From an optimization exercise on the open Yosys and OpenROAD flow, aimed at a short achievable clock period and few clock cycles; shortcuts taken in it are not production practice.
Only simulation tests tie the RTL to the original design; equivalence was not proved.
The series may have gaps, and a smaller design here may also do less where the tests do not look.
The clock port is modelled as an ideal driver; clocking choices that lean on that would not hold on a real chip.
Power is estimated from default activity; no workload was simulated.

==> design.v <==
module constant_value #(parameter W=8, V=0) (A);
	output [W-1:0] A;  
	assign A = V;
endmodule
module register_WE #(parameter W = 8) (A,B,clk,rst,enb);
		input [W-1:0] A;
		input clk,rst,enb;
		output reg [W-1:0] B;
		always@(posedge clk)
		begin
		if(rst == 1) begin
			B <= 0;
		end
		else begin
			if(enb == 1) begin
				B <= A;
			end
		end		
		end
endmodule
module my_2mux #(parameter W=4) (A,B,C,D);
	input [W-1:0] A,B;
	input C;
	output reg [W-1:0] D;
	always@* 
	begin
		if ( C == 0 )
			D = A;
		else
			D = B;
	end
endmodule
module my_4mux #(parameter W=4) (A,B,C,D,E,F);
	input [W-1:0] A,B,C,D;
	input [1:0] E;
	output reg [W-1:0] F;
	always@* 
	begin
		if ( E == 2'b00  )
			F = A;
		else if ( E == 2'b01 )
			F = B;
		else if ( E == 2'b10  )
			F = C;
		else
			F = D;
	end
endmodule
module shifter #(parameter W=8) (data, sh, sh_data);
input [W-1:0] data;  
input [2:0] sh;  
output reg [W-1:0] sh_data;  
always@* begin
	case(sh)
		3'b001: sh_data = 0;  
		3'b010: sh_data = {data[W-2:0],data[W-1]};  
		3'b011: sh_data = {data[0],data[W-1:1]};  
		3'b100: sh_data = {data[W-2:0],1'b0};  
		3'b101: sh_data = {data[W-1],data[W-1:1]};  
		3'b110: sh_data = {1'b0,data[W-1:1]};  
		default: sh_data = data;  
	endcase
end
endmodule
module register_file #(parameter W=8) (din1,Rn,Rm,Rd,wrt,R7Write,rst,clk,dout1,dout2);
	input [W-1:0] din1;
	input [2:0] Rn,Rm,Rd;
	input rst,wrt,R7Write,clk;
	output [W-1:0] dout1,dout2;
	reg [W-1:0] regs [0:7];
	integer i;
	always@(posedge clk)
	begin
		if(rst == 1) begin
			for(i=0;i<8;i=i+1) regs[i] <= 0;
		end
		else begin
			if(wrt == 1) regs[Rd] <= din1;
			if(R7Write == 1) regs[7] <= din1;
		end
	end
	assign dout1 = (R7Write && Rn == 3'd7) ? din1 : regs[Rn];
	assign dout2 = (R7Write && Rm == 3'd7) ? din1 : regs[Rm];
endmodule
module alu #(parameter W=4) (clk,rst,enb,updateFlags,A,B,C,CONTROL,CO,OVF,N,Z);
	input clk,rst,enb;
	input updateFlags;
	input [W-1:0] A,B;
	input [2:0] CONTROL;
	output reg CO,OVF,N,Z;  
	output reg [W-1:0] C;
	reg nCO,nOVF,nN,nZ;  
	reg setFlags;  
	always@*
	begin
	nCO = 0;
	nOVF = 0;
	setFlags = 0;
	C = 0;
	if ( CONTROL == 3'b000)
	begin
		{nCO,C} = A + B;  
		if ( (A[W-1] == B[W-1] ) && (A[W-1] != C[W-1] ))  
			nOVF = 1;  
		setFlags = 1;
	end
	else if ( CONTROL == 3'b001)
	begin
		{nCO,C} = A + {1'b0,~B} + 1'b1;  
		if ( (A[W-1] != B[W-1] ) && (A[W-1] != C[W-1] ))  
			nOVF = 1;
		setFlags = 1;
	end
	else if ( CONTROL == 3'b010)
	begin
		{nCO,C} = B + {1'b0,~A} + 1'b1;  
		if ( (A[W-1] != B[W-1] ) && (B[W-1] != C[W-1] ))  
			nOVF = 1;
		setFlags = 1;
	end
	else if ( CONTROL == 3'b011)
	begin
		C = A ^ B; 			 
		setFlags = 1;
	end
	else if ( CONTROL == 3'b100)
	begin
		C = A & B; 			 
		setFlags = 1;
	end
	else if ( CONTROL == 3'b101)
	begin
		C = A | B;			 
		setFlags = 1;
	end
	else if ( CONTROL == 3'b110)
	begin
		C = B; 			 
	end
	else
	begin
		C = A;			 
	end
	nN = C[W-1];  
	nZ = ( C == 0);  
	end
	always@(posedge clk)
	begin
		if(rst == 1) begin
			CO <= 0;
			OVF <= 0;
			N <= 0;
			Z <= 0;
		end
		else if(enb && updateFlags && setFlags) begin
			CO <= nCO;
			OVF <= nOVF;
			N <= nN;
			Z <= nZ;
		end
	end
endmodule
module datapath(
	PCWrite,
	CLK,
	RST,
	AdrSrc,
	MemW,
	IRWrite,
	RA1Src,
	RegWrite,
	R7Write,
	ALUSrcA,
	updateFlags,
	reg_enb,
	ALUControl,
	ALUSrcB,
	RA2Src,
	RA3Src,
	ResultSrc,
	shift,
	WD3Src,
	C,
	V,
	N,
	Z,
	ALUA,
	ALUB,
	alures,
	counter,
	instruction,
	mem,
	rd2,
	result,
	shiftd,
	mem_addr,
	mem_rdata,
	mem_wdata,
	mem_we
);
input wire	PCWrite;
input wire	CLK;
input wire	RST;
input wire	AdrSrc;
input wire	MemW;
input wire	IRWrite;
input wire	RA1Src;
input wire	RegWrite;
input wire	R7Write;
input wire	ALUSrcA;
input wire	updateFlags;
input wire	reg_enb;
input wire	[2:0] ALUControl;
input wire	[1:0] ALUSrcB;
input wire	[1:0] RA2Src;
input wire	[1:0] RA3Src;
input wire	[1:0] ResultSrc;
input wire	[2:0] shift;
input wire	[1:0] WD3Src;
output wire	C;
output wire	V;
output wire	N;
output wire	Z;
output wire	[7:0] ALUA;
output wire	[7:0] ALUB;
output wire	[7:0] alures;
output wire	[7:0] counter;
output wire	[15:0] instruction;
output wire	[15:0] mem;
output wire	[7:0] rd2;
output wire	[7:0] result;
output wire	[7:0] shiftd;
output wire	[7:0] mem_addr;
input wire	[15:0] mem_rdata;
output wire	[7:0] mem_wdata;
output wire	mem_we;
wire	[7:0] ALUOut;
wire	[7:0] ALUResult;
wire	[7:0] DATA;
wire	enb;
wire	[15:0] INSTR;
wire	[15:0] MEM_ALTERA_SYNTHESIZED;
wire	[7:0] ONE;
wire	[7:0] PC;
wire	[2:0] RA1;
wire	[2:0] RA2;
wire	[2:0] RA3;
wire	[7:0] RD_ALTERA_SYNTHESIZED2;
wire	[7:0] Result_ALTERA_SYNTHESIZED;
wire	[2:0] SEVEN;
wire	[7:0] shifted;
wire	[2:0] SIX;
wire	[7:0] WD3;
wire	[7:0] SYNTHESIZED_WIRE_0;
wire	[7:0] SYNTHESIZED_WIRE_1;
wire	[7:0] SYNTHESIZED_WIRE_2;
wire	[7:0] SYNTHESIZED_WIRE_3;
wire	[7:0] SYNTHESIZED_WIRE_4;
wire	SYNTHESIZED_WIRE_5;
wire	[7:0] SYNTHESIZED_WIRE_6;
assign	ALUA = SYNTHESIZED_WIRE_0;
assign	ALUB = SYNTHESIZED_WIRE_1;
assign	SYNTHESIZED_WIRE_5 = 1;
register_WE	b2v_inst(
	.clk(CLK),
	.rst(RST),
	.enb(PCWrite),
	.A(Result_ALTERA_SYNTHESIZED),
	.B(PC));
	defparam	b2v_inst.W = 8;
alu	b2v_inst1(
	.clk(CLK),
	.rst(RST),
	.enb(enb),
	.updateFlags(updateFlags),
	.A(SYNTHESIZED_WIRE_0),
	.B(SYNTHESIZED_WIRE_1),
	.CONTROL(ALUControl),
	.CO(C),
	.OVF(V),
	.N(N),
	.Z(Z),
	.C(ALUResult));
	defparam	b2v_inst1.W = 8;
constant_value	b2v_inst10(
	.A(SIX));
	defparam	b2v_inst10.V = 6;
	defparam	b2v_inst10.W = 3;
my_2mux	b2v_inst11(
	.C(RA1Src),
	.A(INSTR[5:3]),
	.B(SEVEN),
	.D(RA1));
	defparam	b2v_inst11.W = 3;
constant_value	b2v_inst12(
	.A(SEVEN));
	defparam	b2v_inst12.V = 7;
	defparam	b2v_inst12.W = 3;
register_file	b2v_inst13(
	.wrt(RegWrite),
	.rst(RST),
	.clk(CLK),
	.R7Write(R7Write),
	.din1(WD3),
	.Rd(RA3),
	.Rm(RA2),
	.Rn(RA1),
	.dout1(SYNTHESIZED_WIRE_2),
	.dout2(SYNTHESIZED_WIRE_3));
	defparam	b2v_inst13.W = 8;
register_WE	b2v_inst14(
	.clk(CLK),
	.rst(RST),
	.enb(enb),
	.A(SYNTHESIZED_WIRE_2),
	.B(SYNTHESIZED_WIRE_4));
	defparam	b2v_inst14.W = 8;
register_WE	b2v_inst15(
	.clk(CLK),
	.rst(RST),
	.enb(enb),
	.A(SYNTHESIZED_WIRE_3),
	.B(RD_ALTERA_SYNTHESIZED2));
	defparam	b2v_inst15.W = 8;
shifter	b2v_inst19(
	.data(RD_ALTERA_SYNTHESIZED2),
	.sh(shift),
	.sh_data(shifted));
	defparam	b2v_inst19.W = 8;
my_2mux	b2v_inst2(
	.C(AdrSrc),
	.A(PC),
	.B(Result_ALTERA_SYNTHESIZED),
	.D(SYNTHESIZED_WIRE_6));
	defparam	b2v_inst2.W = 8;
my_2mux	b2v_inst20(
	.C(ALUSrcA),
	.A(SYNTHESIZED_WIRE_4),
	.B(PC),
	.D(SYNTHESIZED_WIRE_0));
	defparam	b2v_inst20.W = 8;
my_4mux	b2v_inst21(
	.A(shifted),
	.B(INSTR[7:0]),
	.C(ONE),
	.D(8'b0),
	.E(ALUSrcB),
	.F(SYNTHESIZED_WIRE_1));
	defparam	b2v_inst21.W = 8;
constant_value	b2v_inst22(
	.A(ONE));
	defparam	b2v_inst22.V = 1;
	defparam	b2v_inst22.W = 8;
register_WE	b2v_inst28(
	.clk(CLK),
	.rst(RST),
	.enb(enb),
	.A(ALUResult),
	.B(ALUOut));
	defparam	b2v_inst28.W = 8;
my_4mux	b2v_inst31(
	.A(ALUOut),
	.B(DATA),
	.C(ALUResult),
	.D(8'b0),
	.E(ResultSrc),
	.F(Result_ALTERA_SYNTHESIZED));
	defparam	b2v_inst31.W = 8;
assign	mem_addr = SYNTHESIZED_WIRE_6;
assign	mem_we = MemW;
assign	mem_wdata = RD_ALTERA_SYNTHESIZED2;
assign	MEM_ALTERA_SYNTHESIZED = mem_rdata;
register_WE	b2v_inst4(
	.clk(CLK),
	.rst(RST),
	.enb(IRWrite),
	.A(MEM_ALTERA_SYNTHESIZED),
	.B(INSTR));
	defparam	b2v_inst4.W = 16;
register_WE	b2v_inst5(
	.clk(CLK),
	.rst(RST),
	.enb(enb),
	.A(MEM_ALTERA_SYNTHESIZED[7:0]),
	.B(DATA));
	defparam	b2v_inst5.W = 8;
my_4mux	b2v_inst7(
	.A(DATA),
	.B(Result_ALTERA_SYNTHESIZED),
	.C(PC),
	.D(8'b0),
	.E(WD3Src),
	.F(WD3));
	defparam	b2v_inst7.W = 8;
my_4mux	b2v_inst8(
	.A(INSTR[8:6]),
	.B(INSTR[10:8]),
	.C(SIX),
	.D(3'b0),
	.E(RA3Src),
	.F(RA3));
	defparam	b2v_inst8.W = 3;
my_4mux	b2v_inst9(
	.A(INSTR[2:0]),
	.B(INSTR[8:6]),
	.C(SIX),
	.D(INSTR[10:8]),
	.E(RA2Src),
	.F(RA2));
	defparam	b2v_inst9.W = 3;
assign	enb = reg_enb;
assign	alures = ALUResult;
assign	counter = PC;
assign	instruction = INSTR;
assign	mem = MEM_ALTERA_SYNTHESIZED;
assign	rd2 = RD_ALTERA_SYNTHESIZED2;
assign	result = Result_ALTERA_SYNTHESIZED;
assign	shiftd = shifted;
endmodule
module controller(rst,instr,clk,PCWrite,AdrSrc,MemW,IRWrite,RA1Src,RA2Src,RA3Src,WD3Src,RegWrite,R7Write,Shift,ALUSrcA,ALUSrcB,ALUControl,ResultSrc,updateFlags,Z,N,V,C,RUN);
input [15:0] instr;
input clk,rst,RUN;
input Z,N,V,C;
output reg PCWrite,AdrSrc,MemW,IRWrite,RA1Src,RegWrite,R7Write,ALUSrcA,updateFlags;
output reg [1:0] RA2Src,RA3Src,WD3Src,ALUSrcB,ResultSrc;
output reg [2:0] Shift,ALUControl;
reg [3:0] state;
reg dRA1Src;
reg [1:0] dRA2Src,dRA3Src;
always@(posedge clk)
begin
	if(rst == 1) state <= 4'b0000;  
	else if (RUN == 1) begin
		if(state == 4'b0000) state <= 4'b0001;  
		else if(state == 4'b0001) begin
			if(instr[15:14] == 2'b00) begin
				state <= 4'b0010 ; 
			end
			else if(instr[15:14] == 2'b01) begin
				if(instr[13:12] == 2'b00) begin
					state <= 4'b0011 ; 
				end
				else if(instr[13:12] == 2'b01) begin
					state <= 4'b1011 ; 
				end
				else if(instr[13:12] == 2'b10) begin
					state <= 4'b0011 ; 
				end
			end
			else if(instr[15:14] == 2'b10) begin
				if(instr[13:11] == 3'b000) begin
					state <= 4'b1000 ; 
				end
				else if(instr[13:11] == 3'b001) begin
					state <= 4'b1010 ; 
				end
				else if(instr[13:11] == 3'b010) begin
					state <= 4'b1001 ; 
				end
				else if(instr[13:11] == 3'b011) begin
					if(Z == 1) state <= 4'b1000 ; 
					else state <= 4'b0000;  
				end
				else if(instr[13:11] == 3'b100) begin
					if(Z == 0) state <= 4'b1000 ; 
					else state <= 4'b0000;  
				end
				else if(instr[13:11] == 3'b101) begin
					if(C == 1) state <= 4'b1000 ; 
					else state <= 4'b0000;  
				end
				else if(instr[13:11] == 3'b110) begin
					if(C == 0) state <= 4'b1000 ; 
					else state <= 4'b0000;  
				end
			end
		end
		else if(state == 4'b0011) begin
			if(instr[13:12] == 2'b00) state <= 4'b0101;  
			else if(instr[13:12] == 2'b10) state <= 4'b0100;  
		end
		else if(state == 4'b0010) state <= 4'b0111;  
		else if(state == 4'b1011) state <= 4'b0000;  
		else if(state == 4'b0111) state <= 4'b0000;  
		else if(state == 4'b0100) state <= 4'b0000;  
		else if(state == 4'b0101) state <= 4'b0110;  
		else if(state == 4'b0110) state <= 4'b0000;  
		else if(state == 4'b1000) state <= 4'b0000;  
		else if(state == 4'b1001) state <= 4'b0000;  
		else if(state == 4'b1010) state <= 4'b0000;  
	end
end
always@(*)
	begin
	if(instr[15:14] == 2'b10) dRA1Src = 1;  
	else dRA1Src = 0;
	if(instr[15:9] == 7'b00000 || instr[15:9] == 7'b00001 || instr[15:9] == 7'b00010 
			|| instr[15:9] == 7'b00011 || instr[15:9] == 7'b00100)  dRA2Src = 2'b00;  
	else if(instr[15:9] == 7'b00101 || instr[15:9] == 7'b00110 || instr[15:9] == 7'b00111 
			|| instr[15:9] == 7'b01000 || instr[15:9] == 7'b01001 || instr[15:9] == 7'b01010) dRA2Src = 2'b01;  
	else if(instr[15:14] == 2'b01 && instr[13:12] == 2'b10) dRA2Src = 2'b01;  
	else if(instr[15:14] == 2'b10 && instr[13:11] == 3'b010) dRA2Src = 2'b11;  
	else dRA2Src = 2'b00;
	if(instr[15:14] == 2'b00 || (instr[15:14] == 2'b01 && instr[13:12] == 2'b00)) dRA3Src = 2'b00;  
	else if(instr[15:14] == 2'b01 && instr[13:12] == 2'b01) dRA3Src = 2'b01;  
	else if(instr[15:14] == 2'b10 && instr[13:11] == 3'b001) dRA3Src = 2'b10;  
	else dRA3Src = 2'b00;
	end
always@(*)
	begin
	PCWrite = 0;
	AdrSrc = 0;
	MemW = 0;
	IRWrite = 0;
	RegWrite = 0;
	R7Write = 0;
	Shift = 3'b000;
	ALUSrcA = 0;
	ALUSrcB = 2'b00;
	ALUControl = 3'b000;
	ResultSrc = 2'b00;
	updateFlags = 0;
	RA1Src = dRA1Src;
	RA2Src = dRA2Src;
	RA3Src = dRA3Src;
	WD3Src = 2'b01;
	if(state == 4'b0000) begin
		PCWrite = 1;
		AdrSrc = 0;
		MemW = 0;
		IRWrite = 1;
		RegWrite = 0;
		R7Write = 0;
		Shift = 3'b000;
		ALUSrcA = 1;
		ALUSrcB = 2'b10;
		ALUControl = 3'b000;
		ResultSrc = 2'b10;
		updateFlags = 0;
	end
	else if(state == 4'b0001) begin
		PCWrite = 0;
		AdrSrc = 0;
		MemW = 0;
		IRWrite = 0;
		WD3Src = 2'b01;
		RegWrite = 0;
		R7Write = 1;
		Shift = 3'b000;
		ALUSrcA = 1;
		ALUSrcB = 2'b10;
		ALUControl = 3'b000;
		ResultSrc = 2'b10;
		updateFlags = 0;
	end
	else if(state == 4'b0101) begin
		PCWrite = 0;
		AdrSrc = 1;
		MemW = 0;
		IRWrite = 0;
		RegWrite = 0;
		R7Write = 0;
		Shift = 3'b000;
		ALUSrcA = 0;
		ALUSrcB = 2'b00;
		ALUControl = 3'b000;
		ResultSrc = 2'b00;
		updateFlags = 0;
	end
	else if(state == 4'b1011) begin
		PCWrite = 0;
		AdrSrc = 0;
		MemW = 0;
		IRWrite = 0;
		RegWrite = 1;
		R7Write = 0;
		Shift = 3'b000;
		ALUSrcA = 0;
		ALUSrcB = 2'b01;
		ALUControl = 3'b110;
		ResultSrc = 2'b10;
		updateFlags = 0;
	end
	else if(state == 4'b0010) begin
		PCWrite = 0;
		AdrSrc = 0;
		MemW = 0;
		IRWrite = 0;
		RegWrite = 0;
		R7Write = 0;
		if(instr[13:9] == 5'b00101) 		Shift = 3'b001;  
		else if(instr[13:9] == 5'b00110) Shift = 3'b010;  
		else if(instr[13:9] == 5'b00111) Shift = 3'b011;  
		else if(instr[13:9] == 5'b01000)	Shift = 3'b100;  
		else if(instr[13:9] == 5'b01001)	Shift = 3'b101;  
		else if(instr[13:9] == 5'b01010) Shift = 3'b110;  
		ALUSrcA = 0;
		ALUSrcB = 2'b00;
		if(instr[13:9] == 5'b00000) ALUControl = 3'b000;  
		else if(instr[13:9] == 5'b00001) ALUControl = 3'b001;  
		else if(instr[13:9] == 5'b00010) ALUControl = 3'b100;  
		else if(instr[13:9] == 5'b00011) ALUControl = 3'b101;  
		else if(instr[13:9] == 5'b00100) ALUControl = 3'b011;  
		else if(instr[13:9] == 5'b00101) ALUControl = 3'b110;  
		else if(instr[13:9] == 5'b00110) ALUControl = 3'b110;  
		else if(instr[13:9] == 5'b00111) ALUControl = 3'b110;  
		else if(instr[13:9] == 5'b01000) ALUControl = 3'b110;  
		else if(instr[13:9] == 5'b01001) ALUControl = 3'b110;  
		else if(instr[13:9] == 5'b01010) ALUControl = 3'b110;  
		ResultSrc = 2'b00;
		updateFlags = 1;
	end
	else if(state == 4'b0011) begin
		PCWrite = 0;
		AdrSrc = 0;
		MemW = 0;
		IRWrite = 0;
		RegWrite = 0;
		R7Write = 0;
		Shift = 3'b000;
		ALUSrcA = 0;
		ALUSrcB = 2'b00;
		ALUControl = 3'b111;
		ResultSrc = 2'b00;
		updateFlags = 0;
	end
	else if(state == 4'b0100) begin
		PCWrite = 0;
		AdrSrc = 1;
		MemW = 1;
		IRWrite = 0;
		RegWrite = 0;
		R7Write = 0;
		Shift = 3'b000;
		ALUSrcA = 0;
		ALUSrcB = 2'b00;
		ALUControl = 3'b000;
		ResultSrc = 2'b00;
		updateFlags = 0;
	end
	else if(state == 4'b1000) begin
		WD3Src = 2'b01;
		PCWrite = 1;
		AdrSrc = 0;
		MemW = 0;
		IRWrite = 0;
		RegWrite = 0;
		R7Write = 1;
		Shift = 3'b000;
		ALUSrcA = 0;
		ALUSrcB = 2'b01;
		ALUControl = 3'b000;
		ResultSrc = 2'b10;
		updateFlags = 0;
	end
	else if(state == 4'b1010) begin
		WD3Src = 2'b10;
		PCWrite = 1;
		AdrSrc = 0;
		MemW = 0;
		IRWrite = 0;
		RegWrite = 1;
		R7Write = 1;
		Shift = 3'b000;
		ALUSrcA = 0;
		ALUSrcB = 2'b01;
		ALUControl = 3'b000;
		ResultSrc = 2'b10;
		updateFlags = 0;
	end
	else if(state == 4'b1001) begin
		WD3Src = 2'b01;
		PCWrite = 1;
		AdrSrc = 0;
		MemW = 0;
		IRWrite = 0;
		RegWrite = 0;
		R7Write = 1;
		Shift = 3'b000;
		ALUSrcA = 0;
		ALUSrcB = 2'b00;
		ALUControl = 3'b110;
		ResultSrc = 2'b10;
		updateFlags = 0;
	end
	else if(state == 4'b0110) begin
		WD3Src = 2'b00;
		PCWrite = 0;
		AdrSrc = 0;
		MemW = 0;
		IRWrite = 0;
		RegWrite = 1;
		R7Write = 0;
		Shift = 3'b000;
		ALUSrcA = 0;
		ALUSrcB = 2'b00;
		ALUControl = 3'b000;
		ResultSrc = 2'b00;
		updateFlags = 0;
	end
	else if(state == 4'b0111) begin
		RA3Src = 2'b00;
		WD3Src = 2'b01;
		PCWrite = 0;
		AdrSrc = 0;
		MemW = 0;
		IRWrite = 0;
		RegWrite = 1;
		R7Write = 0;
		Shift = 3'b000;
		ALUSrcA = 0;
		ALUSrcB = 2'b00;
		ALUControl = 3'b000;
		ResultSrc = 2'b00;
		updateFlags = 0;
	end
end
endmodule
module msprocessor(clk,RESET,RUN,MemAddr,MemRData,MemWE,MemWData);
input clk, RESET, RUN;
output [7:0] MemAddr;     
input [15:0] MemRData;    
output MemWE;             
output [7:0] MemWData;
wire [15:0] inst;
wire C,Z,N,V;
wire PCWrite,AdrSrc,MemW,IRWrite,RA1Src,RegWrite,R7Write,ALUSrcA,updateFlags;
wire [1:0] RA2Src,RA3Src,WD3Src,ALUSrcB,ResultSrc;
wire [2:0] Shift,ALUControl;
datapath dpt(.CLK(clk),.RST(RESET),.PCWrite(PCWrite&RUN),.AdrSrc(AdrSrc),.MemW(MemW&RUN),.IRWrite(IRWrite&RUN),
				.RA1Src(RA1Src),.RA2Src(RA2Src),.RA3Src(RA3Src),.WD3Src(WD3Src),
					.RegWrite(RegWrite&RUN),.R7Write(R7Write&RUN),.shift(Shift),.ALUSrcA(ALUSrcA),
						.ALUSrcB(ALUSrcB),.ALUControl(ALUControl),.ResultSrc(ResultSrc),.C(C),.Z(Z),
							.N(N),.V(V),.counter(),.alures(),.result(),.shiftd(),
								.mem(),.updateFlags(updateFlags),.ALUB(),.ALUA(),.reg_enb(RUN),.instruction(inst),.rd2(),
									.mem_addr(MemAddr),.mem_rdata(MemRData),.mem_wdata(MemWData),.mem_we(MemWE));
controller cont(.rst(RESET),.clk(clk),.PCWrite(PCWrite),.AdrSrc(AdrSrc),.MemW(MemW),.IRWrite(IRWrite),
				.RA1Src(RA1Src),.RA2Src(RA2Src),.RA3Src(RA3Src),.WD3Src(WD3Src),
					.RegWrite(RegWrite),.R7Write(R7Write),.Shift(Shift),.ALUSrcA(ALUSrcA),
						.ALUSrcB(ALUSrcB),.ALUControl(ALUControl),.ResultSrc(ResultSrc),.updateFlags(updateFlags),.instr(inst),
							.C(C),.Z(Z),.N(N),.V(V),.RUN(RUN));
endmodule
==> run.sh <==
#!/bin/bash
# synth_recipe.tcl (not shown) runs the flow's synth.tcl, then flattens the netlist and writes it again
# the make line also repeats each setting of config.mk as NAME=value (left out here)
make -C /OpenROAD-flow-scripts/flow DESIGN_CONFIG=/design/flow/config.mk WORK_HOME=/design/flow/orfs CLKGATE_MAP_FILE= SYNTH_SCRIPT=/design/flow/synth_recipe.tcl finish
==> config.mk <==
export PLATFORM = sky130hd
export DESIGN_NAME = msprocessor
export DESIGN_NICKNAME = msprocessor
export VERILOG_FILES = /design/flow/design.v
export SDC_FILE = /design/flow/constraint.sdc
export NUM_CORES = 4
export LEC_CHECK = 0
export CAP_MARGIN = 20
export CORE_MARGIN = 2
export CORE_UTILIZATION = 40
export PLACE_DENSITY = 0.6
export SLEW_MARGIN = 20
==> constraint.sdc <==
create_clock -name core_clock -period 7.5 [get_ports {clk}]
set_input_delay 1.5000 -clock core_clock [delete_from_list [all_inputs] [get_ports {clk}]]
set_output_delay 1.5000 -clock core_clock [all_outputs]
set_load 0.01 [all_outputs]
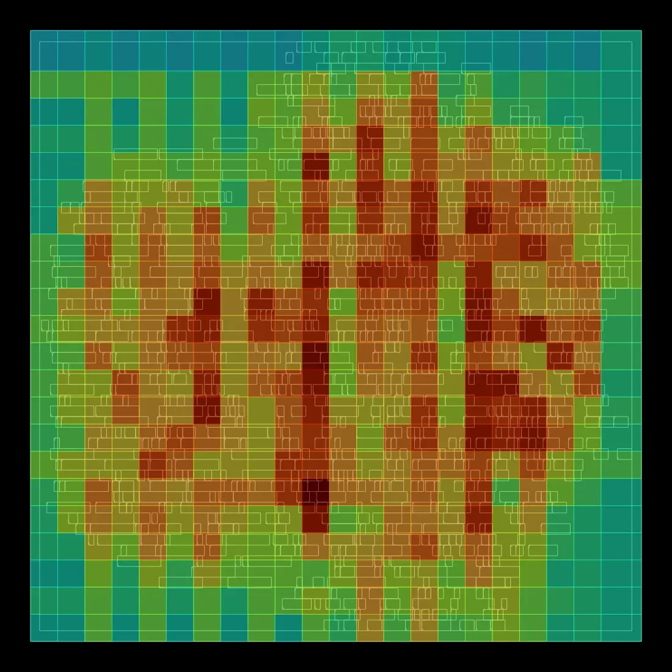
Run 1: congestion heat map
met3 usage: 2.87%
busiest grt layer: met2
met2 usage: 41.9%
met1 Track Usage GR: 33.1%

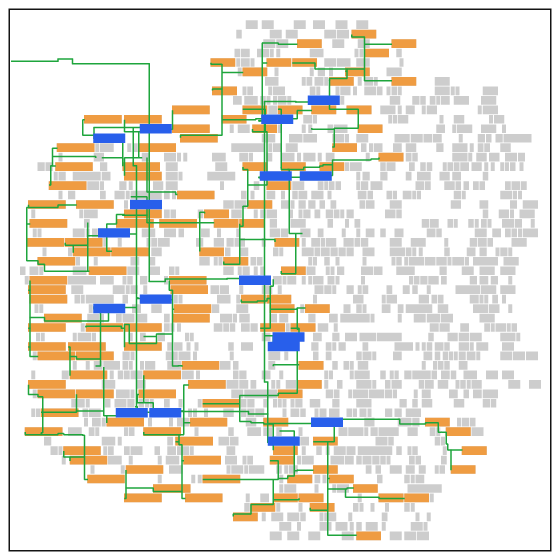
Run 1: clock distribution
clock wires: marked green, length 1830 um. flip-flops: marked orange, count 126. clock-net drivers: marked blue, count 17.
There are 18 routed clock nets.

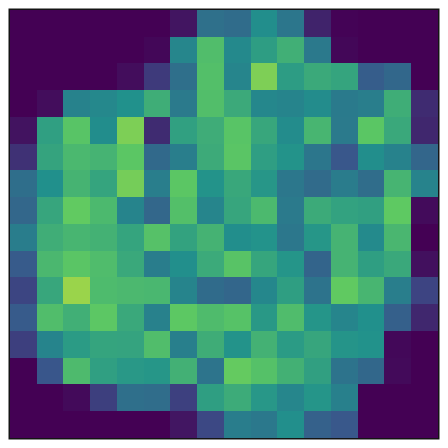
Run 1: local utilization
The die is cut into 16 by 16 equal tiles; dark purple is low, yellow is high, 0 to 100% covered.
17% of the tiles are nearly empty. The mean over all tiles is 41%. The emptiest ninth of the die: north-west.

run 1: final timing paths:
kind                                    endpoint                              from  cells after the start
min reg2reg     dpt.b2v_inst14.B[3]$_SDFFE_PP0P_  dpt.b2v_inst14.B[3]$_SDFFE_PP0P_                      2
max          dpt.b2v_inst13.regs[7][6]$_DFFE_PP_        cont.state[3]$_SDFFE_PP0P_                     17
min             dpt.b2v_inst14.B[3]$_SDFFE_PP0P_  dpt.b2v_inst14.B[3]$_SDFFE_PP0P_                      2
max reg2reg  dpt.b2v_inst13.regs[7][6]$_DFFE_PP_        cont.state[3]$_SDFFE_PP0P_                     17
run 1: cells by family after synthesis:
family          Yosys count  synth area share, %
simple gates            388                 19.6
mux                      89                 10.7
fa+ha+maj                36                 5.09
compound gates          315                 24.5
buf+inv                 112                 5.17
flops                   126                 34.6
xor+xnor                  4                0.383
run 1: cells in the mapped netlist (all sizes together), types with 8 or more instances:
library cell    n
nor2b          17
o22ai          19
nand2         115
o211ai         14
nor2          158
a22oi          17
a221oi         13
o21ai          67
nor3           22
a21oi          72
a31oi           8
o221ai          8
mux2           28
mux2i          57
inv            39
dfxtp          62
nand3          16
buf            29
clkbuf         43
ha             34
a211oi         17
edfxtp         64
nand2b         16
==> results.sh, run 1 <==
export IMPL_outcome="timing/DRC/antenna clean"
export IMPL_syn_num_nets=1125
export IMPL_fin_util_pct=45.3
export IMPL_multiInputCombCellCount=832
export IMPL_clk_path_buf_depth=2
export IMPL_drive_gt1_share_pct=10.7
export IMPL_wl_per_cell_um=21.9
export IMPL_n_antenna_cell=0
export IMPL_whs_ns=0.493
export IMPL_wl_met3_mm=1.63
export IMPL_layout_common_cells="157 x nor2_1, 114 x nand2_1, 72 x a21oi_1"
export IMPL_crit_required_ns=7.64
export IMPL_dieArea_mm2=0.0241
export IMPL_min_period_over_period_pct=71.9
export IMPL_yosysTopAreaCell="edfxtp_1"
export IMPL_worstPathCellList="buf_4 -> nor2b_1 -> nor2b_1 -> a2111oi_0 -> o21ai_1 -> ha_1 -> inv_1 -> fa_1 -> o21bai_1 -> a21oi_1 -> o31a_1 -> nand2_1 -> nand2_1 -> a22oi_1 -> a22oi_1 -> a31oi_2 -> nor2_1"
export IMPL_crit_family="compound AO/OA/AOI/OAI gates"
export IMPL_cellPowerDensity_mw_per_mm2=215
export IMPL_synth_cell_types=89
export IMPL_syn_inst=1070
export IMPL_core_area_mm2=0.0225
export IMPL_yosysTopAreaCellShare_pct=21.0
export IMPL_numPlacedInstances=1332
export IMPL_peakVddDrop_mv=0.160
export IMPL_pwr_share_comb_pct=27.4
export IMPL_taps=285
export IMPL_max_slew_margin_rel_pct=29.3
export IMPL_cts_resized=0
export IMPL_cts_max_level=4
export IMPL_pwr_share_seq_pct=37.6
export IMPL_largestClassByArea="multi-input combinational cells"
export IMPL_initial_core_util_pct=40.6
export IMPL_clkTransAtPathRegs_ns=0.06
export IMPL_p_total_mw=2.19
export IMPL_p_sw_share_pct=34.2
export IMPL_grt_pass1_vias=8184
export IMPL_r2r_slack_ns=2.11
export IMPL_multi_input_area_share_pct=54.3
export IMPL_synth_seq_cells=126
export IMPL_postRouteWirelength_mm=29.9
export IMPL_path_buf_inv=2
export IMPL_clock_fmax_ghz=0.186
export IMPL_vias_per_cell=6.12
export IMPL_multiInputGateArea_mm2=0.00553
export IMPL_layout_commonest_cell="nor2_1"
export IMPL_drv_slew=0
export IMPL_dpl_cell_area_mm2=0.00964
export IMPL_final_cells=1364
export IMPL_area_delta_synth_final_pct=11.4
export IMPL_synth_main_ff_cell="edfxtp_1"
export IMPL_regArea_mm2=0.00316
export IMPL_dp_final_hpwl_mm=21.6
export IMPL_met1_length_mm=12.8
export IMPL_endpoint_kind="flop"
export IMPL_path_class="flop to flop"
export IMPL_maxCapViolCount=0
export IMPL_cts_inserted_buffers=17
export IMPL_grt_usage_pct=25.3
export IMPL_route_detailed_drc=0
export IMPL_grt_max_degree=75
export IMPL_clkPwrFrac_pct=35.0
export IMPL_ant_nets=0
export IMPL_met2WireLength_mm=14.2
export IMPL_cp_slowest_cell="a31oi_2"
export IMPL_cp_arrival_ns=5.53
export IMPL_io_pins=36
export IMPL_largest_reg_flops=64
Testbench counts for the RTL of run 1, summed over its fixed seeds: cycles 44,472.
==> run 2, diff against run 1 <==
--- a/design.v
+++ b/design.v
@@ -722,21 +722,139 @@
 input [15:0] MemRData;    
 output MemWE;             
 output [7:0] MemWData;
-wire [15:0] inst;
-wire C,Z,N,V;
-wire PCWrite,AdrSrc,MemW,IRWrite,RA1Src,RegWrite,R7Write,ALUSrcA,updateFlags;
-wire [1:0] RA2Src,RA3Src,WD3Src,ALUSrcB,ResultSrc;
-wire [2:0] Shift,ALUControl;
-datapath dpt(.CLK(clk),.RST(RESET),.PCWrite(PCWrite&RUN),.AdrSrc(AdrSrc),.MemW(MemW&RUN),.IRWrite(IRWrite&RUN),
-				.RA1Src(RA1Src),.RA2Src(RA2Src),.RA3Src(RA3Src),.WD3Src(WD3Src),
-					.RegWrite(RegWrite&RUN),.R7Write(R7Write&RUN),.shift(Shift),.ALUSrcA(ALUSrcA),
-						.ALUSrcB(ALUSrcB),.ALUControl(ALUControl),.ResultSrc(ResultSrc),.C(C),.Z(Z),
-							.N(N),.V(V),.counter(),.alures(),.result(),.shiftd(),
-								.mem(),.updateFlags(updateFlags),.ALUB(),.ALUA(),.reg_enb(RUN),.instruction(inst),.rd2(),
-									.mem_addr(MemAddr),.mem_rdata(MemRData),.mem_wdata(MemWData),.mem_we(MemWE));
-controller cont(.rst(RESET),.clk(clk),.PCWrite(PCWrite),.AdrSrc(AdrSrc),.MemW(MemW),.IRWrite(IRWrite),
-				.RA1Src(RA1Src),.RA2Src(RA2Src),.RA3Src(RA3Src),.WD3Src(WD3Src),
-					.RegWrite(RegWrite),.R7Write(R7Write),.Shift(Shift),.ALUSrcA(ALUSrcA),
-						.ALUSrcB(ALUSrcB),.ALUControl(ALUControl),.ResultSrc(ResultSrc),.updateFlags(updateFlags),.instr(inst),
-							.C(C),.Z(Z),.N(N),.V(V),.RUN(RUN));
+reg [7:0] A;         
+reg [7:0] pc;        
+reg dmode;           
+reg st;              
+reg ld_we;           
+reg [2:0] ld_rd;     
+reg [7:0] wd;        
+reg halted;
+reg Zf, Cf;
+reg [7:0] R [0:6];   
+reg ev;              
+reg [15:0] eir;      
+reg [7:0] epc2;      
+reg [7:0] elink;     
+assign MemAddr = A;
+assign MemWData = wd;
+assign MemWE = st & RUN;
+wire [4:0] e_op = eir[13:9];
+wire [2:0] e_rd = eir[8:6];
+wire [2:0] e_rn = eir[5:3];
+wire [2:0] e_rm = eir[2:0];
+wire e_isdp  = ev && eir[15:14] == 2'b00 && e_op <= 5'd10;
+wire e_isldi = ev && eir[15:12] == 4'b0101;
+wire e_isbl  = ev && eir[15:11] == 5'b10001;
+wire e_setf  = e_isdp && e_op <= 5'd4;
+wire [7:0] ea = (e_rn == 3'd7) ? epc2 : R[e_rn];
+wire [7:0] eb = (e_rm == 3'd7) ? epc2 : R[e_rm];
+wire [7:0] es = (e_rd == 3'd7) ? epc2 : R[e_rd];
+reg [7:0] e_res;
+reg e_c;
+always @* begin
+	e_c = 1'b0;
+	case (e_op)
+		5'd0: {e_c, e_res} = {1'b0, ea} + {1'b0, eb};
+		5'd1: {e_c, e_res} = {1'b0, ea} + {1'b0, ~eb} + 9'd1;
+		5'd2: e_res = ea & eb;
+		5'd3: e_res = ea | eb;
+		5'd4: e_res = ea ^ eb;
+		5'd6: e_res = {es[6:0], es[7]};
+		5'd7: e_res = {es[0], es[7:1]};
+		5'd8: e_res = {es[6:0], 1'b0};
+		5'd9: e_res = {es[7], es[7:1]};
+		5'd10: e_res = {1'b0, es[7:1]};
+		default: e_res = 8'h00;
+	endcase
+end
+wire [2:0] e_wreg = e_isldi ? eir[10:8] : e_isbl ? 3'd6 : e_rd;
+wire e_we = (e_isdp || e_isldi || e_isbl) && e_wreg != 3'd7;
+wire [7:0] e_wshort = e_isldi ? eir[7:0] : elink;
+wire [7:0] e_wdata = e_isdp ? e_res : e_wshort;
+wire Zn = e_setf ? (e_res == 8'h00) : Zf;
+wire Cn = e_setf ? e_c : Cf;
+wire [15:0] I = MemRData;
+wire f_dp   = I[15:14] == 2'b00;
+wire f_mem  = I[15:14] == 2'b01;
+wire f_br   = I[15:14] == 2'b10;
+wire f_halt = I[15:14] == 2'b11;
+wire f_ldr  = f_mem && I[13:12] == 2'b00;
+wire f_ldi  = f_mem && I[13:12] == 2'b01;
+wire f_str  = f_mem && I[13:12] == 2'b10;
+wire [2:0] cond = I[13:11];
+wire f_bl   = f_br && cond == 3'b001;
+wire f_bx   = f_br && cond == 3'b010;
+wire [7:0] pc1 = pc + 8'd1;
+wire [7:0] pc2 = pc + 8'd2;
+wire [2:0] f_in = I[5:3];    
+wire [2:0] f_im = I[8:6];    
+wire [2:0] f_ix = I[10:8];   
+wire e_fwd = e_we && !e_isdp;
+wire [7:0] f_rn = (f_in == 3'd7) ? pc2 : (e_fwd && e_wreg == f_in) ? e_wshort : R[f_in];
+wire [7:0] f_rm = (f_im == 3'd7) ? pc2 : (e_fwd && e_wreg == f_im) ? e_wshort : R[f_im];
+wire [7:0] f_rx = (f_ix == 3'd7) ? pc2 : (e_fwd && e_wreg == f_ix) ? e_wshort : R[f_ix];
+wire hazard = e_isdp && e_we &&
+	(((f_ldr || f_str) && e_rd == I[5:3]) || (f_str && e_rd == I[8:6]) || (f_bx && e_rd == I[10:8]));
+reg taken;
+always @* begin
+	case (cond)
+		3'b000: taken = 1'b1;
+		3'b001: taken = 1'b1;
+		3'b011: taken = Zn;
+		3'b100: taken = !Zn;
+		3'b101: taken = Cn;
+		3'b110: taken = !Cn;
+		default: taken = 1'b0;
+	endcase
+end
+wire [7:0] target = pc2 + I[7:0];
+wire [7:0] nxt = f_bx ? f_rx : (f_br && taken) ? target : pc1;
+integer i;
+always @(posedge clk) begin
+	if (RESET) begin
+		A <= 8'h00;
+		pc <= 8'h00;
+		dmode <= 1'b0;
+		st <= 1'b0;
+		halted <= 1'b0;
+		ev <= 1'b0;
+		Zf <= 1'b0;
+		Cf <= 1'b0;
+		for (i = 0; i < 7; i = i + 1) R[i] <= 8'h00;
+	end else if (RUN) begin
+		if (dmode) begin
+			if (ld_we) R[ld_rd] <= MemRData[7:0];
+			dmode <= 1'b0;
+			st <= 1'b0;
+			A <= pc;
+		end else begin
+			if (e_we) R[e_wreg] <= e_wdata;
+			if (e_setf) begin
+				Zf <= Zn;
+				Cf <= Cn;
+			end
+			ev <= 1'b0;
+			if (halted || hazard) begin
+			end else if (f_halt) begin
+				halted <= 1'b1;
+			end else if (f_ldr || f_str) begin
+				dmode <= 1'b1;
+				st <= f_str;
+				ld_we <= f_ldr && I[8:6] != 3'd7;
+				ld_rd <= I[8:6];
+				wd <= f_rm;
+				A <= f_rn;
+				pc <= pc1;
+			end else begin
+				ev <= f_dp || f_ldi || f_bl;
+				eir <= I;
+				epc2 <= pc2;
+				elink <= pc1;
+				A <= nxt;
+				pc <= nxt;
+			end
+		end
+	end
+end
 endmodule
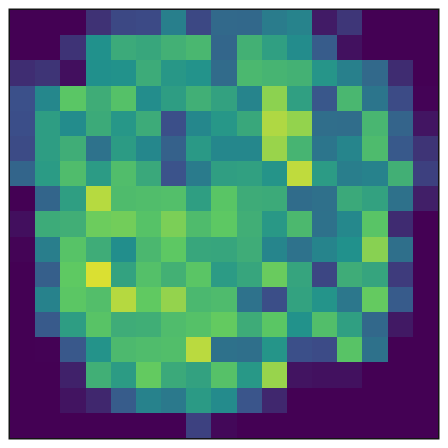
Run 2: local utilization
The die is cut into 17 by 17 equal tiles; dark purple is low, yellow is high, 0 to 100% covered.
19% of the tiles are nearly empty. The mean over all tiles is 40%. 7.3% of the tiles are over 75% full. The densest ninth of the die: center. The emptiest ninth of the die: south-east. The fullest tile reaches 95%.

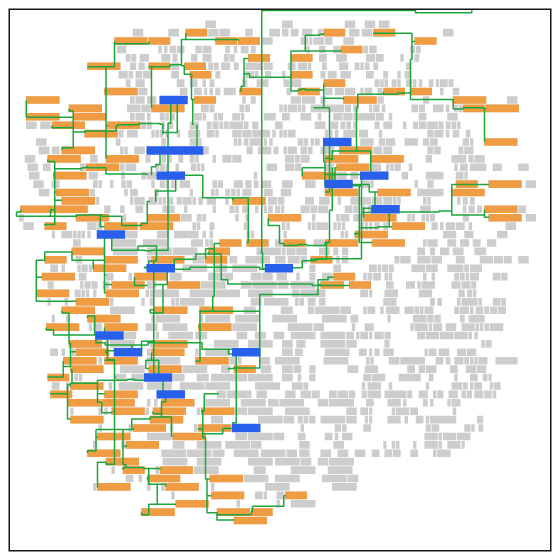
Run 2: clock distribution
flip-flops: marked orange, count 139. clock wires: marked green, length 2280 um. clock-net drivers: marked blue, count 17.
There are 18 routed clock nets.

==> results.sh, run 2 <==
export IMPL_outcome="timing/DRC/antenna clean"
export IMPL_drv_slew=0
export IMPL_layout_common_cells="121 x nand2_1, 116 x nor2_1, 100 x edfxtp_1"
export IMPL_initial_core_util_pct=40.6
export IMPL_dpl_cell_area_mm2=0.0122
export IMPL_yosysTopAreaCell="edfxtp_1"
export IMPL_synth_xor_area_share_pct=2.71
export IMPL_met1_length_mm=17.4
export IMPL_synth_common_cells="121 x nand2_1, 116 x nor2_1, 100 x edfxtp_1, 83 x mux4_2, 69 x mux2i_1"
export IMPL_crit_required_ns=7.88
export IMPL_cellPowerDensity_mw_per_mm2=182
export IMPL_synth_cell_types=91
export IMPL_path_buf_inv=1
export IMPL_synth_seq_cells=139
export IMPL_clk_path_buf_depth=2
export IMPL_syn_num_nets=1209
export IMPL_final_cells=1535
export IMPL_synth_most_common_cell="nand2_1"
export IMPL_r2r_slack_ns=2.24
export IMPL_min_period_over_period_pct=70.2
export IMPL_crit_family="compound AO/OA/AOI/OAI gates"
export IMPL_clock_fmax_ghz=0.190
export IMPL_layout_commonest_cell="nand2_1"
export IMPL_largest_reg_flops=64
export IMPL_grt_max_degree=43
export IMPL_route_detailed_drc=0
export IMPL_max_slew_margin_rel_pct=24.8
export IMPL_synth_top_family_by_area="multiplexers"
export IMPL_clkTransAtPathRegs_ns=0.07
export IMPL_postRouteWirelength_mm=40.7
export IMPL_yosysTopAreaCellShare_pct=25.8
export IMPL_synth_compound_area_share_pct=15.0
export IMPL_peakVddDrop_mv=0.146
export IMPL_taps=384
export IMPL_synthAdderAreaFrac_pct=4.17
export IMPL_synthMuxAreaShare_pct=24.5
export IMPL_whs_ns=0.470
export IMPL_crit_end="A[1]$_SDFFE_PP0P_"
export IMPL_cts_resized=0
export IMPL_wl_per_cell_um=26.5
export IMPL_p_total_mw=2.33
export IMPL_met2_usage_pct=38.4
export IMPL_clkPwrFrac_pct=38.0
export IMPL_rr_worst_depth=17
export IMPL_vias_per_cell=6.61
export IMPL_regArea_mm2=0.00378
export IMPL_core_area_mm2=0.0287
export IMPL_grtUsageMet1_pct=40.1
export IMPL_io_pins=36
export IMPL_pwr_share_comb_pct=22.9
export IMPL_syn_inst=1153
export IMPL_grt_pass1_vias=9537
export IMPL_met2WireLength_mm=17.2
export IMPL_synth_main_ff_cell="edfxtp_1"
export IMPL_worstPathCellList="mux4_2 -> mux2i_1 -> a21o_1 -> inv_1 -> ha_1 -> fa_1 -> a21o_1 -> a31o_1 -> a21oi_1 -> xnor2_1 -> a221oi_2 -> nand4b_4 -> o311ai_2 -> nand3_1 -> mux2i_1 -> a2111oi_0 -> a221o_1"
export IMPL_cts_max_level=4
export IMPL_synth_simple_gate_area_share_pct=16.1
Testbench counts for the RTL of run 2, summed over its fixed seeds: cycles 14,335.
[run 2: cell count changes in the layout (fill, tap and decap cells not counted), sizes merged, moves of 12 or more]
cell / delta
dfxtp: -23
mux2i: +13
nand3: +17
nor2: -40
xnor2: +23
mux4: +79
a21oi: -27
a21o: +16
inv: +12
o22ai: -15
edfxtp: +36
nand4: +17
[run 2: worst min-delay path by stage]
| stage | endpoint | depth (start not counted) | slack (ns) | start |
|---|---|---|---|---|
| after CTS | A[3]$_SDFFE_PP0P_ | 2 | 0.47 | A[3]$_SDFFE_PP0P_ |
| after global placement | A[3]$_SDFFE_PP0P_ | 2 | 0.46 | A[3]$_SDFFE_PP0P_ |
| after global routing | A[3]$_SDFFE_PP0P_ | 2 | 0.49 | A[3]$_SDFFE_PP0P_ |
| after floorplan | halted$_SDFFE_PP0P_ | 2 | 0.44 | halted$_SDFFE_PP0P_ |
| final | A[3]$_SDFFE_PP0P_ | 2 | 0.47 | A[3]$_SDFFE_PP0P_ |
| after detailed placement | A[3]$_SDFFE_PP0P_ | 2 | 0.46 | A[3]$_SDFFE_PP0P_ |
==> run 3, diff against run 2 <==
--- a/design.v
+++ b/design.v
@@ -732,48 +732,33 @@
 reg halted;
 reg Zf, Cf;
 reg [7:0] R [0:6];   
-reg ev;              
-reg [15:0] eir;      
-reg [7:0] epc2;      
-reg [7:0] elink;     
+reg [7:0] opA;       
+reg [7:0] opB;       
+reg [7:0] opS;       
+reg e_cin;           
+reg e_we;            
+reg [2:0] e_wreg;
+reg e_setf;          
+reg e_arith, e_and, e_or, e_xor, e_rol, e_ror, e_shl, e_asr, e_lsr, e_pass;
 assign MemAddr = A;
 assign MemWData = wd;
 assign MemWE = st & RUN;
-wire [4:0] e_op = eir[13:9];
-wire [2:0] e_rd = eir[8:6];
-wire [2:0] e_rn = eir[5:3];
-wire [2:0] e_rm = eir[2:0];
-wire e_isdp  = ev && eir[15:14] == 2'b00 && e_op <= 5'd10;
-wire e_isldi = ev && eir[15:12] == 4'b0101;
-wire e_isbl  = ev && eir[15:11] == 5'b10001;
-wire e_setf  = e_isdp && e_op <= 5'd4;
-wire [7:0] ea = (e_rn == 3'd7) ? epc2 : R[e_rn];
-wire [7:0] eb = (e_rm == 3'd7) ? epc2 : R[e_rm];
-wire [7:0] es = (e_rd == 3'd7) ? epc2 : R[e_rd];
-reg [7:0] e_res;
-reg e_c;
-always @* begin
-	e_c = 1'b0;
-	case (e_op)
-		5'd0: {e_c, e_res} = {1'b0, ea} + {1'b0, eb};
-		5'd1: {e_c, e_res} = {1'b0, ea} + {1'b0, ~eb} + 9'd1;
-		5'd2: e_res = ea & eb;
-		5'd3: e_res = ea | eb;
-		5'd4: e_res = ea ^ eb;
-		5'd6: e_res = {es[6:0], es[7]};
-		5'd7: e_res = {es[0], es[7:1]};
-		5'd8: e_res = {es[6:0], 1'b0};
-		5'd9: e_res = {es[7], es[7:1]};
-		5'd10: e_res = {1'b0, es[7:1]};
-		default: e_res = 8'h00;
-	endcase
-end
-wire [2:0] e_wreg = e_isldi ? eir[10:8] : e_isbl ? 3'd6 : e_rd;
-wire e_we = (e_isdp || e_isldi || e_isbl) && e_wreg != 3'd7;
-wire [7:0] e_wshort = e_isldi ? eir[7:0] : elink;
-wire [7:0] e_wdata = e_isdp ? e_res : e_wshort;
-wire Zn = e_setf ? (e_res == 8'h00) : Zf;
-wire Cn = e_setf ? e_c : Cf;
+wire [8:0] e_sum = {1'b0, opA} + {1'b0, opB} + {8'b0, e_cin};
+wire [7:0] e_res =
+	  ({8{e_arith}} & e_sum[7:0])
+	| ({8{e_and}} & (opA & opB))
+	| ({8{e_or}}  & (opA | opB))
+	| ({8{e_xor}} & (opA ^ opB))
+	| ({8{e_rol}} & {opS[6:0], opS[7]})
+	| ({8{e_ror}} & {opS[0], opS[7:1]})
+	| ({8{e_shl}} & {opS[6:0], 1'b0})
+	| ({8{e_asr}} & {opS[7], opS[7:1]})
+	| ({8{e_lsr}} & {1'b0, opS[7:1]})
+	| ({8{e_pass}} & opB);
+wire e_zarith = &(~((opA ^ opB) ^ {opA[6:0] | opB[6:0], e_cin}));
+wire e_zlogic = ~|(({8{e_and}} & (opA & opB)) | ({8{e_or}} & (opA | opB)) | ({8{e_xor}} & (opA ^ opB)));
+wire Zn = e_setf ? (e_arith ? e_zarith : e_zlogic) : Zf;
+wire Cn = e_setf ? (e_arith & e_sum[8]) : Cf;
 wire [15:0] I = MemRData;
 wire f_dp   = I[15:14] == 2'b00;
 wire f_mem  = I[15:14] == 2'b01;
@@ -785,17 +770,18 @@
 wire [2:0] cond = I[13:11];
 wire f_bl   = f_br && cond == 3'b001;
 wire f_bx   = f_br && cond == 3'b010;
+wire [4:0] op = I[13:9];
+wire f_dpv  = f_dp && op <= 5'd10;
 wire [7:0] pc1 = pc + 8'd1;
 wire [7:0] pc2 = pc + 8'd2;
-wire [2:0] f_in = I[5:3];    
-wire [2:0] f_im = I[8:6];    
-wire [2:0] f_ix = I[10:8];   
-wire e_fwd = e_we && !e_isdp;
-wire [7:0] f_rn = (f_in == 3'd7) ? pc2 : (e_fwd && e_wreg == f_in) ? e_wshort : R[f_in];
-wire [7:0] f_rm = (f_im == 3'd7) ? pc2 : (e_fwd && e_wreg == f_im) ? e_wshort : R[f_im];
-wire [7:0] f_rx = (f_ix == 3'd7) ? pc2 : (e_fwd && e_wreg == f_ix) ? e_wshort : R[f_ix];
-wire hazard = e_isdp && e_we &&
-	(((f_ldr || f_str) && e_rd == I[5:3]) || (f_str && e_rd == I[8:6]) || (f_bx && e_rd == I[10:8]));
+wire [2:0] i_n = I[5:3];
+wire [2:0] i_m = I[2:0];
+wire [2:0] i_d = I[8:6];
+wire [2:0] i_x = I[10:8];
+wire [7:0] r_n = (i_n == 3'd7) ? pc2 : (e_we && e_wreg == i_n) ? e_res : R[i_n];
+wire [7:0] r_m = (i_m == 3'd7) ? pc2 : (e_we && e_wreg == i_m) ? e_res : R[i_m];
+wire [7:0] r_d = (i_d == 3'd7) ? pc2 : (e_we && e_wreg == i_d) ? e_res : R[i_d];
+wire [7:0] r_x = (i_x == 3'd7) ? pc2 : (e_we && e_wreg == i_x) ? e_res : R[i_x];
 reg taken;
 always @* begin
 	case (cond)
@@ -809,7 +795,8 @@
 	endcase
 end
 wire [7:0] target = pc2 + I[7:0];
-wire [7:0] nxt = f_bx ? f_rx : (f_br && taken) ? target : pc1;
+wire [7:0] nxt = f_bx ? r_x : (f_br && taken) ? target : pc1;
+wire f_sub = op == 5'd1;
 integer i;
 always @(posedge clk) begin
 	if (RESET) begin
@@ -818,7 +805,8 @@
 		dmode <= 1'b0;
 		st <= 1'b0;
 		halted <= 1'b0;
-		ev <= 1'b0;
+		e_we <= 1'b0;
+		e_setf <= 1'b0;
 		Zf <= 1'b0;
 		Cf <= 1'b0;
 		for (i = 0; i < 7; i = i + 1) R[i] <= 8'h00;
@@ -829,28 +817,42 @@
 			st <= 1'b0;
 			A <= pc;
 		end else begin
-			if (e_we) R[e_wreg] <= e_wdata;
+			if (e_we) R[e_wreg] <= e_res;
 			if (e_setf) begin
 				Zf <= Zn;
 				Cf <= Cn;
 			end
-			ev <= 1'b0;
-			if (halted || hazard) begin
+			e_we <= 1'b0;
+			e_setf <= 1'b0;
+			if (halted) begin
 			end else if (f_halt) begin
 				halted <= 1'b1;
 			end else if (f_ldr || f_str) begin
 				dmode <= 1'b1;
 				st <= f_str;
-				ld_we <= f_ldr && I[8:6] != 3'd7;
-				ld_rd <= I[8:6];
-				wd <= f_rm;
-				A <= f_rn;
+				ld_we <= f_ldr && i_d != 3'd7;
+				ld_rd <= i_d;
+				wd <= r_d;
+				A <= r_n;
 				pc <= pc1;
 			end else begin
-				ev <= f_dp || f_ldi || f_bl;
-				eir <= I;
-				epc2 <= pc2;
-				elink <= pc1;
+				e_we <= (f_dpv && i_d != 3'd7) || (f_ldi && i_x != 3'd7) || f_bl;
+				e_setf <= f_dp && op <= 5'd4;
+				e_wreg <= f_ldi ? i_x : f_bl ? 3'd6 : i_d;
+				opA <= r_n;
+				opB <= f_ldi ? I[7:0] : f_bl ? pc1 : f_sub ? ~r_m : r_m;
+				opS <= r_d;
+				e_cin <= f_sub;
+				e_arith <= f_dp && (op == 5'd0 || op == 5'd1);
+				e_and <= f_dp && op == 5'd2;
+				e_or  <= f_dp && op == 5'd3;
+				e_xor <= f_dp && op == 5'd4;
+				e_rol <= f_dp && op == 5'd6;
+				e_ror <= f_dp && op == 5'd7;
+				e_shl <= f_dp && op == 5'd8;
+				e_asr <= f_dp && op == 5'd9;
+				e_lsr <= f_dp && op == 5'd10;
+				e_pass <= f_ldi || f_bl;
 				A <= nxt;
 				pc <= nxt;
 			end
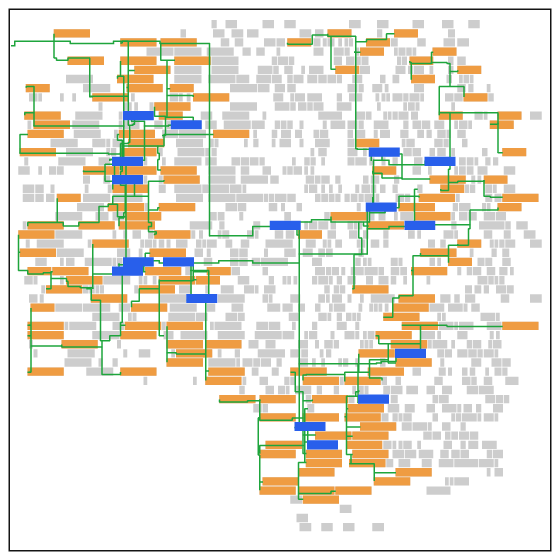
Run 3: clock distribution
flip-flops: marked orange, count 137. clock-net drivers: marked blue, count 17. clock wires: marked green, length 2040 um.
There are 18 routed clock nets. Position of the flops: all over the die.

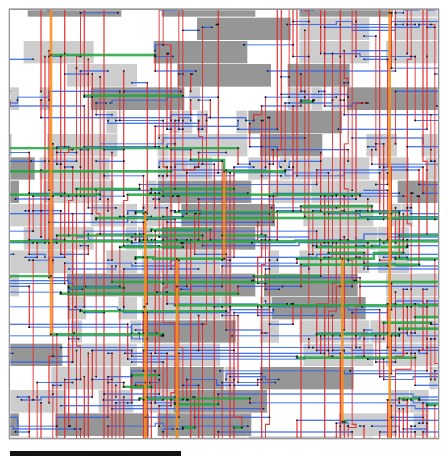
Run 3: close-up of the layout
The bar under the picture is 20 um long. Window x 15 to 65, y 95 to 145 um. Cells in gray, sequential cells in the stronger gray; small squares are vias.
M3: marked green. M4: marked orange. M1: marked blue. M2: marked red.
Most frequent: mux4_2 (25), nor2_1 (20), edfxtp_1 (19). Sequential cells in the window: 22. 101 logic cells have their middle in the window. Netlist names of flops here include `R` (22).

==> results.sh, run 3 <==
export IMPL_synth_main_ff_cell="edfxtp_1"
export IMPL_cp_arrival_ns=4.61
export IMPL_cts_inserted_buffers=17
export IMPL_grt_max_degree=39
export IMPL_n_antenna_cell=0
export IMPL_path_buf_inv=3
export IMPL_peakVddDrop_mv=0.124
export IMPL_ant_nets=0
export IMPL_cts_resized=0
export IMPL_synth_common_cells="109 x nor2_1, 106 x edfxtp_1, 84 x nand2_1, 60 x mux4_2, 56 x o21ai_0"
export IMPL_fin_util_pct=45.2
export IMPL_rr_worst_depth=10
export IMPL_path_depth=7
export IMPL_path_class="input pin to flop"
export IMPL_timing_hold_violations_final=0
export IMPL_syn_num_nets=1015
export IMPL_outcome="timing/DRC/antenna clean"
export IMPL_dr_pass1_iters=6
export IMPL_layout_commonest_cell="nor2_1"
export IMPL_synth_most_common_cell="nor2_1"
export IMPL_final_cells=1301
export IMPL_startpoint="RUN"
export IMPL_synth_seq_area_share_pct=38.8
export IMPL_p_total_mw=2.10
export IMPL_core_area_mm2=0.0242
export IMPL_synth_seq_cells=137
export IMPL_r2r_start="opA[0]$_DFFE_PP_"
export IMPL_yosysTopAreaCell="edfxtp_1"
export IMPL_cts_max_level=4
export IMPL_route_detailed_drc=0
export IMPL_endpoint_kind="flop"
export IMPL_r2r_slack_ns=3.68
export IMPL_dp_final_hpwl_mm=23.4
export IMPL_holdPathStages=2
export IMPL_grt_usage_pct=25.5
export IMPL_async_flop_share_pct=0
export IMPL_maxCapViolCount=0
export IMPL_dpl_cell_area_mm2=0.0103
export IMPL_whs_ns=0.480
export IMPL_clock_fmax_ghz=0.223
export IMPL_io_pins=36
export IMPL_worst_slew_pin_slew_ns=1.14
export IMPL_synth_cell_types=69
export IMPL_postRouteWirelength_mm=32.4
export IMPL_drive_gt1_share_pct=13.2
export IMPL_vias_per_cell=6.33
export IMPL_antenna_found_initial=0
export IMPL_hold_start="st$_SDFFE_PP0P_"
export IMPL_dieArea_mm2=0.0258
export IMPL_clock_sinks=137
export IMPL_syn_inst=968
export IMPL_grt_pass1_vias=7849
export IMPL_max_slew_margin_rel_pct=23.3
export IMPL_numPlacedInstances=1268
export IMPL_area_delta_synth_final_pct=11.3
export IMPL_yosysTopAreaCellShare_pct=32.4
export IMPL_crit_required_ns=7.64
export IMPL_worstPathCellList="clkdlybuf4s50_1 -> nand3_1 -> nor2_1 -> a22oi_1 -> inv_1 -> nor3_1 -> buf_4"
export IMPL_clk_path_buf_depth=2
export IMPL_initial_core_util_pct=40.6
export IMPL_cp_slowest_cell="nor3_1"
export IMPL_drv_slew=0
export IMPL_clkTransAtPathRegs_ns=0.07
export IMPL_cellPowerDensity_mw_per_mm2=192
export IMPL_min_period_over_period_pct=59.7
export IMPL_crit_family="simple AND/OR/NAND/NOR gates"
export IMPL_wl_per_cell_um=24.9
export IMPL_hold_path_end="st$_SDFFE_PP0P_"
export IMPL_largest_reg_flops=64
Testbench counts for the RTL of run 3, summed over its fixed seeds: cycles 14,335.
## run 3: layout make-up
| cell class | count | area (um^2) |
|---|---|---|
| clock buffers | 21 | 485 |
| clock inverters | 11 | 66.3 |
| fillers | 2282 | 13300 |
| inverters | 43 | 161 |
| multi-input cells | 717 | 5550 |
| flip-flops and latches | 137 | 3800 |
| well taps | 324 | 405 |
| repair buffers | 48 | 450 |
## run 3: power breakdown
group	leakage [nW]	switching, mW	internal (mW)	total, mW
logic	2.33	0.237	0.165	0.402
clock network	0.286	0.347	0.462	0.809
registers	1.29	0.0356	0.850	0.886
## run 3: cell families (layout without fill, tap and decap cells)
kind of cell               count (synthesis)  after routing  synth area share (%)
xor gates and xnor gates                  44             44                  3.93
muxes                                     92             92                  17.2
and+or+nand+nor                          305            305                  14.3
DFF                                      137            137                  38.8
adders and majority gates                 28             28                  3.80
AOI/OAI and AO/OA                        248            248                  17.0
buffers and inverters                    114            123                  4.95
## run 3: per-layer routing
layer  wire length (um)  track usage [%]
met3               2760             4.55
met4               1320             10.6
met2              14900             40.0
met5                  0                0
met1              13400             35.1
## run 3: worst min-delay path, cell delays in order, from the launching register on
cell     delay (ns)
dfxtp_1        0.31
o21ai_0        0.06
a21oi_1        0.06
==> run 4, diff against run 3 <==
--- a/config.mk
+++ b/config.mk
@@ -5,8 +5,10 @@
 export SDC_FILE = /design/flow/constraint.sdc
 export NUM_CORES = 4
 export LEC_CHECK = 0
+export ABC_CLOCK_PERIOD_IN_PS = 3000
 export CAP_MARGIN = 20
 export CORE_MARGIN = 2
 export CORE_UTILIZATION = 40
 export PLACE_DENSITY = 0.6
+export SETUP_SLACK_MARGIN = 4.4
 export SLEW_MARGIN = 20
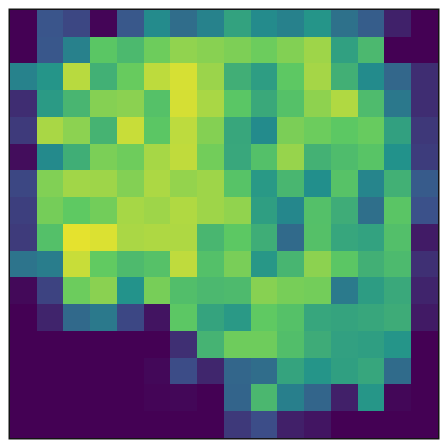
Run 4: local utilization
The die is cut into 16 by 16 equal tiles; dark purple is low, yellow is high, 0 to 100% covered.
The mean over all tiles is 49%. The emptiest ninth of the die: south-west. The fullest tile reaches 96%.

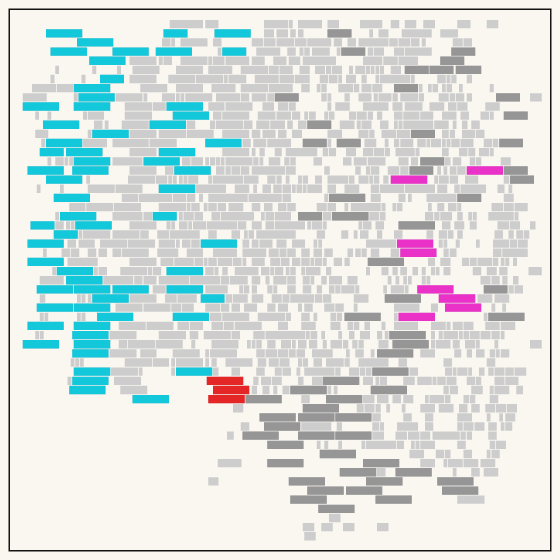
Run 4: sequential cells colored by netlist name
`R`: marked cyan, placed flops 64. `opA`: marked magenta, placed flops 8, where east. `ld_rd`: marked red, placed flops 3.
Another 62 sequential cells are not colored.

==> results.sh, run 4 <==
export IMPL_outcome="timing/DRC/antenna clean"
export IMPL_holdPathStages=2
export IMPL_clkTransAtPathRegs_ns=0.07
export IMPL_io_pins=36
export IMPL_powerSeq_uw=887
export IMPL_dpl_cell_area_mm2=0.0105
export IMPL_numPlacedInstances=1271
export IMPL_min_period_over_period_pct=44.3
export IMPL_timing_hold_violations_final=0
export IMPL_p_comb_uw=559
export IMPL_cts_resized=189
export IMPL_clock_fmax_ghz=0.301
export IMPL_route_detailed_drc=0
export IMPL_p_sw_share_pct=31.0
export IMPL_drv_slew=0
export IMPL_n_antenna_cell=0
export IMPL_p_clk_uw=831
export IMPL_wl_per_cell_um=26.6
export IMPL_hold_start="st$_SDFFE_PP0P_"
export IMPL_crit_required_ns=6.00
export IMPL_whs_ns=0.504
export IMPL_initial_core_util_pct=40.6
export IMPL_cell_internal_pwr_mw=1.57
export IMPL_peakVddDrop_mv=0.111
export IMPL_synth_seq_cells=137
export IMPL_pwr_share_comb_pct=24.6
export IMPL_layout_common_cells="106 x edfxtp_1, 104 x nor2_1, 89 x buf_4"
export IMPL_synth_seq_area_share_pct=38.8
export IMPL_synth_most_common_cell="nor2_1"
export IMPL_worstPathCellList="buf_8 -> and2_4 -> buf_6"
export IMPL_dr_pass1_iters=6
export IMPL_postRouteWirelength_mm=37.7
export IMPL_path_class="input pin to output pin"
export IMPL_power_switching_uw=705
export IMPL_endpoint_kind="output pin"
export IMPL_worst_slew_pin_slew_ns=1.03
export IMPL_syn_num_nets=1015
export IMPL_area_delta_synth_final_pct=33.1
export IMPL_startpoint="RUN"
export IMPL_cp_slowest_cell="and2_4"
export IMPL_r2r_end="A[3]$_SDFFE_PP0P_"
export IMPL_power_leader="registers"
export IMPL_rr_worst_depth=10
export IMPL_dieArea_mm2=0.0258
export IMPL_clk_path_buf_depth=2
export IMPL_drive_gt1_share_pct=33.8
export IMPL_dp_final_hpwl_mm=24.2
export IMPL_path_depth=3
export IMPL_maxCapViolCount=0
export IMPL_cellPowerDensity_mw_per_mm2=174
export IMPL_hold_path_end="st$_SDFFE_PP0P_"
export IMPL_max_slew_margin_rel_pct=30.5
export IMPL_grt_usage_pct=28.3
export IMPL_cp_arrival_ns=1.83
export IMPL_p_total_mw=2.28
export IMPL_synth_main_ff_cell="edfxtp_1"
export IMPL_r2r_start="opB[0]$_DFFE_PP_"
export IMPL_core_area_mm2=0.0242
export IMPL_grt_max_degree=28
export IMPL_synth_common_cells="109 x nor2_1, 106 x edfxtp_1, 84 x nand2_1, 60 x mux4_2, 56 x o21ai_0"
export IMPL_clock_sinks=137
export IMPL_syn_inst=968
export IMPL_clkPwrFrac_pct=36.5
export IMPL_grt_pass1_vias=8783
export IMPL_layout_commonest_cell="edfxtp_1"
export IMPL_cts_inserted_buffers=17
export IMPL_ant_nets=0
## run 4: changes by cell type in the layout (fill, tap and decap cells not counted), moves of 13 or more
cell and delta:
clkdlybuf4s50_1 -16, o21ai_1 +19, buf_6 +13, buf_12 +18, o21ai_0 -22, buf_4 +77
## run 4: area by class of cell
class	count	area, um^2
well taps	324	405
inverters	43	161
multi-input cells	718	6350
clock inverters	15	144
flip-flops and latches	137	3800
repair buffers	161	1770
clock buffers	17	425
fillers	2019	11100
## run 4: routing by layer
layer | vias up | part of all wire [%] | GRT usage (%)
met5 | - | 0 | 0
met2 | 647 | 46 | 45.8
li1 | 3920 | - | -
met4 | 0 | 6.2 | 13.1
met1 | 4526 | 37 | 36.4
met3 | 193 | 10 | 6.17
## run 4: logic make-up (layout without fill, tap and decap cells)
kind of cell | Yosys count | in the layout | synth area share (%)
AND/OR/NAND/NOR | 305 | 306 | 14.3
adder cells (fa/ha/maj) | 28 | 28 | 3.80
XOR/XNOR | 44 | 44 | 3.93
multiplexers | 92 | 92 | 17.2
AO/OA/AOI/OAI | 248 | 248 | 17.0
buffers and inverters | 114 | 236 | 4.95
flip-flops | 137 | 137 | 38.8
==> run 5, diff against run 4 <==
--- a/design.v
+++ b/design.v
@@ -726,8 +726,6 @@
 reg [7:0] pc;        
 reg dmode;           
 reg st;              
-reg ld_we;           
-reg [2:0] ld_rd;     
 reg [7:0] wd;        
 reg halted;
 reg Zf, Cf;
@@ -740,6 +738,12 @@
 reg [2:0] e_wreg;
 reg e_setf;          
 reg e_arith, e_and, e_or, e_xor, e_rol, e_ror, e_shl, e_asr, e_lsr, e_pass;
+reg [15:0] cdat [0:3];
+reg [5:0] ctag [0:3];
+reg [3:0] cv;
+reg fill;            
+reg [15:0] cw;       
+reg chit;            
 assign MemAddr = A;
 assign MemWData = wd;
 assign MemWE = st & RUN;
@@ -759,7 +763,8 @@
 wire e_zlogic = ~|(({8{e_and}} & (opA & opB)) | ({8{e_or}} & (opA | opB)) | ({8{e_xor}} & (opA ^ opB)));
 wire Zn = e_setf ? (e_arith ? e_zarith : e_zlogic) : Zf;
 wire Cn = e_setf ? (e_arith & e_sum[8]) : Cf;
-wire [15:0] I = MemRData;
+wire f_go = !dmode || chit;
+wire [15:0] I = dmode ? cw : MemRData;
 wire f_dp   = I[15:14] == 2'b00;
 wire f_mem  = I[15:14] == 2'b01;
 wire f_br   = I[15:14] == 2'b10;
@@ -774,14 +779,15 @@
 wire f_dpv  = f_dp && op <= 5'd10;
 wire [7:0] pc1 = pc + 8'd1;
 wire [7:0] pc2 = pc + 8'd2;
+wire [7:0] w_data = dmode ? MemRData[7:0] : e_res;
 wire [2:0] i_n = I[5:3];
 wire [2:0] i_m = I[2:0];
 wire [2:0] i_d = I[8:6];
 wire [2:0] i_x = I[10:8];
-wire [7:0] r_n = (i_n == 3'd7) ? pc2 : (e_we && e_wreg == i_n) ? e_res : R[i_n];
-wire [7:0] r_m = (i_m == 3'd7) ? pc2 : (e_we && e_wreg == i_m) ? e_res : R[i_m];
-wire [7:0] r_d = (i_d == 3'd7) ? pc2 : (e_we && e_wreg == i_d) ? e_res : R[i_d];
-wire [7:0] r_x = (i_x == 3'd7) ? pc2 : (e_we && e_wreg == i_x) ? e_res : R[i_x];
+wire [7:0] r_n = (i_n == 3'd7) ? pc2 : (e_we && e_wreg == i_n) ? w_data : R[i_n];
+wire [7:0] r_m = (i_m == 3'd7) ? pc2 : (e_we && e_wreg == i_m) ? w_data : R[i_m];
+wire [7:0] r_d = (i_d == 3'd7) ? pc2 : (e_we && e_wreg == i_d) ? w_data : R[i_d];
+wire [7:0] r_x = (i_x == 3'd7) ? pc2 : (e_we && e_wreg == i_x) ? w_data : R[i_x];
 reg taken;
 always @* begin
 	case (cond)
@@ -797,6 +803,8 @@
 wire [7:0] target = pc2 + I[7:0];
 wire [7:0] nxt = f_bx ? r_x : (f_br && taken) ? target : pc1;
 wire f_sub = op == 5'd1;
+wire [1:0] lk = pc1[1:0];
+wire lhit = cv[lk] && ctag[lk] == pc1[7:2] && !(dmode && st && A == pc1);
 integer i;
 always @(posedge clk) begin
 	if (RESET) begin
@@ -809,53 +817,62 @@
 		e_setf <= 1'b0;
 		Zf <= 1'b0;
 		Cf <= 1'b0;
+		fill <= 1'b0;
+		cv <= 4'b0000;
 		for (i = 0; i < 7; i = i + 1) R[i] <= 8'h00;
 	end else if (RUN) begin
-		if (dmode) begin
-			if (ld_we) R[ld_rd] <= MemRData[7:0];
-			dmode <= 1'b0;
-			st <= 1'b0;
+		if (e_we) R[e_wreg] <= w_data;
+		if (e_setf) begin
+			Zf <= Zn;
+			Cf <= Cn;
+		end
+		if (fill) begin
+			cdat[pc[1:0]] <= MemRData;
+			ctag[pc[1:0]] <= pc[7:2];
+			cv[pc[1:0]] <= 1'b1;
+		end
+		if (dmode && st && ctag[A[1:0]] == A[7:2]) cv[A[1:0]] <= 1'b0;
+		e_we <= 1'b0;
+		e_setf <= 1'b0;
+		dmode <= 1'b0;
+		st <= 1'b0;
+		fill <= 1'b0;
+		if (halted) begin
+		end else if (!f_go) begin
 			A <= pc;
+			fill <= 1'b1;
+		end else if (f_halt) begin
+			halted <= 1'b1;
+		end else if (f_ldr || f_str) begin
+			dmode <= 1'b1;
+			st <= f_str;
+			e_we <= f_ldr && i_d != 3'd7;
+			e_wreg <= i_d;
+			wd <= r_d;
+			A <= r_n;
+			pc <= pc1;
+			cw <= cdat[lk];
+			chit <= lhit;
 		end else begin
-			if (e_we) R[e_wreg] <= e_res;
-			if (e_setf) begin
-				Zf <= Zn;
-				Cf <= Cn;
-			end
-			e_we <= 1'b0;
-			e_setf <= 1'b0;
-			if (halted) begin
-			end else if (f_halt) begin
-				halted <= 1'b1;
-			end else if (f_ldr || f_str) begin
-				dmode <= 1'b1;
-				st <= f_str;
-				ld_we <= f_ldr && i_d != 3'd7;
-				ld_rd <= i_d;
-				wd <= r_d;
-				A <= r_n;
-				pc <= pc1;
-			end else begin
-				e_we <= (f_dpv && i_d != 3'd7) || (f_ldi && i_x != 3'd7) || f_bl;
-				e_setf <= f_dp && op <= 5'd4;
-				e_wreg <= f_ldi ? i_x : f_bl ? 3'd6 : i_d;
-				opA <= r_n;
-				opB <= f_ldi ? I[7:0] : f_bl ? pc1 : f_sub ? ~r_m : r_m;
-				opS <= r_d;
-				e_cin <= f_sub;
-				e_arith <= f_dp && (op == 5'd0 || op == 5'd1);
-				e_and <= f_dp && op == 5'd2;
-				e_or  <= f_dp && op == 5'd3;
-				e_xor <= f_dp && op == 5'd4;
-				e_rol <= f_dp && op == 5'd6;
-				e_ror <= f_dp && op == 5'd7;
-				e_shl <= f_dp && op == 5'd8;
-				e_asr <= f_dp && op == 5'd9;
-				e_lsr <= f_dp && op == 5'd10;
-				e_pass <= f_ldi || f_bl;
-				A <= nxt;
-				pc <= nxt;
-			end
+			e_we <= (f_dpv && i_d != 3'd7) || (f_ldi && i_x != 3'd7) || f_bl;
+			e_setf <= f_dp && op <= 5'd4;
+			e_wreg <= f_ldi ? i_x : f_bl ? 3'd6 : i_d;
+			opA <= r_n;
+			opB <= f_ldi ? I[7:0] : f_bl ? pc1 : f_sub ? ~r_m : r_m;
+			opS <= r_d;
+			e_cin <= f_sub;
+			e_arith <= f_dp && (op == 5'd0 || op == 5'd1);
+			e_and <= f_dp && op == 5'd2;
+			e_or  <= f_dp && op == 5'd3;
+			e_xor <= f_dp && op == 5'd4;
+			e_rol <= f_dp && op == 5'd6;
+			e_ror <= f_dp && op == 5'd7;
+			e_shl <= f_dp && op == 5'd8;
+			e_asr <= f_dp && op == 5'd9;
+			e_lsr <= f_dp && op == 5'd10;
+			e_pass <= f_ldi || f_bl;
+			A <= nxt;
+			pc <= nxt;
 		end
 	end
 end
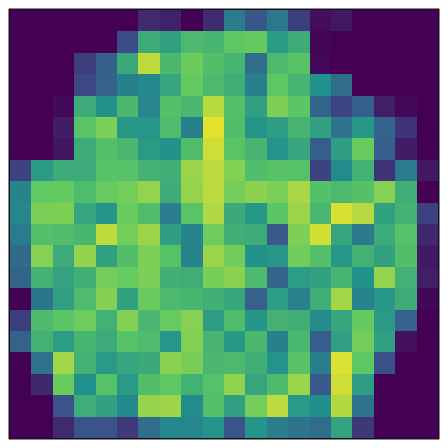
Run 5: local utilization
The die is cut into 20 by 20 equal tiles; dark purple is low, yellow is high, 0 to 100% covered.
The emptiest ninth of the die: north-east. The fullest tile reaches 96%. 17% of the tiles are nearly empty.

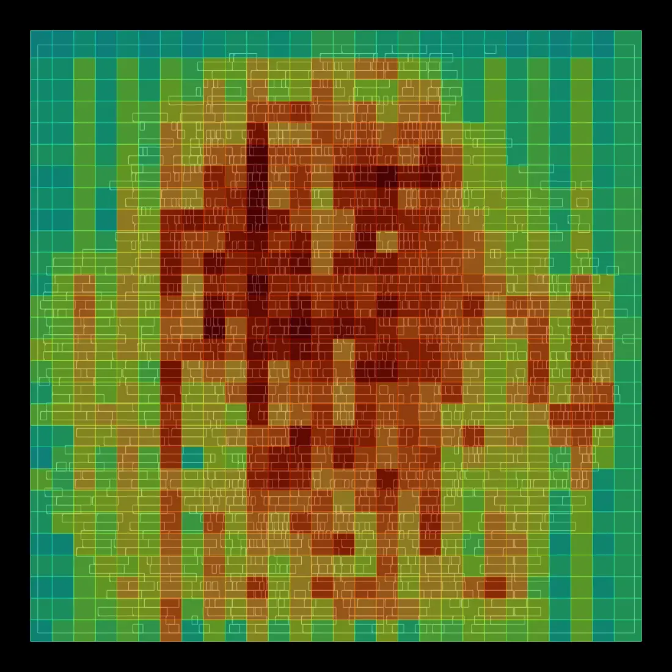
Run 5: congestion heat map
met1 Track Usage GR: 38.3%
Final Core Density: 52.7%
met3 usage: 6.20%
met2 usage: 42.6%

==> results.sh, run 5 <==
export IMPL_outcome="timing/DRC/antenna clean"
export IMPL_synth_seq_cells=245
export IMPL_clk_path_buf_depth=3
export IMPL_dpl_cell_area_mm2=0.0155
export IMPL_power_switching_mw=1.05
export IMPL_grt_usage_pct=28.2
export IMPL_pre_cts_ws_ns=2.08
export IMPL_grt_pass1_vias=12500
export IMPL_synth_most_common_cell="nand2_1"
export IMPL_multi_input_area_share_pct=42.8
export IMPL_multiInputGateArea_mm2=0.00806
export IMPL_synth_xor_area_share_pct=3.72
export IMPL_dp_final_hpwl_mm=34.1
export IMPL_timing_hold_violations_final=0
export IMPL_clock_area_share_pct=5.20
export IMPL_non_clock_inverter_count=55
export IMPL_synth_cell_types=73
export IMPL_cts_max_level=1
export IMPL_synth_seq_area_share_pct=47.8
export IMPL_clkPwrFrac_pct=38.9
export IMPL_cp_arrival_ns=3.83
export IMPL_clock_sinks=245
export IMPL_yosysTopAreaCell="edfxtp_1"
export IMPL_syn_num_nets=1468
export IMPL_cp_slowest_cell="o211ai_1"
export IMPL_io_pins=36
export IMPL_layout_common_cells="207 x edfxtp_1, 205 x nand2_1, 108 x buf_4"
export IMPL_ant_nets=0
export IMPL_syn_inst=1418
export IMPL_buffers=186
export IMPL_drive_gt1_share_pct=27.3
export IMPL_n_antenna_cell=0
export IMPL_gp_congestion=0.949
export IMPL_pwr_share_comb_pct=19.7
export IMPL_taps=461
export IMPL_endpoint_kind="flop"
export IMPL_bufAreaShareNonClock_pct=10.5
export IMPL_layout_nets=1598
export IMPL_worst_slew_pin_slew_ns=0.898
export IMPL_cts_resized=228
export IMPL_cell_internal_pwr_mw=2.75
export IMPL_crit_required_ns=7.94
export IMPL_core_area_mm2=0.0357
export IMPL_synth_top_family_by_area="simple AND/OR/NAND/NOR gates"
export IMPL_p_sw_share_pct=27.6
export IMPL_postRouteWirelength_mm=54.9
export IMPL_maxCapViolCount=0
export IMPL_dr_pass1_iters=7
export IMPL_initial_core_util_pct=40.8
export IMPL_min_period_over_period_pct=45.1
export IMPL_cellPowerDensity_mw_per_mm2=201
export IMPL_nClkBuffers=31
export IMPL_regArea_mm2=0.00699
export IMPL_cts_inserted_buffers=27
export IMPL_pwr_share_seq_pct=41.3
export IMPL_clock_fmax_ghz=0.295
export IMPL_wl_per_cell_um=27.0
export IMPL_dieArea_mm2=0.0380
export IMPL_clkTransAtPathRegs_ns=0.07
export IMPL_seq_cells=245
export IMPL_yosys_warnings=1
export IMPL_path_buf_inv=2
export IMPL_crit_family="compound AO/OA/AOI/OAI gates"
export IMPL_synth_main_ff_cell="edfxtp_1"
export IMPL_route_detailed_drc=0
export IMPL_r2r_slack_ns=4.11
export IMPL_layout_commonest_cell="edfxtp_1"
export IMPL_max_slew_margin_rel_pct=39.7
export IMPL_seq_area_share_pct=37.1
export IMPL_area_delta_synth_final_pct=29.0
export IMPL_antenna_found_initial=0
export IMPL_fillers=3111
export IMPL_path_class="flop to flop"
Testbench counts for the RTL of run 5, summed over its fixed seeds: cycles 13,870.
[run 5: metrics by stage]
stage | std cells | total power, mW
after floorplan | 1418 | 1.95
after global routing | 2030 | 3.89
final | 2030 | 3.79
after detailed placement | 1852 | 2.14
after global placement | 1852 | 2.14
after CTS | 2001 | 3.73
[run 5: path summary, 6_finish.rpt]
path                            start  depth (start not counted)             endpoint
hold / removal    halted$_SDFFE_PP0P_                          2  halted$_SDFFE_PP0P_
setup / recovery     opA[0]$_DFFE_PP_                         11    A[6]$_SDFFE_PP0P_
hold reg to reg   halted$_SDFFE_PP0P_                          2  halted$_SDFFE_PP0P_
setup reg to reg     opA[0]$_DFFE_PP_                         11    A[6]$_SDFFE_PP0P_
[run 5: power by group through the flow]
stage	sequential, mW	combinational (mW)	clock [mW]
4_1_cts	1.56	0.676	1.49
5_1_grt	1.57	0.784	1.54
3_3_place_gp	1.59	0.543	0
2_1_floorplan	1.57	0.385	0
3_5_place_dp	1.59	0.544	0
6_report	1.57	0.749	1.48
[run 5: layer usage]
metal	up-vias	GRT usage [%]	wire length (um)
li1	5542	-	-
met1	6235	38.3	21300
met2	859	42.6	23600
met3	232	6.20	6590
met4	0	14.6	3320
met5	-	0	0
==> run 6, diff against run 5 <==
--- a/design.v
+++ b/design.v
@@ -747,7 +747,8 @@
 assign MemAddr = A;
 assign MemWData = wd;
 assign MemWE = st & RUN;
-wire [8:0] e_sum = {1'b0, opA} + {1'b0, opB} + {8'b0, e_cin};
+wire [8:0] e_sum;
+ks_add8 e_add(.a(opA), .b(opB), .cin(e_cin), .s(e_sum[7:0]), .cout(e_sum[8]));
 wire [7:0] e_res =
 	  ({8{e_arith}} & e_sum[7:0])
 	| ({8{e_and}} & (opA & opB))
@@ -777,8 +778,14 @@
 wire f_bx   = f_br && cond == 3'b010;
 wire [4:0] op = I[13:9];
 wire f_dpv  = f_dp && op <= 5'd10;
-wire [7:0] pc1 = pc + 8'd1;
-wire [7:0] pc2 = pc + 8'd2;
+reg [7:0] pc1, pc2;
+integer b;
+always @* begin
+	for (b = 0; b < 8; b = b + 1) begin
+		pc1[b] = pc[b] ^ ((pc & ((8'd1 << b) - 8'd1)) == ((8'd1 << b) - 8'd1));
+		pc2[b] = (b == 0) ? pc[0] : pc[b] ^ ((pc & ((8'd1 << b) - 8'd2)) == ((8'd1 << b) - 8'd2));
+	end
+end
 wire [7:0] w_data = dmode ? MemRData[7:0] : e_res;
 wire [2:0] i_n = I[5:3];
 wire [2:0] i_m = I[2:0];
@@ -800,7 +807,8 @@
 		default: taken = 1'b0;
 	endcase
 end
-wire [7:0] target = pc2 + I[7:0];
+wire [7:0] target;
+ks_add8 t_add(.a(pc2), .b(I[7:0]), .cin(1'b0), .s(target), .cout());
 wire [7:0] nxt = f_bx ? r_x : (f_br && taken) ? target : pc1;
 wire f_sub = op == 5'd1;
 wire [1:0] lk = pc1[1:0];
@@ -877,3 +885,45 @@
 	end
 end
 endmodule
+module ks_add8(a, b, cin, s, cout);
+input [7:0] a, b;
+input cin;
+output [7:0] s;
+output cout;
+wire [8:0] g0 = {a & b, cin};
+wire [8:0] p0 = {a ^ b, 1'b0};
+wire [8:0] g1, p1, g2, p2, g3, p3, g4;
+genvar j;
+generate
+	for (j = 0; j < 9; j = j + 1) begin : pre
+		if (j >= 1) begin
+			assign g1[j] = g0[j] | (p0[j] & g0[j-1]);
+			assign p1[j] = p0[j] & p0[j-1];
+		end else begin
+			assign g1[j] = g0[j];
+			assign p1[j] = p0[j];
+		end
+		if (j >= 2) begin
+			assign g2[j] = g1[j] | (p1[j] & g1[j-2]);
+			assign p2[j] = p1[j] & p1[j-2];
+		end else begin
+			assign g2[j] = g1[j];
+			assign p2[j] = p1[j];
+		end
+		if (j >= 4) begin
+			assign g3[j] = g2[j] | (p2[j] & g2[j-4]);
+			assign p3[j] = p2[j] & p2[j-4];
+		end else begin
+			assign g3[j] = g2[j];
+			assign p3[j] = p2[j];
+		end
+		if (j >= 8) begin
+			assign g4[j] = g3[j] | (p3[j] & g3[j-8]);
+		end else begin
+			assign g4[j] = g3[j];
+		end
+	end
+endgenerate
+assign s = p0[8:1] ^ g4[7:0];
+assign cout = g4[8];
+endmodule
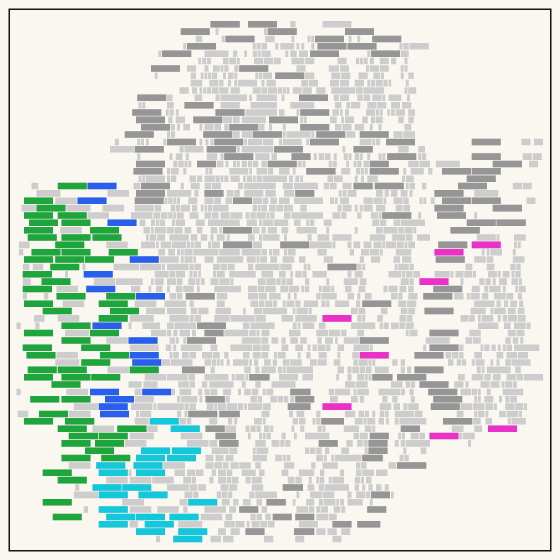
Run 6: sequential cells colored by netlist name
sequential share of cell area: 36.4%
Final Core Density: 51.1%
sequential group power: 1.56 mW

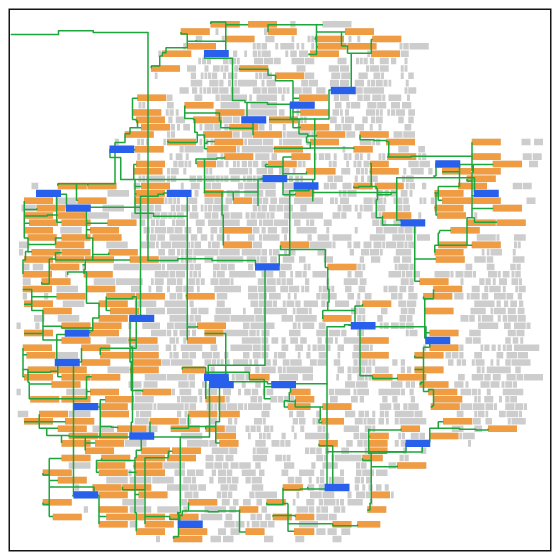
Run 6: clock distribution
clock wires: marked green, length 3420 um. clock-net drivers: marked blue, count 28. flip-flops: marked orange, count 245.
Position of the flops: all over the die. There are 29 routed clock nets.

==> results.sh, run 6 <==
export IMPL_dpl_cell_area_mm2=0.0162
export IMPL_largestClassByArea="multi-input combinational cells"
export IMPL_synth_simple_gate_area_share_pct=14.8
export IMPL_fillers=3296
export IMPL_numPlacedInstances=1922
export IMPL_cell_internal_pwr_mw=2.58
export IMPL_regArea_mm2=0.00700
export IMPL_cts_inserted_buffers=28
export IMPL_synthMuxAreaShare_pct=13.2
export IMPL_p_total_mw=3.65
export IMPL_bufAreaShareNonClock_pct=9.96
export IMPL_maxCapViolCount=0
export IMPL_yosys_warnings=1
export IMPL_wl_per_cell_um=27.4
export IMPL_outcome="timing/DRC/antenna clean"
export IMPL_grtUsageMet1_pct=38.4
export IMPL_grt_use_met3_pct=6.20
export IMPL_synth_main_ff_cell="edfxtp_1"
export IMPL_synth_seq_area_share_pct=45.5
export IMPL_synth_most_common_cell="edfxtp_1"
export IMPL_vias_per_cell=6.40
export IMPL_synth_seq_cells=245
export IMPL_cellPowerDensity_mw_per_mm2=190
export IMPL_multi_input_area_share_pct=44.3
export IMPL_grt_pass1_vias=12600
export IMPL_yosysTopAreaCell="edfxtp_1"
export IMPL_initial_core_util_pct=40.7
export IMPL_gp_congestion=0.988
export IMPL_non_clock_inverter_count=61
export IMPL_drv_slew=0
export IMPL_cts_max_level=1
export IMPL_grt_max_degree=37
export IMPL_pwr_share_comb_pct=20.5
export IMPL_layout_common_cells="207 x edfxtp_1, 159 x nand2_1, 98 x nor2_1"
export IMPL_multiInputCombCellCount=1048
export IMPL_min_period_over_period_pct=45.8
export IMPL_path_class="input pin to output pin"
export IMPL_dieArea_mm2=0.0399
export IMPL_startpoint="RUN"
export IMPL_met2_usage_pct=43.1
export IMPL_buffers=177
Testbench counts for the RTL of run 6, summed over its fixed seeds: cycles 13,870.
## run 6: cell count changes after synthesis, sizes merged, moves of 11 or more
cell    change
nand2      -48
mux2i      +38
a211oi     +13
clkbuf     -24
and3       -18
buf        +29
a21oi      +11
nor3       +15
a311oi     -13
o21ai      -20
## run 6: timing repair
item                       CTS  global route
gates cloned                10             2
resized for setup          176           110
hold endpoints to repair     0             0
buffers inserted            86            22
setup endpoints to repair  329           148
pin swaps                   35            43
## run 6: path summary, 6_finish.rpt
| kind | to | slack [ns] | cells past startpoint |
|---|---|---|---|
| worst max-delay path | MemWE | 4.07 | 4 |
| worst min register to register | halted$_SDFFE_PP0P_ | 0.47 | 2 |
| worst min-delay path | halted$_SDFFE_PP0P_ | 0.47 | 2 |
| worst max register to register | opB[1]$_DFFE_PP_ | 4.39 | 9 |
## run 6: power by group through the flow
stage                     logic, mW  clock network (mW)  registers, mW
after floorplan               0.412                   0           1.56
after global placement        0.562                   0           1.58
after detailed placement      0.568                   0           1.58
after CTS                     0.671                1.35           1.56
after global routing          0.777                1.41           1.56
final                         0.748                1.35           1.56
## run 6: metal layers
layer,up-vias,wire length [um]
met5,-,0
met4,0,3130
met3,245,6720
met2,931,25000
met1,6543,22400
li1,5668,-
==> run 7, diff against run 6 <==
--- a/config.mk
+++ b/config.mk
@@ -5,7 +5,7 @@
 export SDC_FILE = /design/flow/constraint.sdc
 export NUM_CORES = 4
 export LEC_CHECK = 0
-export ABC_CLOCK_PERIOD_IN_PS = 3000
+export ABC_CLOCK_PERIOD_IN_PS = 1000
 export CAP_MARGIN = 20
 export CORE_MARGIN = 2
 export CORE_UTILIZATION = 40
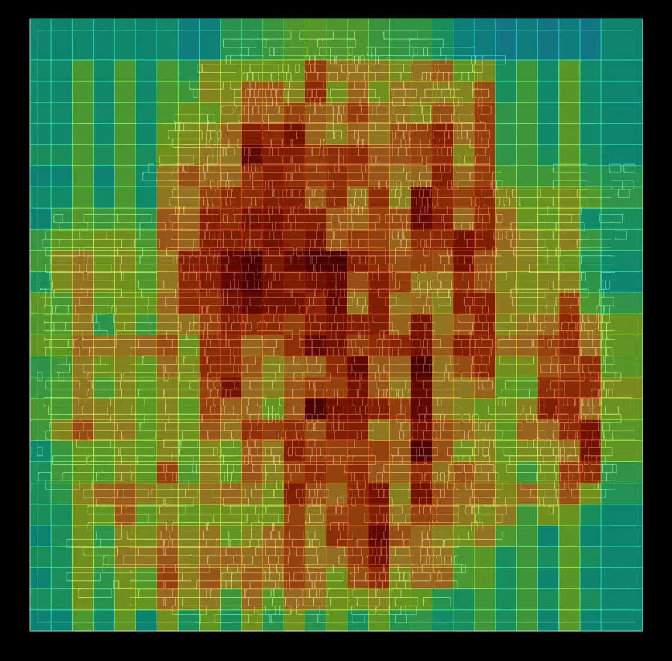
Run 7: congestion heat map
drt wl/cell: 27.4 um
met3 usage: 6.20%
Total Routing Usage GR: 28.2%
met2 usage: 43.1%
met1 Track Usage GR: 38.4%

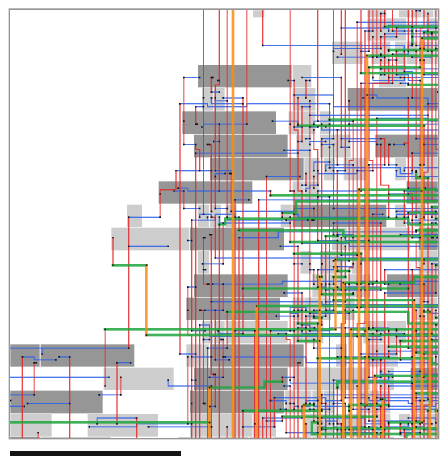
Run 7: close-up of the layout
The bar under the picture is 20 um long. Window x 25 to 75, y 125 to 175 um. Cells in gray, sequential cells in the stronger gray; small squares are vias.
M2: marked red. M1: marked blue. M4: marked orange. M3: marked green.
Most frequent: nand2_1 (18), edfxtp_1 (16), nor2_1 (13). 97 logic cells have their middle in the window. Sequential cells in the window: 17. Netlist names of flops here include `R` (15), `cw` (2).

==> results.sh, run 7 <==
export IMPL_synth_seq_cells=245
export IMPL_rr_worst_depth=9
export IMPL_outcome="timing/DRC/antenna clean"
export IMPL_syn_num_nets=1498
export IMPL_gp_congestion=0.988
export IMPL_min_period_over_period_pct=45.8
export IMPL_layout_commonest_cell="edfxtp_1"
export IMPL_clock_area_share_pct=4.65
export IMPL_taps=511
export IMPL_r2r_end="opB[1]$_DFFE_PP_"
export IMPL_crit_required_ns=6.00
export IMPL_dieArea_mm2=0.0399
export IMPL_r2r_slack_ns=4.39
export IMPL_synth_compound_area_share_pct=15.3
export IMPL_clk_path_buf_depth=3
export IMPL_p_total_mw=3.65
export IMPL_fin_util_pct=51.1
export IMPL_gr_total_overflow=0
export IMPL_initial_core_util_pct=40.7
export IMPL_synthMuxAreaShare_pct=13.2
export IMPL_core_area_mm2=0.0377
export IMPL_seq_cells=245
export IMPL_multiInputGateArea_mm2=0.00853
export IMPL_synth_seq_area_share_pct=45.5
export IMPL_dp_final_hpwl_mm=36.3
export IMPL_dr_pass1_iters=8
export IMPL_synth_cell_types=99
export IMPL_rsz0062_at_grt="yes"
export IMPL_endpoint_kind="output pin"
export IMPL_drive_gt1_share_pct=27.6
export IMPL_seq_area_share_pct=36.4
export IMPL_clock_latency_ns=0.60
export IMPL_synth_xor_area_share_pct=3.03
export IMPL_clock_fmax_ghz=0.291
export IMPL_fillers=3296
export IMPL_area_delta_synth_final_pct=25.5
export IMPL_synthAdderAreaFrac_pct=2.87
export IMPL_pre_cts_ws_ns=2.41
export IMPL_regArea_mm2=0.00700
export IMPL_die_width_um=200
export IMPL_grt_pass1_vias=12600
export IMPL_buffers=177
export IMPL_route_detailed_drc=0
export IMPL_dpl_cell_area_mm2=0.0162
export IMPL_async_flop_share_pct=0
export IMPL_maxCapViolCount=0
export IMPL_antenna_found_initial=0
export IMPL_path_class="input pin to output pin"
export IMPL_layout_common_cells="207 x edfxtp_1, 159 x nand2_1, 98 x nor2_1"
export IMPL_io_pins=36
export IMPL_nClkBuffers=29
export IMPL_numPlacedInstances=1922
export IMPL_synth_most_common_cell="edfxtp_1"
export IMPL_syn_inst=1445
export IMPL_cts_max_level=1
export IMPL_synth_common_cells="207 x edfxtp_1, 167 x nand2_1, 103 x nor2_1, 99 x mux2i_1, 74 x a21oi_1"
export IMPL_avgSynthCellArea_um2=10.6
export IMPL_drv_slew=0
export IMPL_clkTransAtPathRegs_ns=0.06
export IMPL_synth_top_family_by_area="compound AO/OA/AOI/OAI gates"
export IMPL_largestClassByArea="multi-input combinational cells"
export IMPL_yosysTopAreaCellShare_pct=40.5
export IMPL_drtIter0Drc=1890
export IMPL_cts_inserted_buffers=28
export IMPL_worst_slew_pin_slew_ns=1.09
export IMPL_layout_nets=1614
export IMPL_synth_simple_gate_area_share_pct=14.8
export IMPL_cp_arrival_ns=1.93
export IMPL_hold_start="halted$_SDFFE_PP0P_"
export IMPL_bufAreaShareNonClock_pct=9.96
export IMPL_n_antenna_cell=0
export IMPL_multi_input_area_share_pct=44.3
export IMPL_cellPowerDensity_mw_per_mm2=190
export IMPL_whs_ns=0.471
export IMPL_multiInputCombCellCount=1048
export IMPL_yosys_warnings=1
export IMPL_ant_nets=0
export IMPL_timing_hold_violations_final=0
export IMPL_max_slew_margin_rel_pct=26.6
export IMPL_non_clock_inverter_count=61
export IMPL_postRouteWirelength_mm=57.2
export IMPL_peakVddDrop_mv=0.182
export IMPL_holdPathStages=2
export IMPL_vias_per_cell=6.40
export IMPL_clock_sinks=245
export IMPL_startpoint="RUN"
export IMPL_hold_path_end="halted$_SDFFE_PP0P_"
export IMPL_grt_max_degree=37
export IMPL_r2r_start="opB[0]$_DFFE_PP_"
export IMPL_final_cells=2092
export IMPL_yosysTopAreaCell="edfxtp_1"
export IMPL_synth_main_ff_cell="edfxtp_1"
run 7: timing repair:
action,in CTS,in global routing
pin swaps,35,43
resized for setup,176,110
buffers inserted,86,22
endpoints found under the setup margin,329,148
gates cloned,10,2
run 7: worst max path at each step:
stage / end / slack, ns
after global placement: A[7]$_SDFFE_PP0P_ / 2.38
final: MemWE / 4.07
after detailed placement: A[7]$_SDFFE_PP0P_ / 2.41
after CTS: MemWE / 4.07
after floorplan: pc[6]$_SDFFE_PP0P_ / 3.79
after global routing: MemWE / 4.06
run 7: routing by layer:
metal	up-vias	global-route usage (%)	share of wire, %
li1	5668	-	-
met1	6543	38.4	39
met2	931	43.1	44
met3	245	6.20	12
met4	0	12.7	5.5
met5	-	0	0
run 7: critical path, stage by stage:
cell and delay, ns:
buf_6 0.09, buf_6 0.10, and2_4 0.13, buf_6 0.11
run 7: power by group:
group / switching, mW / internal, mW / total (mW) / leakage (nW)
sequential: 0.0481 / 1.51 / 1.56 / 2.27
combinational: 0.429 / 0.320 / 0.748 / 4.39
clock: 0.594 / 0.753 / 1.35 / 0.418
==> run 8, diff against run 7 <==
--- a/config.mk
+++ b/config.mk
@@ -5,10 +5,10 @@
 export SDC_FILE = /design/flow/constraint.sdc
 export NUM_CORES = 4
 export LEC_CHECK = 0
-export ABC_CLOCK_PERIOD_IN_PS = 1000
 export CAP_MARGIN = 20
 export CORE_MARGIN = 2
 export CORE_UTILIZATION = 40
+export GPL_TIMING_DRIVEN = 0
 export PLACE_DENSITY = 0.6
 export SETUP_SLACK_MARGIN = 4.4
 export SLEW_MARGIN = 20
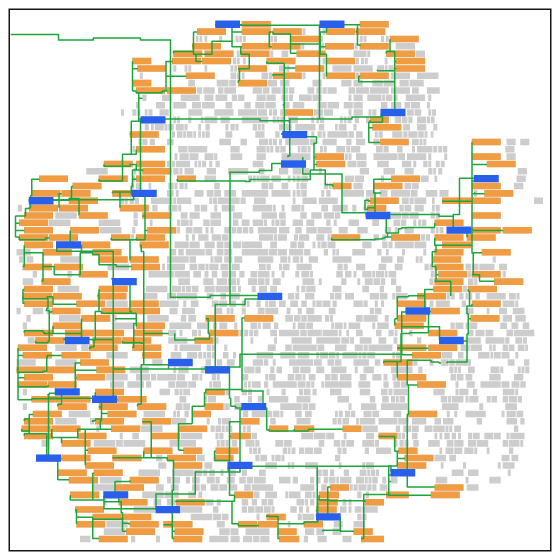
Run 8: clock distribution
clock wires: marked green, length 3450 um. clock-net drivers: marked blue, count 28. flip-flops: marked orange, count 245.
There are 29 routed clock nets.

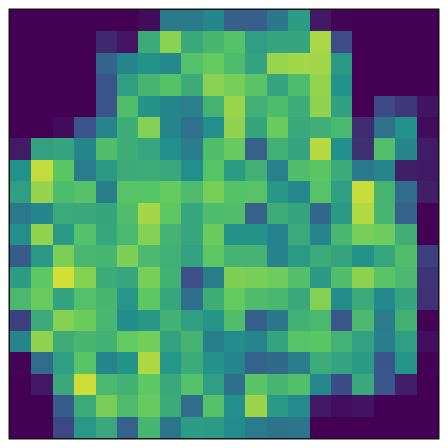
Run 8: local utilization
The die is cut into 20 by 20 equal tiles; dark purple is low, yellow is high, 0 to 100% covered.
Initial Utilization: 40.7%
CORE AREA: 0.0377 mm^2
Final Core Density: 51.6%

==> results.sh, run 8 <==
export IMPL_path_class="input pin to output pin"
export IMPL_worst_slew_pin_slew_ns=0.982
export IMPL_drtIter0Drc=1599
export IMPL_hold_start="halted$_SDFFE_PP0P_"
export IMPL_max_stage_delay_ns=0.13
export IMPL_met2_usage_pct=44.0
export IMPL_cp_arrival_ns=1.97
export IMPL_clock_latency_ns=0.60
export IMPL_startpoint="RUN"
export IMPL_timing_hold_violations_final=0
export IMPL_grt_busiest_layer="met2"
export IMPL_antenna_found_initial=0
export IMPL_multiInputGateArea_mm2=0.00853
export IMPL_grt_max_degree=23
export IMPL_postRouteWirelength_mm=56.8
export IMPL_r2r_end="A[5]$_SDFFE_PP0P_"
export IMPL_yosys_warnings=1
export IMPL_clock_fmax_ghz=0.288
export IMPL_async_flop_share_pct=0
export IMPL_syn_num_nets=1498
export IMPL_layout_nets=1662
export IMPL_clkTransAtPathRegs_ns=0.07
export IMPL_synthAdderAreaFrac_pct=2.87
export IMPL_outcome="timing/DRC/antenna clean"
export IMPL_pre_cts_ws_ns=2.61
export IMPL_area_delta_synth_final_pct=26.9
export IMPL_dieArea_mm2=0.0399
export IMPL_endpoint_kind="output pin"
export IMPL_yosysTopAreaCellShare_pct=40.5
export IMPL_drive_gt1_share_pct=29.9
export IMPL_synth_seq_cells=245
export IMPL_r2r_slack_ns=4.28
export IMPL_grtUsageMet1_pct=38.4
export IMPL_p_total_mw=3.63
export IMPL_dr_pass1_iters=6
export IMPL_synth_top_family_by_area="compound AO/OA/AOI/OAI gates"
export IMPL_avgSynthCellArea_um2=10.6
export IMPL_dpl_cell_area_mm2=0.0166
export IMPL_crit_required_ns=6.00
export IMPL_ant_nets=0
export IMPL_min_period_over_period_pct=46.2
export IMPL_rr_worst_depth=10
export IMPL_regArea_mm2=0.00700
export IMPL_whs_ns=0.472
export IMPL_grt_usage_pct=28.4
export IMPL_crit_end="MemWE"
export IMPL_dp_final_hpwl_mm=40.9
export IMPL_worstPathCellList="buf_12 -> clkbuf_16 -> and2_4 -> buf_6"
export IMPL_synth_common_cells="207 x edfxtp_1, 167 x nand2_1, 103 x nor2_1, 99 x mux2i_1, 74 x a21oi_1"
export IMPL_synth_xor_area_share_pct=3.03
export IMPL_layout_commonest_cell="edfxtp_1"
export IMPL_die_width_um=200
export IMPL_n_antenna_cell=0
export IMPL_drv_slew=0
export IMPL_clk_path_buf_depth=3
export IMPL_cts_inserted_buffers=28
export IMPL_cellPowerDensity_mw_per_mm2=187
export IMPL_synth_compound_area_share_pct=15.3
export IMPL_layout_common_cells="207 x edfxtp_1, 162 x nand2_1, 99 x nor2_1"
export IMPL_synth_main_ff_cell="edfxtp_1"
export IMPL_r2r_start="opB[4]$_DFFE_PP_"
export IMPL_gp_congestion=1.01
export IMPL_syn_inst=1445
export IMPL_maxCapViolCount=0
export IMPL_synth_cell_types=99
export IMPL_cts_max_level=1
export IMPL_fillers=3343
export IMPL_vias_per_cell=6.15
export IMPL_route_detailed_drc=0
run 8: cell counts after synthesis:
Identical to the previous run, type by type.
run 8: repair_timing:
item,in CTS,in global routing
gates cloned,0,2
pin swaps,46,47
gates resized for setup,232,109
endpoints found under the setup margin,241,121
setup buffers,58,36
run 8: where the power goes:
| group | internal, mW | total [mW] | switching [mW] |
|---|---|---|---|
| clock network | 0.694 | 1.30 | 0.609 |
| logic | 0.331 | 0.778 | 0.447 |
| registers | 1.51 | 1.55 | 0.0366 |
run 8: layer usage:
layer	share of wire (%)	routed length, um	vias to the layer above
li1	-	-	5779
met1	41	23000	6498
met2	45	25300	742
met3	10	5950	156
met4	4.3	2460	0
met5	0	0	-
run 8: final cells by class:
| cell class | count | share of cell area (%) |
|---|---|---|
| buffer | 95 | 4.39 |
| clock buffer | 28 | 3.60 |
| clock inverter | 24 | 0.888 |
| inverter | 61 | 1.25 |
| multi-input combinational | 1044 | 43.9 |
| sequential | 245 | 36.0 |
| tap | 511 | 3.29 |
| timing repair buffer | 134 | 6.76 |
run 8: critical path, delay by kind of cell:
kind / cells / cell delay, ns
AND/OR/NAND/NOR: 1 / 0.13
buffers and inverters: 3 / 0.34
==> run 9, diff against run 8 <==
==> flow/run.sh (new file) <==
#!/bin/bash
# The standard layout, with one step added after clock tree synthesis:
# flow/fix_io.tcl removes the buffers that placement left on the RUN -> MemWE
# path (between the port buffers). Everything else is the standard flow.
set -euo pipefail
export POST_CTS_TCL="$PWD/flow/fix_io.tcl"
bash standard.sh > standard.log 2>&1
==> flow/fix_io.tcl (new file) <==
# Run after clock tree synthesis (POST_CTS_TCL). The only path from an input
# port to an output port is RUN -> MemWE (MemWE = store & RUN). Buffers that
# placement put between RUN's input buffer and the AND gate only add delay on
# it; remove them, keeping the port buffers at both ends.
set pe [find_timing_paths -from [get_ports RUN] -to [get_ports MemWE] -path_delay max]
set insts {}
foreach pt [get_property $pe points] {
  set pin [get_property $pt pin]
  set inst [get_cells -quiet -of_objects $pin]
  if { $inst eq "" } { continue }
  set name [get_full_name $inst]
  if { [lsearch -exact $insts $name] < 0 } { lappend insts $name }
}
puts "fix_io: RUN -> MemWE goes through $insts"
set extra {}
foreach name [lrange $insts 1 end-1] {
  set ref [get_property [get_cells $name] ref_name]
  if { [regexp {__(buf|clkbuf|dlygate|clkdlybuf)} $ref] } { lappend extra $name }
}
if { [llength $extra] > 0 } {
  puts "fix_io: removing $extra"
  remove_buffers [get_cells $extra]
}
report_checks -from [get_ports RUN] -to [get_ports MemWE]
==> standard.sh (new file) <==
#!/bin/bash
# synth_recipe.tcl (not shown) runs the flow's synth.tcl, then flattens the netlist and writes it again
# the make line also repeats each setting of config.mk as NAME=value (left out here)
make -C /OpenROAD-flow-scripts/flow DESIGN_CONFIG=/design/flow/config.mk WORK_HOME=/design/flow/orfs CLKGATE_MAP_FILE= SYNTH_SCRIPT=/design/flow/synth_recipe.tcl "${@:-finish}"
--- a/config.mk
+++ b/config.mk
@@ -5,10 +5,10 @@
 export SDC_FILE = /design/flow/constraint.sdc
 export NUM_CORES = 4
 export LEC_CHECK = 0
+export ABC_CLOCK_PERIOD_IN_PS = 3000
 export CAP_MARGIN = 20
 export CORE_MARGIN = 2
 export CORE_UTILIZATION = 40
-export GPL_TIMING_DRIVEN = 0
 export PLACE_DENSITY = 0.6
 export SETUP_SLACK_MARGIN = 4.4
 export SLEW_MARGIN = 20
removed: run.sh
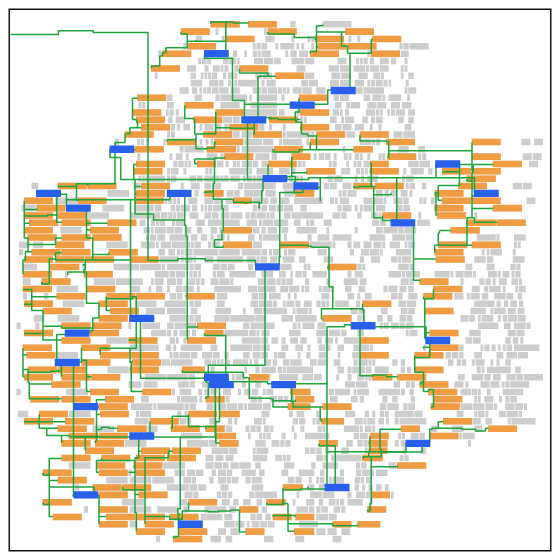
Run 9: clock distribution
clock wires: marked green, length 3420 um. clock-net drivers: marked blue, count 28. flip-flops: marked orange, count 245.
There are 29 routed clock nets. Position of the flops: all over the die.

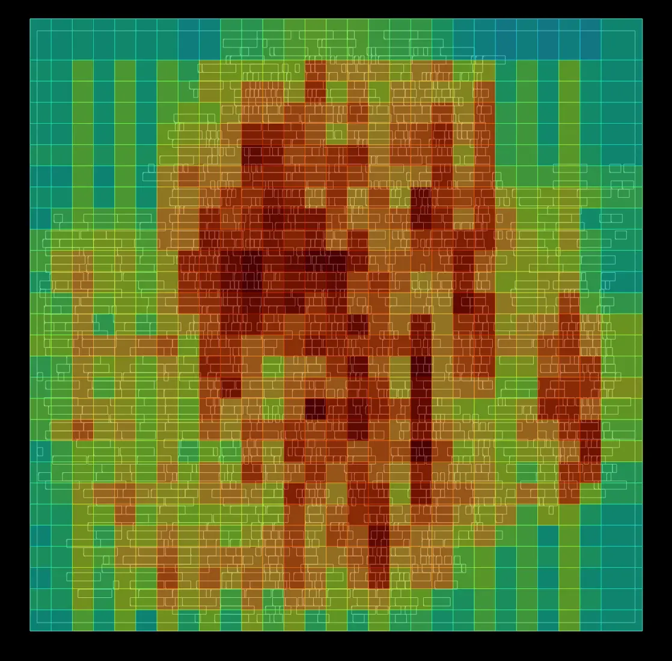
Run 9: congestion heat map
drt wl/cell: 27.3 um
Final Core Density: 50.9%

==> results.sh, run 9 <==
export IMPL_outcome="timing/DRC/antenna clean"
export IMPL_pre_cts_ws_ns=2.41
export IMPL_clock_fmax_ghz=0.301
export IMPL_synthMuxAreaShare_pct=13.2
export IMPL_endpoint_kind="output pin"
export IMPL_vias_per_cell=6.37
export IMPL_hold_start="halted$_SDFFE_PP0P_"
export IMPL_numPlacedInstances=1922
export IMPL_pwr_share_seq_pct=42.7
export IMPL_fillers=3307
export IMPL_seq_area_share_pct=36.5
export IMPL_whs_ns=0.471
export IMPL_multiInputCombCellCount=1049
export IMPL_gp_congestion=0.988
export IMPL_pwr_share_comb_pct=20.4
export IMPL_n_antenna_cell=0
export IMPL_drtIter0Drc=1665
export IMPL_layout_nets=1610
export IMPL_power_switching_mw=1.07
export IMPL_clock_sinks=245
export IMPL_r2r_start="pc[1]$_SDFFE_PP0P_"
export IMPL_timing_hold_violations_final=0
export IMPL_largestClassByArea="multi-input combinational cells"
export IMPL_r2r_end="A[7]$_SDFFE_PP0P_"
export IMPL_bufAreaShareNonClock_pct=9.71
export IMPL_layout_common_cells="207 x edfxtp_1, 159 x nand2_1, 99 x nor2_1"
export IMPL_peakVddDrop_mv=0.184
export IMPL_met2WireLength_mm=24.6
export IMPL_synth_common_cells="207 x edfxtp_1, 167 x nand2_1, 103 x nor2_1, 99 x mux2i_1, 74 x a21oi_1"
export IMPL_multiInputGateArea_mm2=0.00853
export IMPL_layout_commonest_cell="edfxtp_1"
export IMPL_clock_area_share_pct=4.66
export IMPL_p_sw_share_pct=29.3
export IMPL_yosysTopAreaCellShare_pct=40.5
export IMPL_drv_slew=0
export IMPL_dr_pass1_iters=10
export IMPL_cell_internal_pwr_mw=2.58
export IMPL_cellPowerDensity_mw_per_mm2=190
export IMPL_final_cells=2088
export IMPL_holdPathStages=2
export IMPL_postRouteWirelength_mm=57.0
export IMPL_grt_pass1_vias=12600
export IMPL_antenna_found_initial=0
export IMPL_path_class="input pin to output pin"
-- run 9: cell counts after synthesis --
Identical to the previous run, type by type.
-- run 9: worst max-delay path by stage --
stage | from | end | depth (start not counted)
5_1_grt | RUN | MemWE | 3
3_3_place_gp | MemRData[2] | A[7]$_SDFFE_PP0P_ | 12
2_1_floorplan | MemRData[0] | pc[6]$_SDFFE_PP0P_ | 13
3_5_place_dp | MemRData[2] | A[7]$_SDFFE_PP0P_ | 12
6_report | RUN | MemWE | 3
-- run 9: routing by layer --
layer  track usage (%)  up-vias
met5                 0        -
met2              43.1      875
met3              6.20      240
met1              38.4     6515
met4              12.7        0
li1                  -     5671
-- run 9: power groups by stage --
stage / Sequential (mW) / Clock, mW / Combinational (mW)
floorplan: 1.56 / 0 / 0.412
global placement: 1.58 / 0 / 0.562
detailed placement: 1.58 / 0 / 0.568
global route: 1.56 / 1.41 / 0.773
finish: 1.56 / 1.35 / 0.743
-- run 9: worst max-delay path: stages --
cell and delay [ns]:
buf_6 0.09, and2_4 0.12, buf_6 0.11
==> run 10, diff against run 9 <==
--- a/design.v
+++ b/design.v
@@ -738,12 +738,15 @@
 reg [2:0] e_wreg;
 reg e_setf;          
 reg e_arith, e_and, e_or, e_xor, e_rol, e_ror, e_shl, e_asr, e_lsr, e_pass;
-reg [15:0] cdat [0:3];
-reg [5:0] ctag [0:3];
-reg [3:0] cv;
-reg fill;            
+localparam CB = 6;
+localparam NE = 1 << CB;
+localparam DIST = 32;            
+reg [15:0] cdat [0:NE-1];
+reg [7-CB:0] ctag [0:NE-1];
+reg [NE-1:0] cv;
 reg [15:0] cw;       
 reg chit;            
+reg [7:0] ppf;       
 assign MemAddr = A;
 assign MemWData = wd;
 assign MemWE = st & RUN;
@@ -764,8 +767,8 @@
 wire e_zlogic = ~|(({8{e_and}} & (opA & opB)) | ({8{e_or}} & (opA | opB)) | ({8{e_xor}} & (opA ^ opB)));
 wire Zn = e_setf ? (e_arith ? e_zarith : e_zlogic) : Zf;
 wire Cn = e_setf ? (e_arith & e_sum[8]) : Cf;
-wire f_go = !dmode || chit;
-wire [15:0] I = dmode ? cw : MemRData;
+wire f_go = chit || !dmode;
+wire [15:0] I = chit ? cw : MemRData;
 wire f_dp   = I[15:14] == 2'b00;
 wire f_mem  = I[15:14] == 2'b01;
 wire f_br   = I[15:14] == 2'b10;
@@ -811,8 +814,16 @@
 ks_add8 t_add(.a(pc2), .b(I[7:0]), .cin(1'b0), .s(target), .cout());
 wire [7:0] nxt = f_bx ? r_x : (f_br && taken) ? target : pc1;
 wire f_sub = op == 5'd1;
-wire [1:0] lk = pc1[1:0];
-wire lhit = cv[lk] && ctag[lk] == pc1[7:2] && !(dmode && st && A == pc1);
+wire [CB-1:0] lk = pc1[CB-1:0];
+wire lhit = cv[lk] && ctag[lk] == pc1[7:CB] && !(dmode && st && A == pc1);
+wire [7:0] pc3 = pc2 + 8'd1;
+wire [7:0] ppf1 = ppf + 8'd1;
+wire [7:0] pd = ppf - pc1;
+wire prst = pd == 8'd0 || pd > DIST;
+wire h_pc2 = cv[pc2[CB-1:0]] && ctag[pc2[CB-1:0]] == pc2[7:CB];
+wire h_ppf = cv[ppf[CB-1:0]] && ctag[ppf[CB-1:0]] == ppf[7:CB];
+wire [7:0] pfa = prst ? (h_pc2 ? pc3 : pc2) : (h_ppf ? ppf1 : ppf);
+wire seq = !f_bx && !(f_br && taken);
 integer i;
 always @(posedge clk) begin
 	if (RESET) begin
@@ -825,8 +836,9 @@
 		e_setf <= 1'b0;
 		Zf <= 1'b0;
 		Cf <= 1'b0;
-		fill <= 1'b0;
-		cv <= 4'b0000;
+		chit <= 1'b0;
+		cv <= {NE{1'b0}};
+		ppf <= 8'h00;
 		for (i = 0; i < 7; i = i + 1) R[i] <= 8'h00;
 	end else if (RUN) begin
 		if (e_we) R[e_wreg] <= w_data;
@@ -834,21 +846,20 @@
 			Zf <= Zn;
 			Cf <= Cn;
 		end
-		if (fill) begin
-			cdat[pc[1:0]] <= MemRData;
-			ctag[pc[1:0]] <= pc[7:2];
-			cv[pc[1:0]] <= 1'b1;
+		if (!dmode) begin
+			cdat[A[CB-1:0]] <= MemRData;
+			ctag[A[CB-1:0]] <= A[7:CB];
+			cv[A[CB-1:0]] <= 1'b1;
 		end
-		if (dmode && st && ctag[A[1:0]] == A[7:2]) cv[A[1:0]] <= 1'b0;
+		if (dmode && st && ctag[A[CB-1:0]] == A[7:CB]) cv[A[CB-1:0]] <= 1'b0;
 		e_we <= 1'b0;
 		e_setf <= 1'b0;
 		dmode <= 1'b0;
 		st <= 1'b0;
-		fill <= 1'b0;
 		if (halted) begin
 		end else if (!f_go) begin
 			A <= pc;
-			fill <= 1'b1;
+			chit <= 1'b0;
 		end else if (f_halt) begin
 			halted <= 1'b1;
 		end else if (f_ldr || f_str) begin
@@ -879,8 +890,16 @@
 			e_asr <= f_dp && op == 5'd9;
 			e_lsr <= f_dp && op == 5'd10;
 			e_pass <= f_ldi || f_bl;
-			A <= nxt;
 			pc <= nxt;
+			cw <= cdat[lk];
+			if (seq && lhit) begin
+				chit <= 1'b1;
+				A <= pfa;
+				ppf <= pfa + 8'd1;
+			end else begin
+				chit <= 1'b0;
+				A <= nxt;
+			end
 		end
 	end
 end
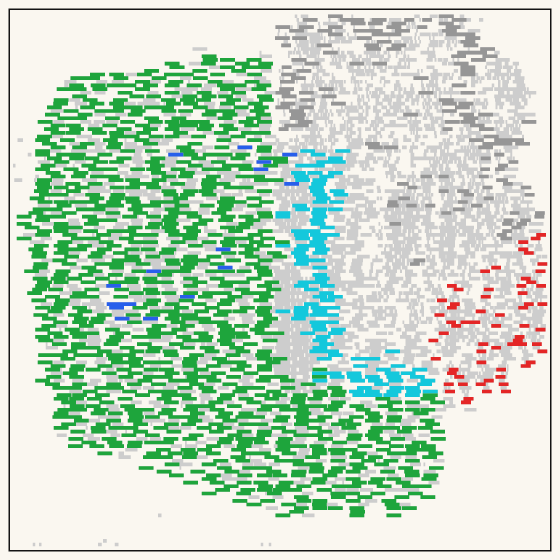
Run 10: sequential cells colored by netlist name
register area: 0.0405 mm^2
sequential share of cell area: 51.2%
Final Core Density: 49.9%

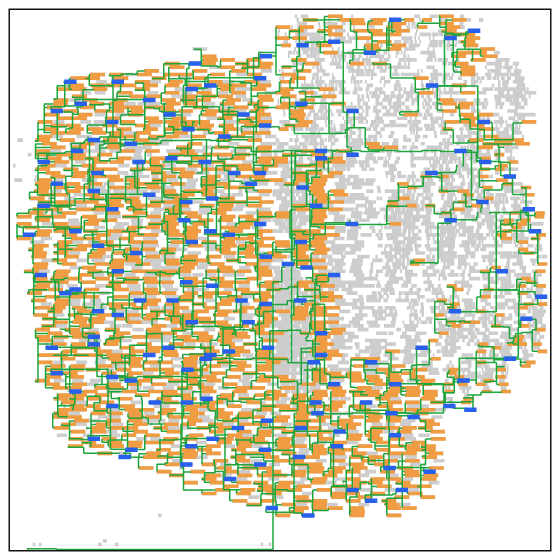
Run 10: clock distribution
clock share of power: 38.5%
Clock Skew: 0.0315 ns
P_clk: 7.36 mW
worst-skew pair later-pin latency: 0.79 ns

==> results.sh, run 10 <==
export IMPL_crit_family="multiplexers"
export IMPL_yosysTopAreaCell="edfxtp_1"
export IMPL_taps=2072
export IMPL_layout_nets=4317
export IMPL_synth_xor_area_share_pct=1.04
export IMPL_clock_area_share_pct=6.09
export IMPL_path_buf_inv=3
export IMPL_drv_slew=0
export IMPL_nClkBuffers=186
export IMPL_worst_slew_pin_slew_ns=1.15
export IMPL_layout_common_cells="1270 x edfxtp_1, 543 x mux4_2, 263 x nand2_1"
export IMPL_cp_slowest_cell="mux4_2"
export IMPL_grtUsageMet1_pct=36.7
export IMPL_grt_pass1_vias=39300
export IMPL_clock_sinks=1386
export IMPL_synth_compound_area_share_pct=5.69
export IMPL_crit_top_cell="mux4_2"
export IMPL_die_width_um=403
export IMPL_dpl_cell_area_mm2=0.0672
export IMPL_fillers=12800
export IMPL_avgSynthCellArea_um2=16.4
export IMPL_synth_seq_area_share_pct=63.5
export IMPL_multiInputCombCellCount=2172
export IMPL_crit_end="ppf[6]$_SDFFE_PP0P_"
export IMPL_grt_use_met3_pct=5.44
export IMPL_path_class="flop to flop"
export IMPL_synth_seq_cells=1386
export IMPL_n_antenna_cell=4
export IMPL_worstPathCellList="buf_6 -> ha_4 -> buf_4 -> mux4_2 -> mux4_2 -> mux4_2 -> xnor2_1 -> a2111o_1 -> a21o_4 -> or3_4 -> inv_4 -> nand3_1 -> o311ai_1"
export IMPL_startpoint="pc[0]$_SDFFE_PP0P_"
export IMPL_met2_usage_pct=39.9
export IMPL_rsz0062_at_grt="yes"
export IMPL_gr_total_overflow=0
export IMPL_synth_most_common_cell="edfxtp_1"
export IMPL_max_slew_margin_rel_pct=22.2
export IMPL_p_total_mw=19.1
export IMPL_hold_start="Cf$_SDFFE_PP0P_"
export IMPL_dieArea_mm2=0.163
export IMPL_non_clock_inverter_count=72
export IMPL_path_depth=13
export IMPL_drtIter0Drc=5758
export IMPL_async_flop_share_pct=0
export IMPL_synth_simple_gate_area_share_pct=6.15
export IMPL_largest_reg_flops=1024
export IMPL_postRouteWirelength_mm=212
export IMPL_synth_main_ff_cell="edfxtp_1"
export IMPL_drive_gt1_share_pct=36.3
export IMPL_r2r_slack_ns=3.29
export IMPL_multi_input_area_share_pct=30.6
export IMPL_route_detailed_drc=0
export IMPL_seq_cells=1386
export IMPL_grt_max_degree=88
export IMPL_timing_hold_violations_final=0
export IMPL_area_delta_synth_final_pct=24.1
export IMPL_synth_cell_types=81
export IMPL_maxCapViolCount=0
export IMPL_peakVddDrop_mv=0.258
export IMPL_grt_usage_pct=25.8
export IMPL_gp_congestion=0.946
export IMPL_holdPathStages=2
export IMPL_initial_core_util_pct=40.2
export IMPL_dp_final_hpwl_mm=120
export IMPL_core_area_mm2=0.158
export IMPL_crit_required_ns=8.19
export IMPL_synth_top_family_by_area="multiplexers"
export IMPL_syn_num_nets=3939
export IMPL_r2r_start="pc[0]$_SDFFE_PP0P_"
export IMPL_vias_per_cell=6.40
export IMPL_hold_path_end="Cf$_SDFFE_PP0P_"
export IMPL_largestClassByArea="sequential cells"
export IMPL_outcome="timing/DRC/antenna clean"
Testbench counts for the RTL of run 10, summed over its fixed seeds: cycles 13,219.
==> run 10: kinds of logic (layout without fill, tap and decap cells) <==
logic type               after synthesis  in the layout
AO/OA/AOI/OAI                        552            552
XOR/XNOR                              76             76
adder cells (fa/ha/maj)               46             46
buffers and inverters                319            804
flip-flops                          1386           1386
multiplexers                         633            634
other                                  0              4
AND/OR/NAND/NOR                      862            864
==> run 10: stage by stage <==
| stage | util [%] | std cells | hold WS, ns |
|---|---|---|---|
| 2_1_floorplan | - | 3874 | 0.428 |
| 3_3_place_gp | 42.4 | 5804 | 0.439 |
| 3_5_place_dp | 42.4 | 5805 | 0.446 |
| 5_1_grt | 49.9 | 6434 | 0.485 |
| 6_report | 49.9 | 6438 | 0.450 |
==> run 10: per-layer routing <==
metal,up-vias,part of all wire (%)
met1,21600,40
met3,444,10
met2,2611,46
met5,-,0.0047
met4,2,3.5
li1,16600,-
==> run 10: report_power, final <==
group / switching (mW) / internal (mW) / leakage [nW] / total (mW)
Clock: 3.14 / 4.22 / 2.33 / 7.36
Sequential: 0.109 / 8.52 / 12.5 / 8.63
Combinational: 1.67 / 1.45 / 10.5 / 3.11

==> layout pictures side by side <==
Local utilization.
shot_01.png
The die is cut into 16 by 16 equal tiles; dark purple is low, yellow is high, 0 to 100% covered.
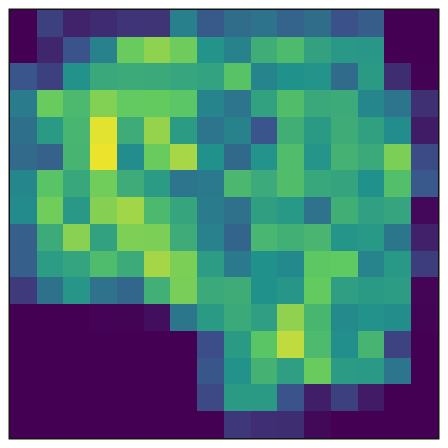
shot_02.png
The die is cut into 20 by 20 equal tiles; dark purple is low, yellow is high, 0 to 100% covered.
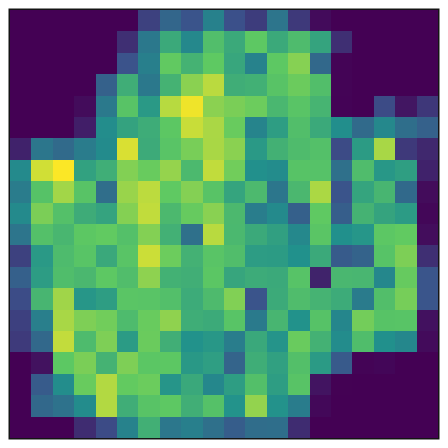
shot_03.png
The die is cut into 20 by 20 equal tiles; dark purple is low, yellow is high, 0 to 100% covered.
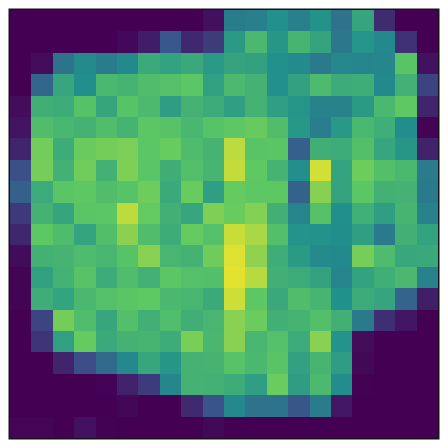
Run 3 is shot_01.png.
Run 10 is shot_03.png.
Run 7 is shot_02.png.


==> layout pictures side by side <==
Congestion heat map.
Plate I
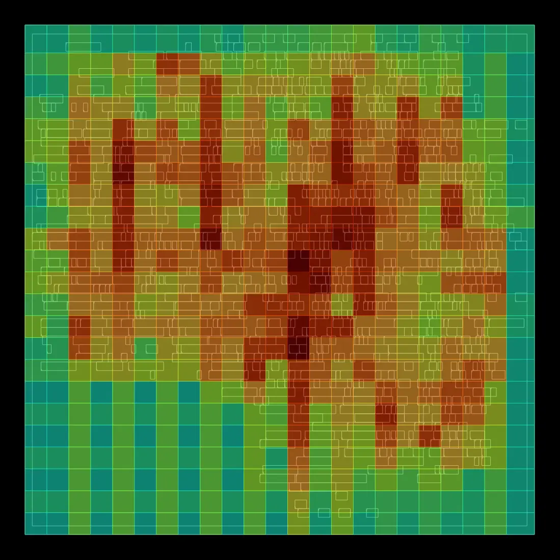
Plate II
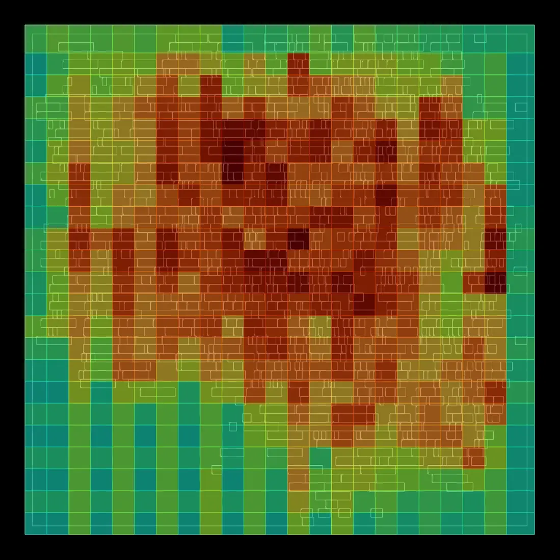
Plate III
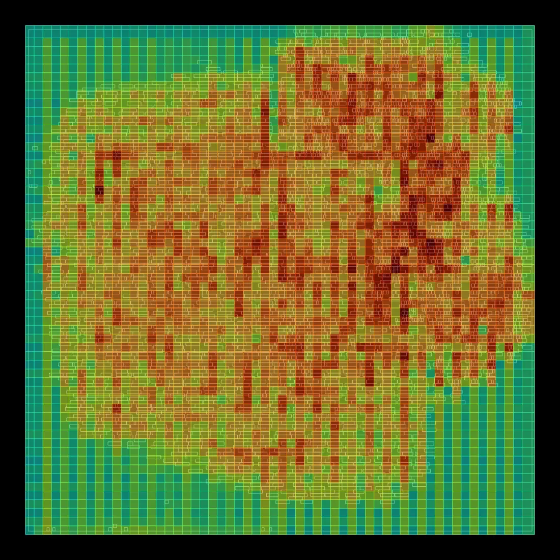
Plate IV
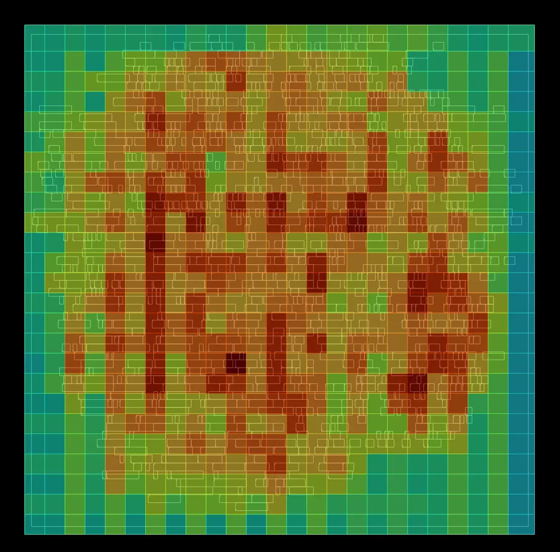
Plate V
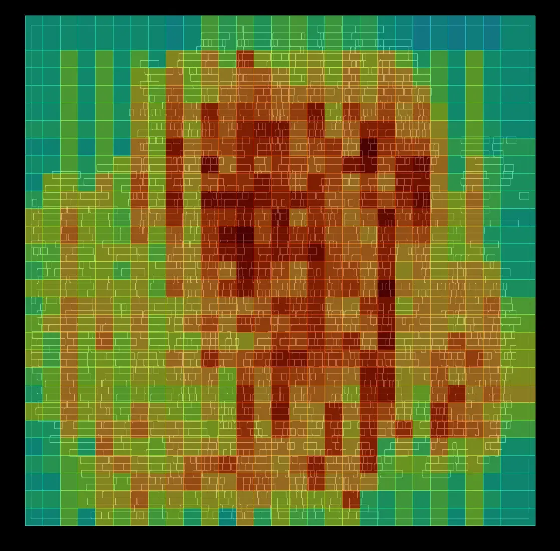
run 10: Plate III
run 3: Plate I
run 2: Plate IV
run 4: Plate II
run 8: Plate V
Of these, most wire per cell: Plate III

## re-timing with driven ports
No port has a modelled driver above. Below, the same layouts with a new extraction and two added sets of constraints.
Step 1, drivers: a clkbuf_16 drives clk and a buf_2 each remaining input, both assumed.
Step 2 also shifts input and output timing later by t, the mid clock arrival at the registers, as if the neighbouring blocks saw the same clock.
a / b / c = ideal ports / drivers / drivers and shift; a / b = the first two.
| run | shift t [ns] | slack for setup (ns) | worst hold slack (ns) | worst setup path after step 2 |
|---|---|---|---|---|
| run 1 | 0.456 | 2.111 / 2.111 / 2.111 | 0.493 / 0.493 / 0.493 | register to register |
| run 2 | 0.479 | 2.235 / 2.235 / 2.087 | 0.470 / 0.470 / 0.470 | input to register |
| run 3 | 0.477 | 3.021 / 3.049 / 2.572 | 0.480 / 0.480 / 0.480 | input to register |
| run 4 | 0.478 | 4.174 / 4.133 / 3.866 | 0.504 / 0.504 / 0.504 | input to register |
| run 5 | 0.617 | 4.114 / 4.112 / 3.531 | 0.478 / 0.478 / 0.478 | input to register |
| run 6 | 0.629 | 4.068 / 4.037 / 3.650 | 0.471 / 0.471 / 0.471 | input to register |
| run 7 | 0.629 | 4.068 / 4.037 / 3.650 | 0.471 / 0.471 / 0.471 | input to register |
| run 8 | 0.636 | 4.032 / 3.987 / 3.528 | 0.472 / 0.472 / 0.472 | input to register |
| run 9 | 0.627 | 4.174 / 4.143 / 3.665 | 0.471 / 0.471 / 0.471 | input to register |
| run 10 | 0.857 | 3.292 / 3.292 / 3.049 | 0.450 / 0.450 / 0.450 | input to register |
After both steps every run listed still meets setup and hold. For run 5, which loses most, drivers alone change the setup slack by -0.002 ns; drivers and shift together by -0.583 ns.
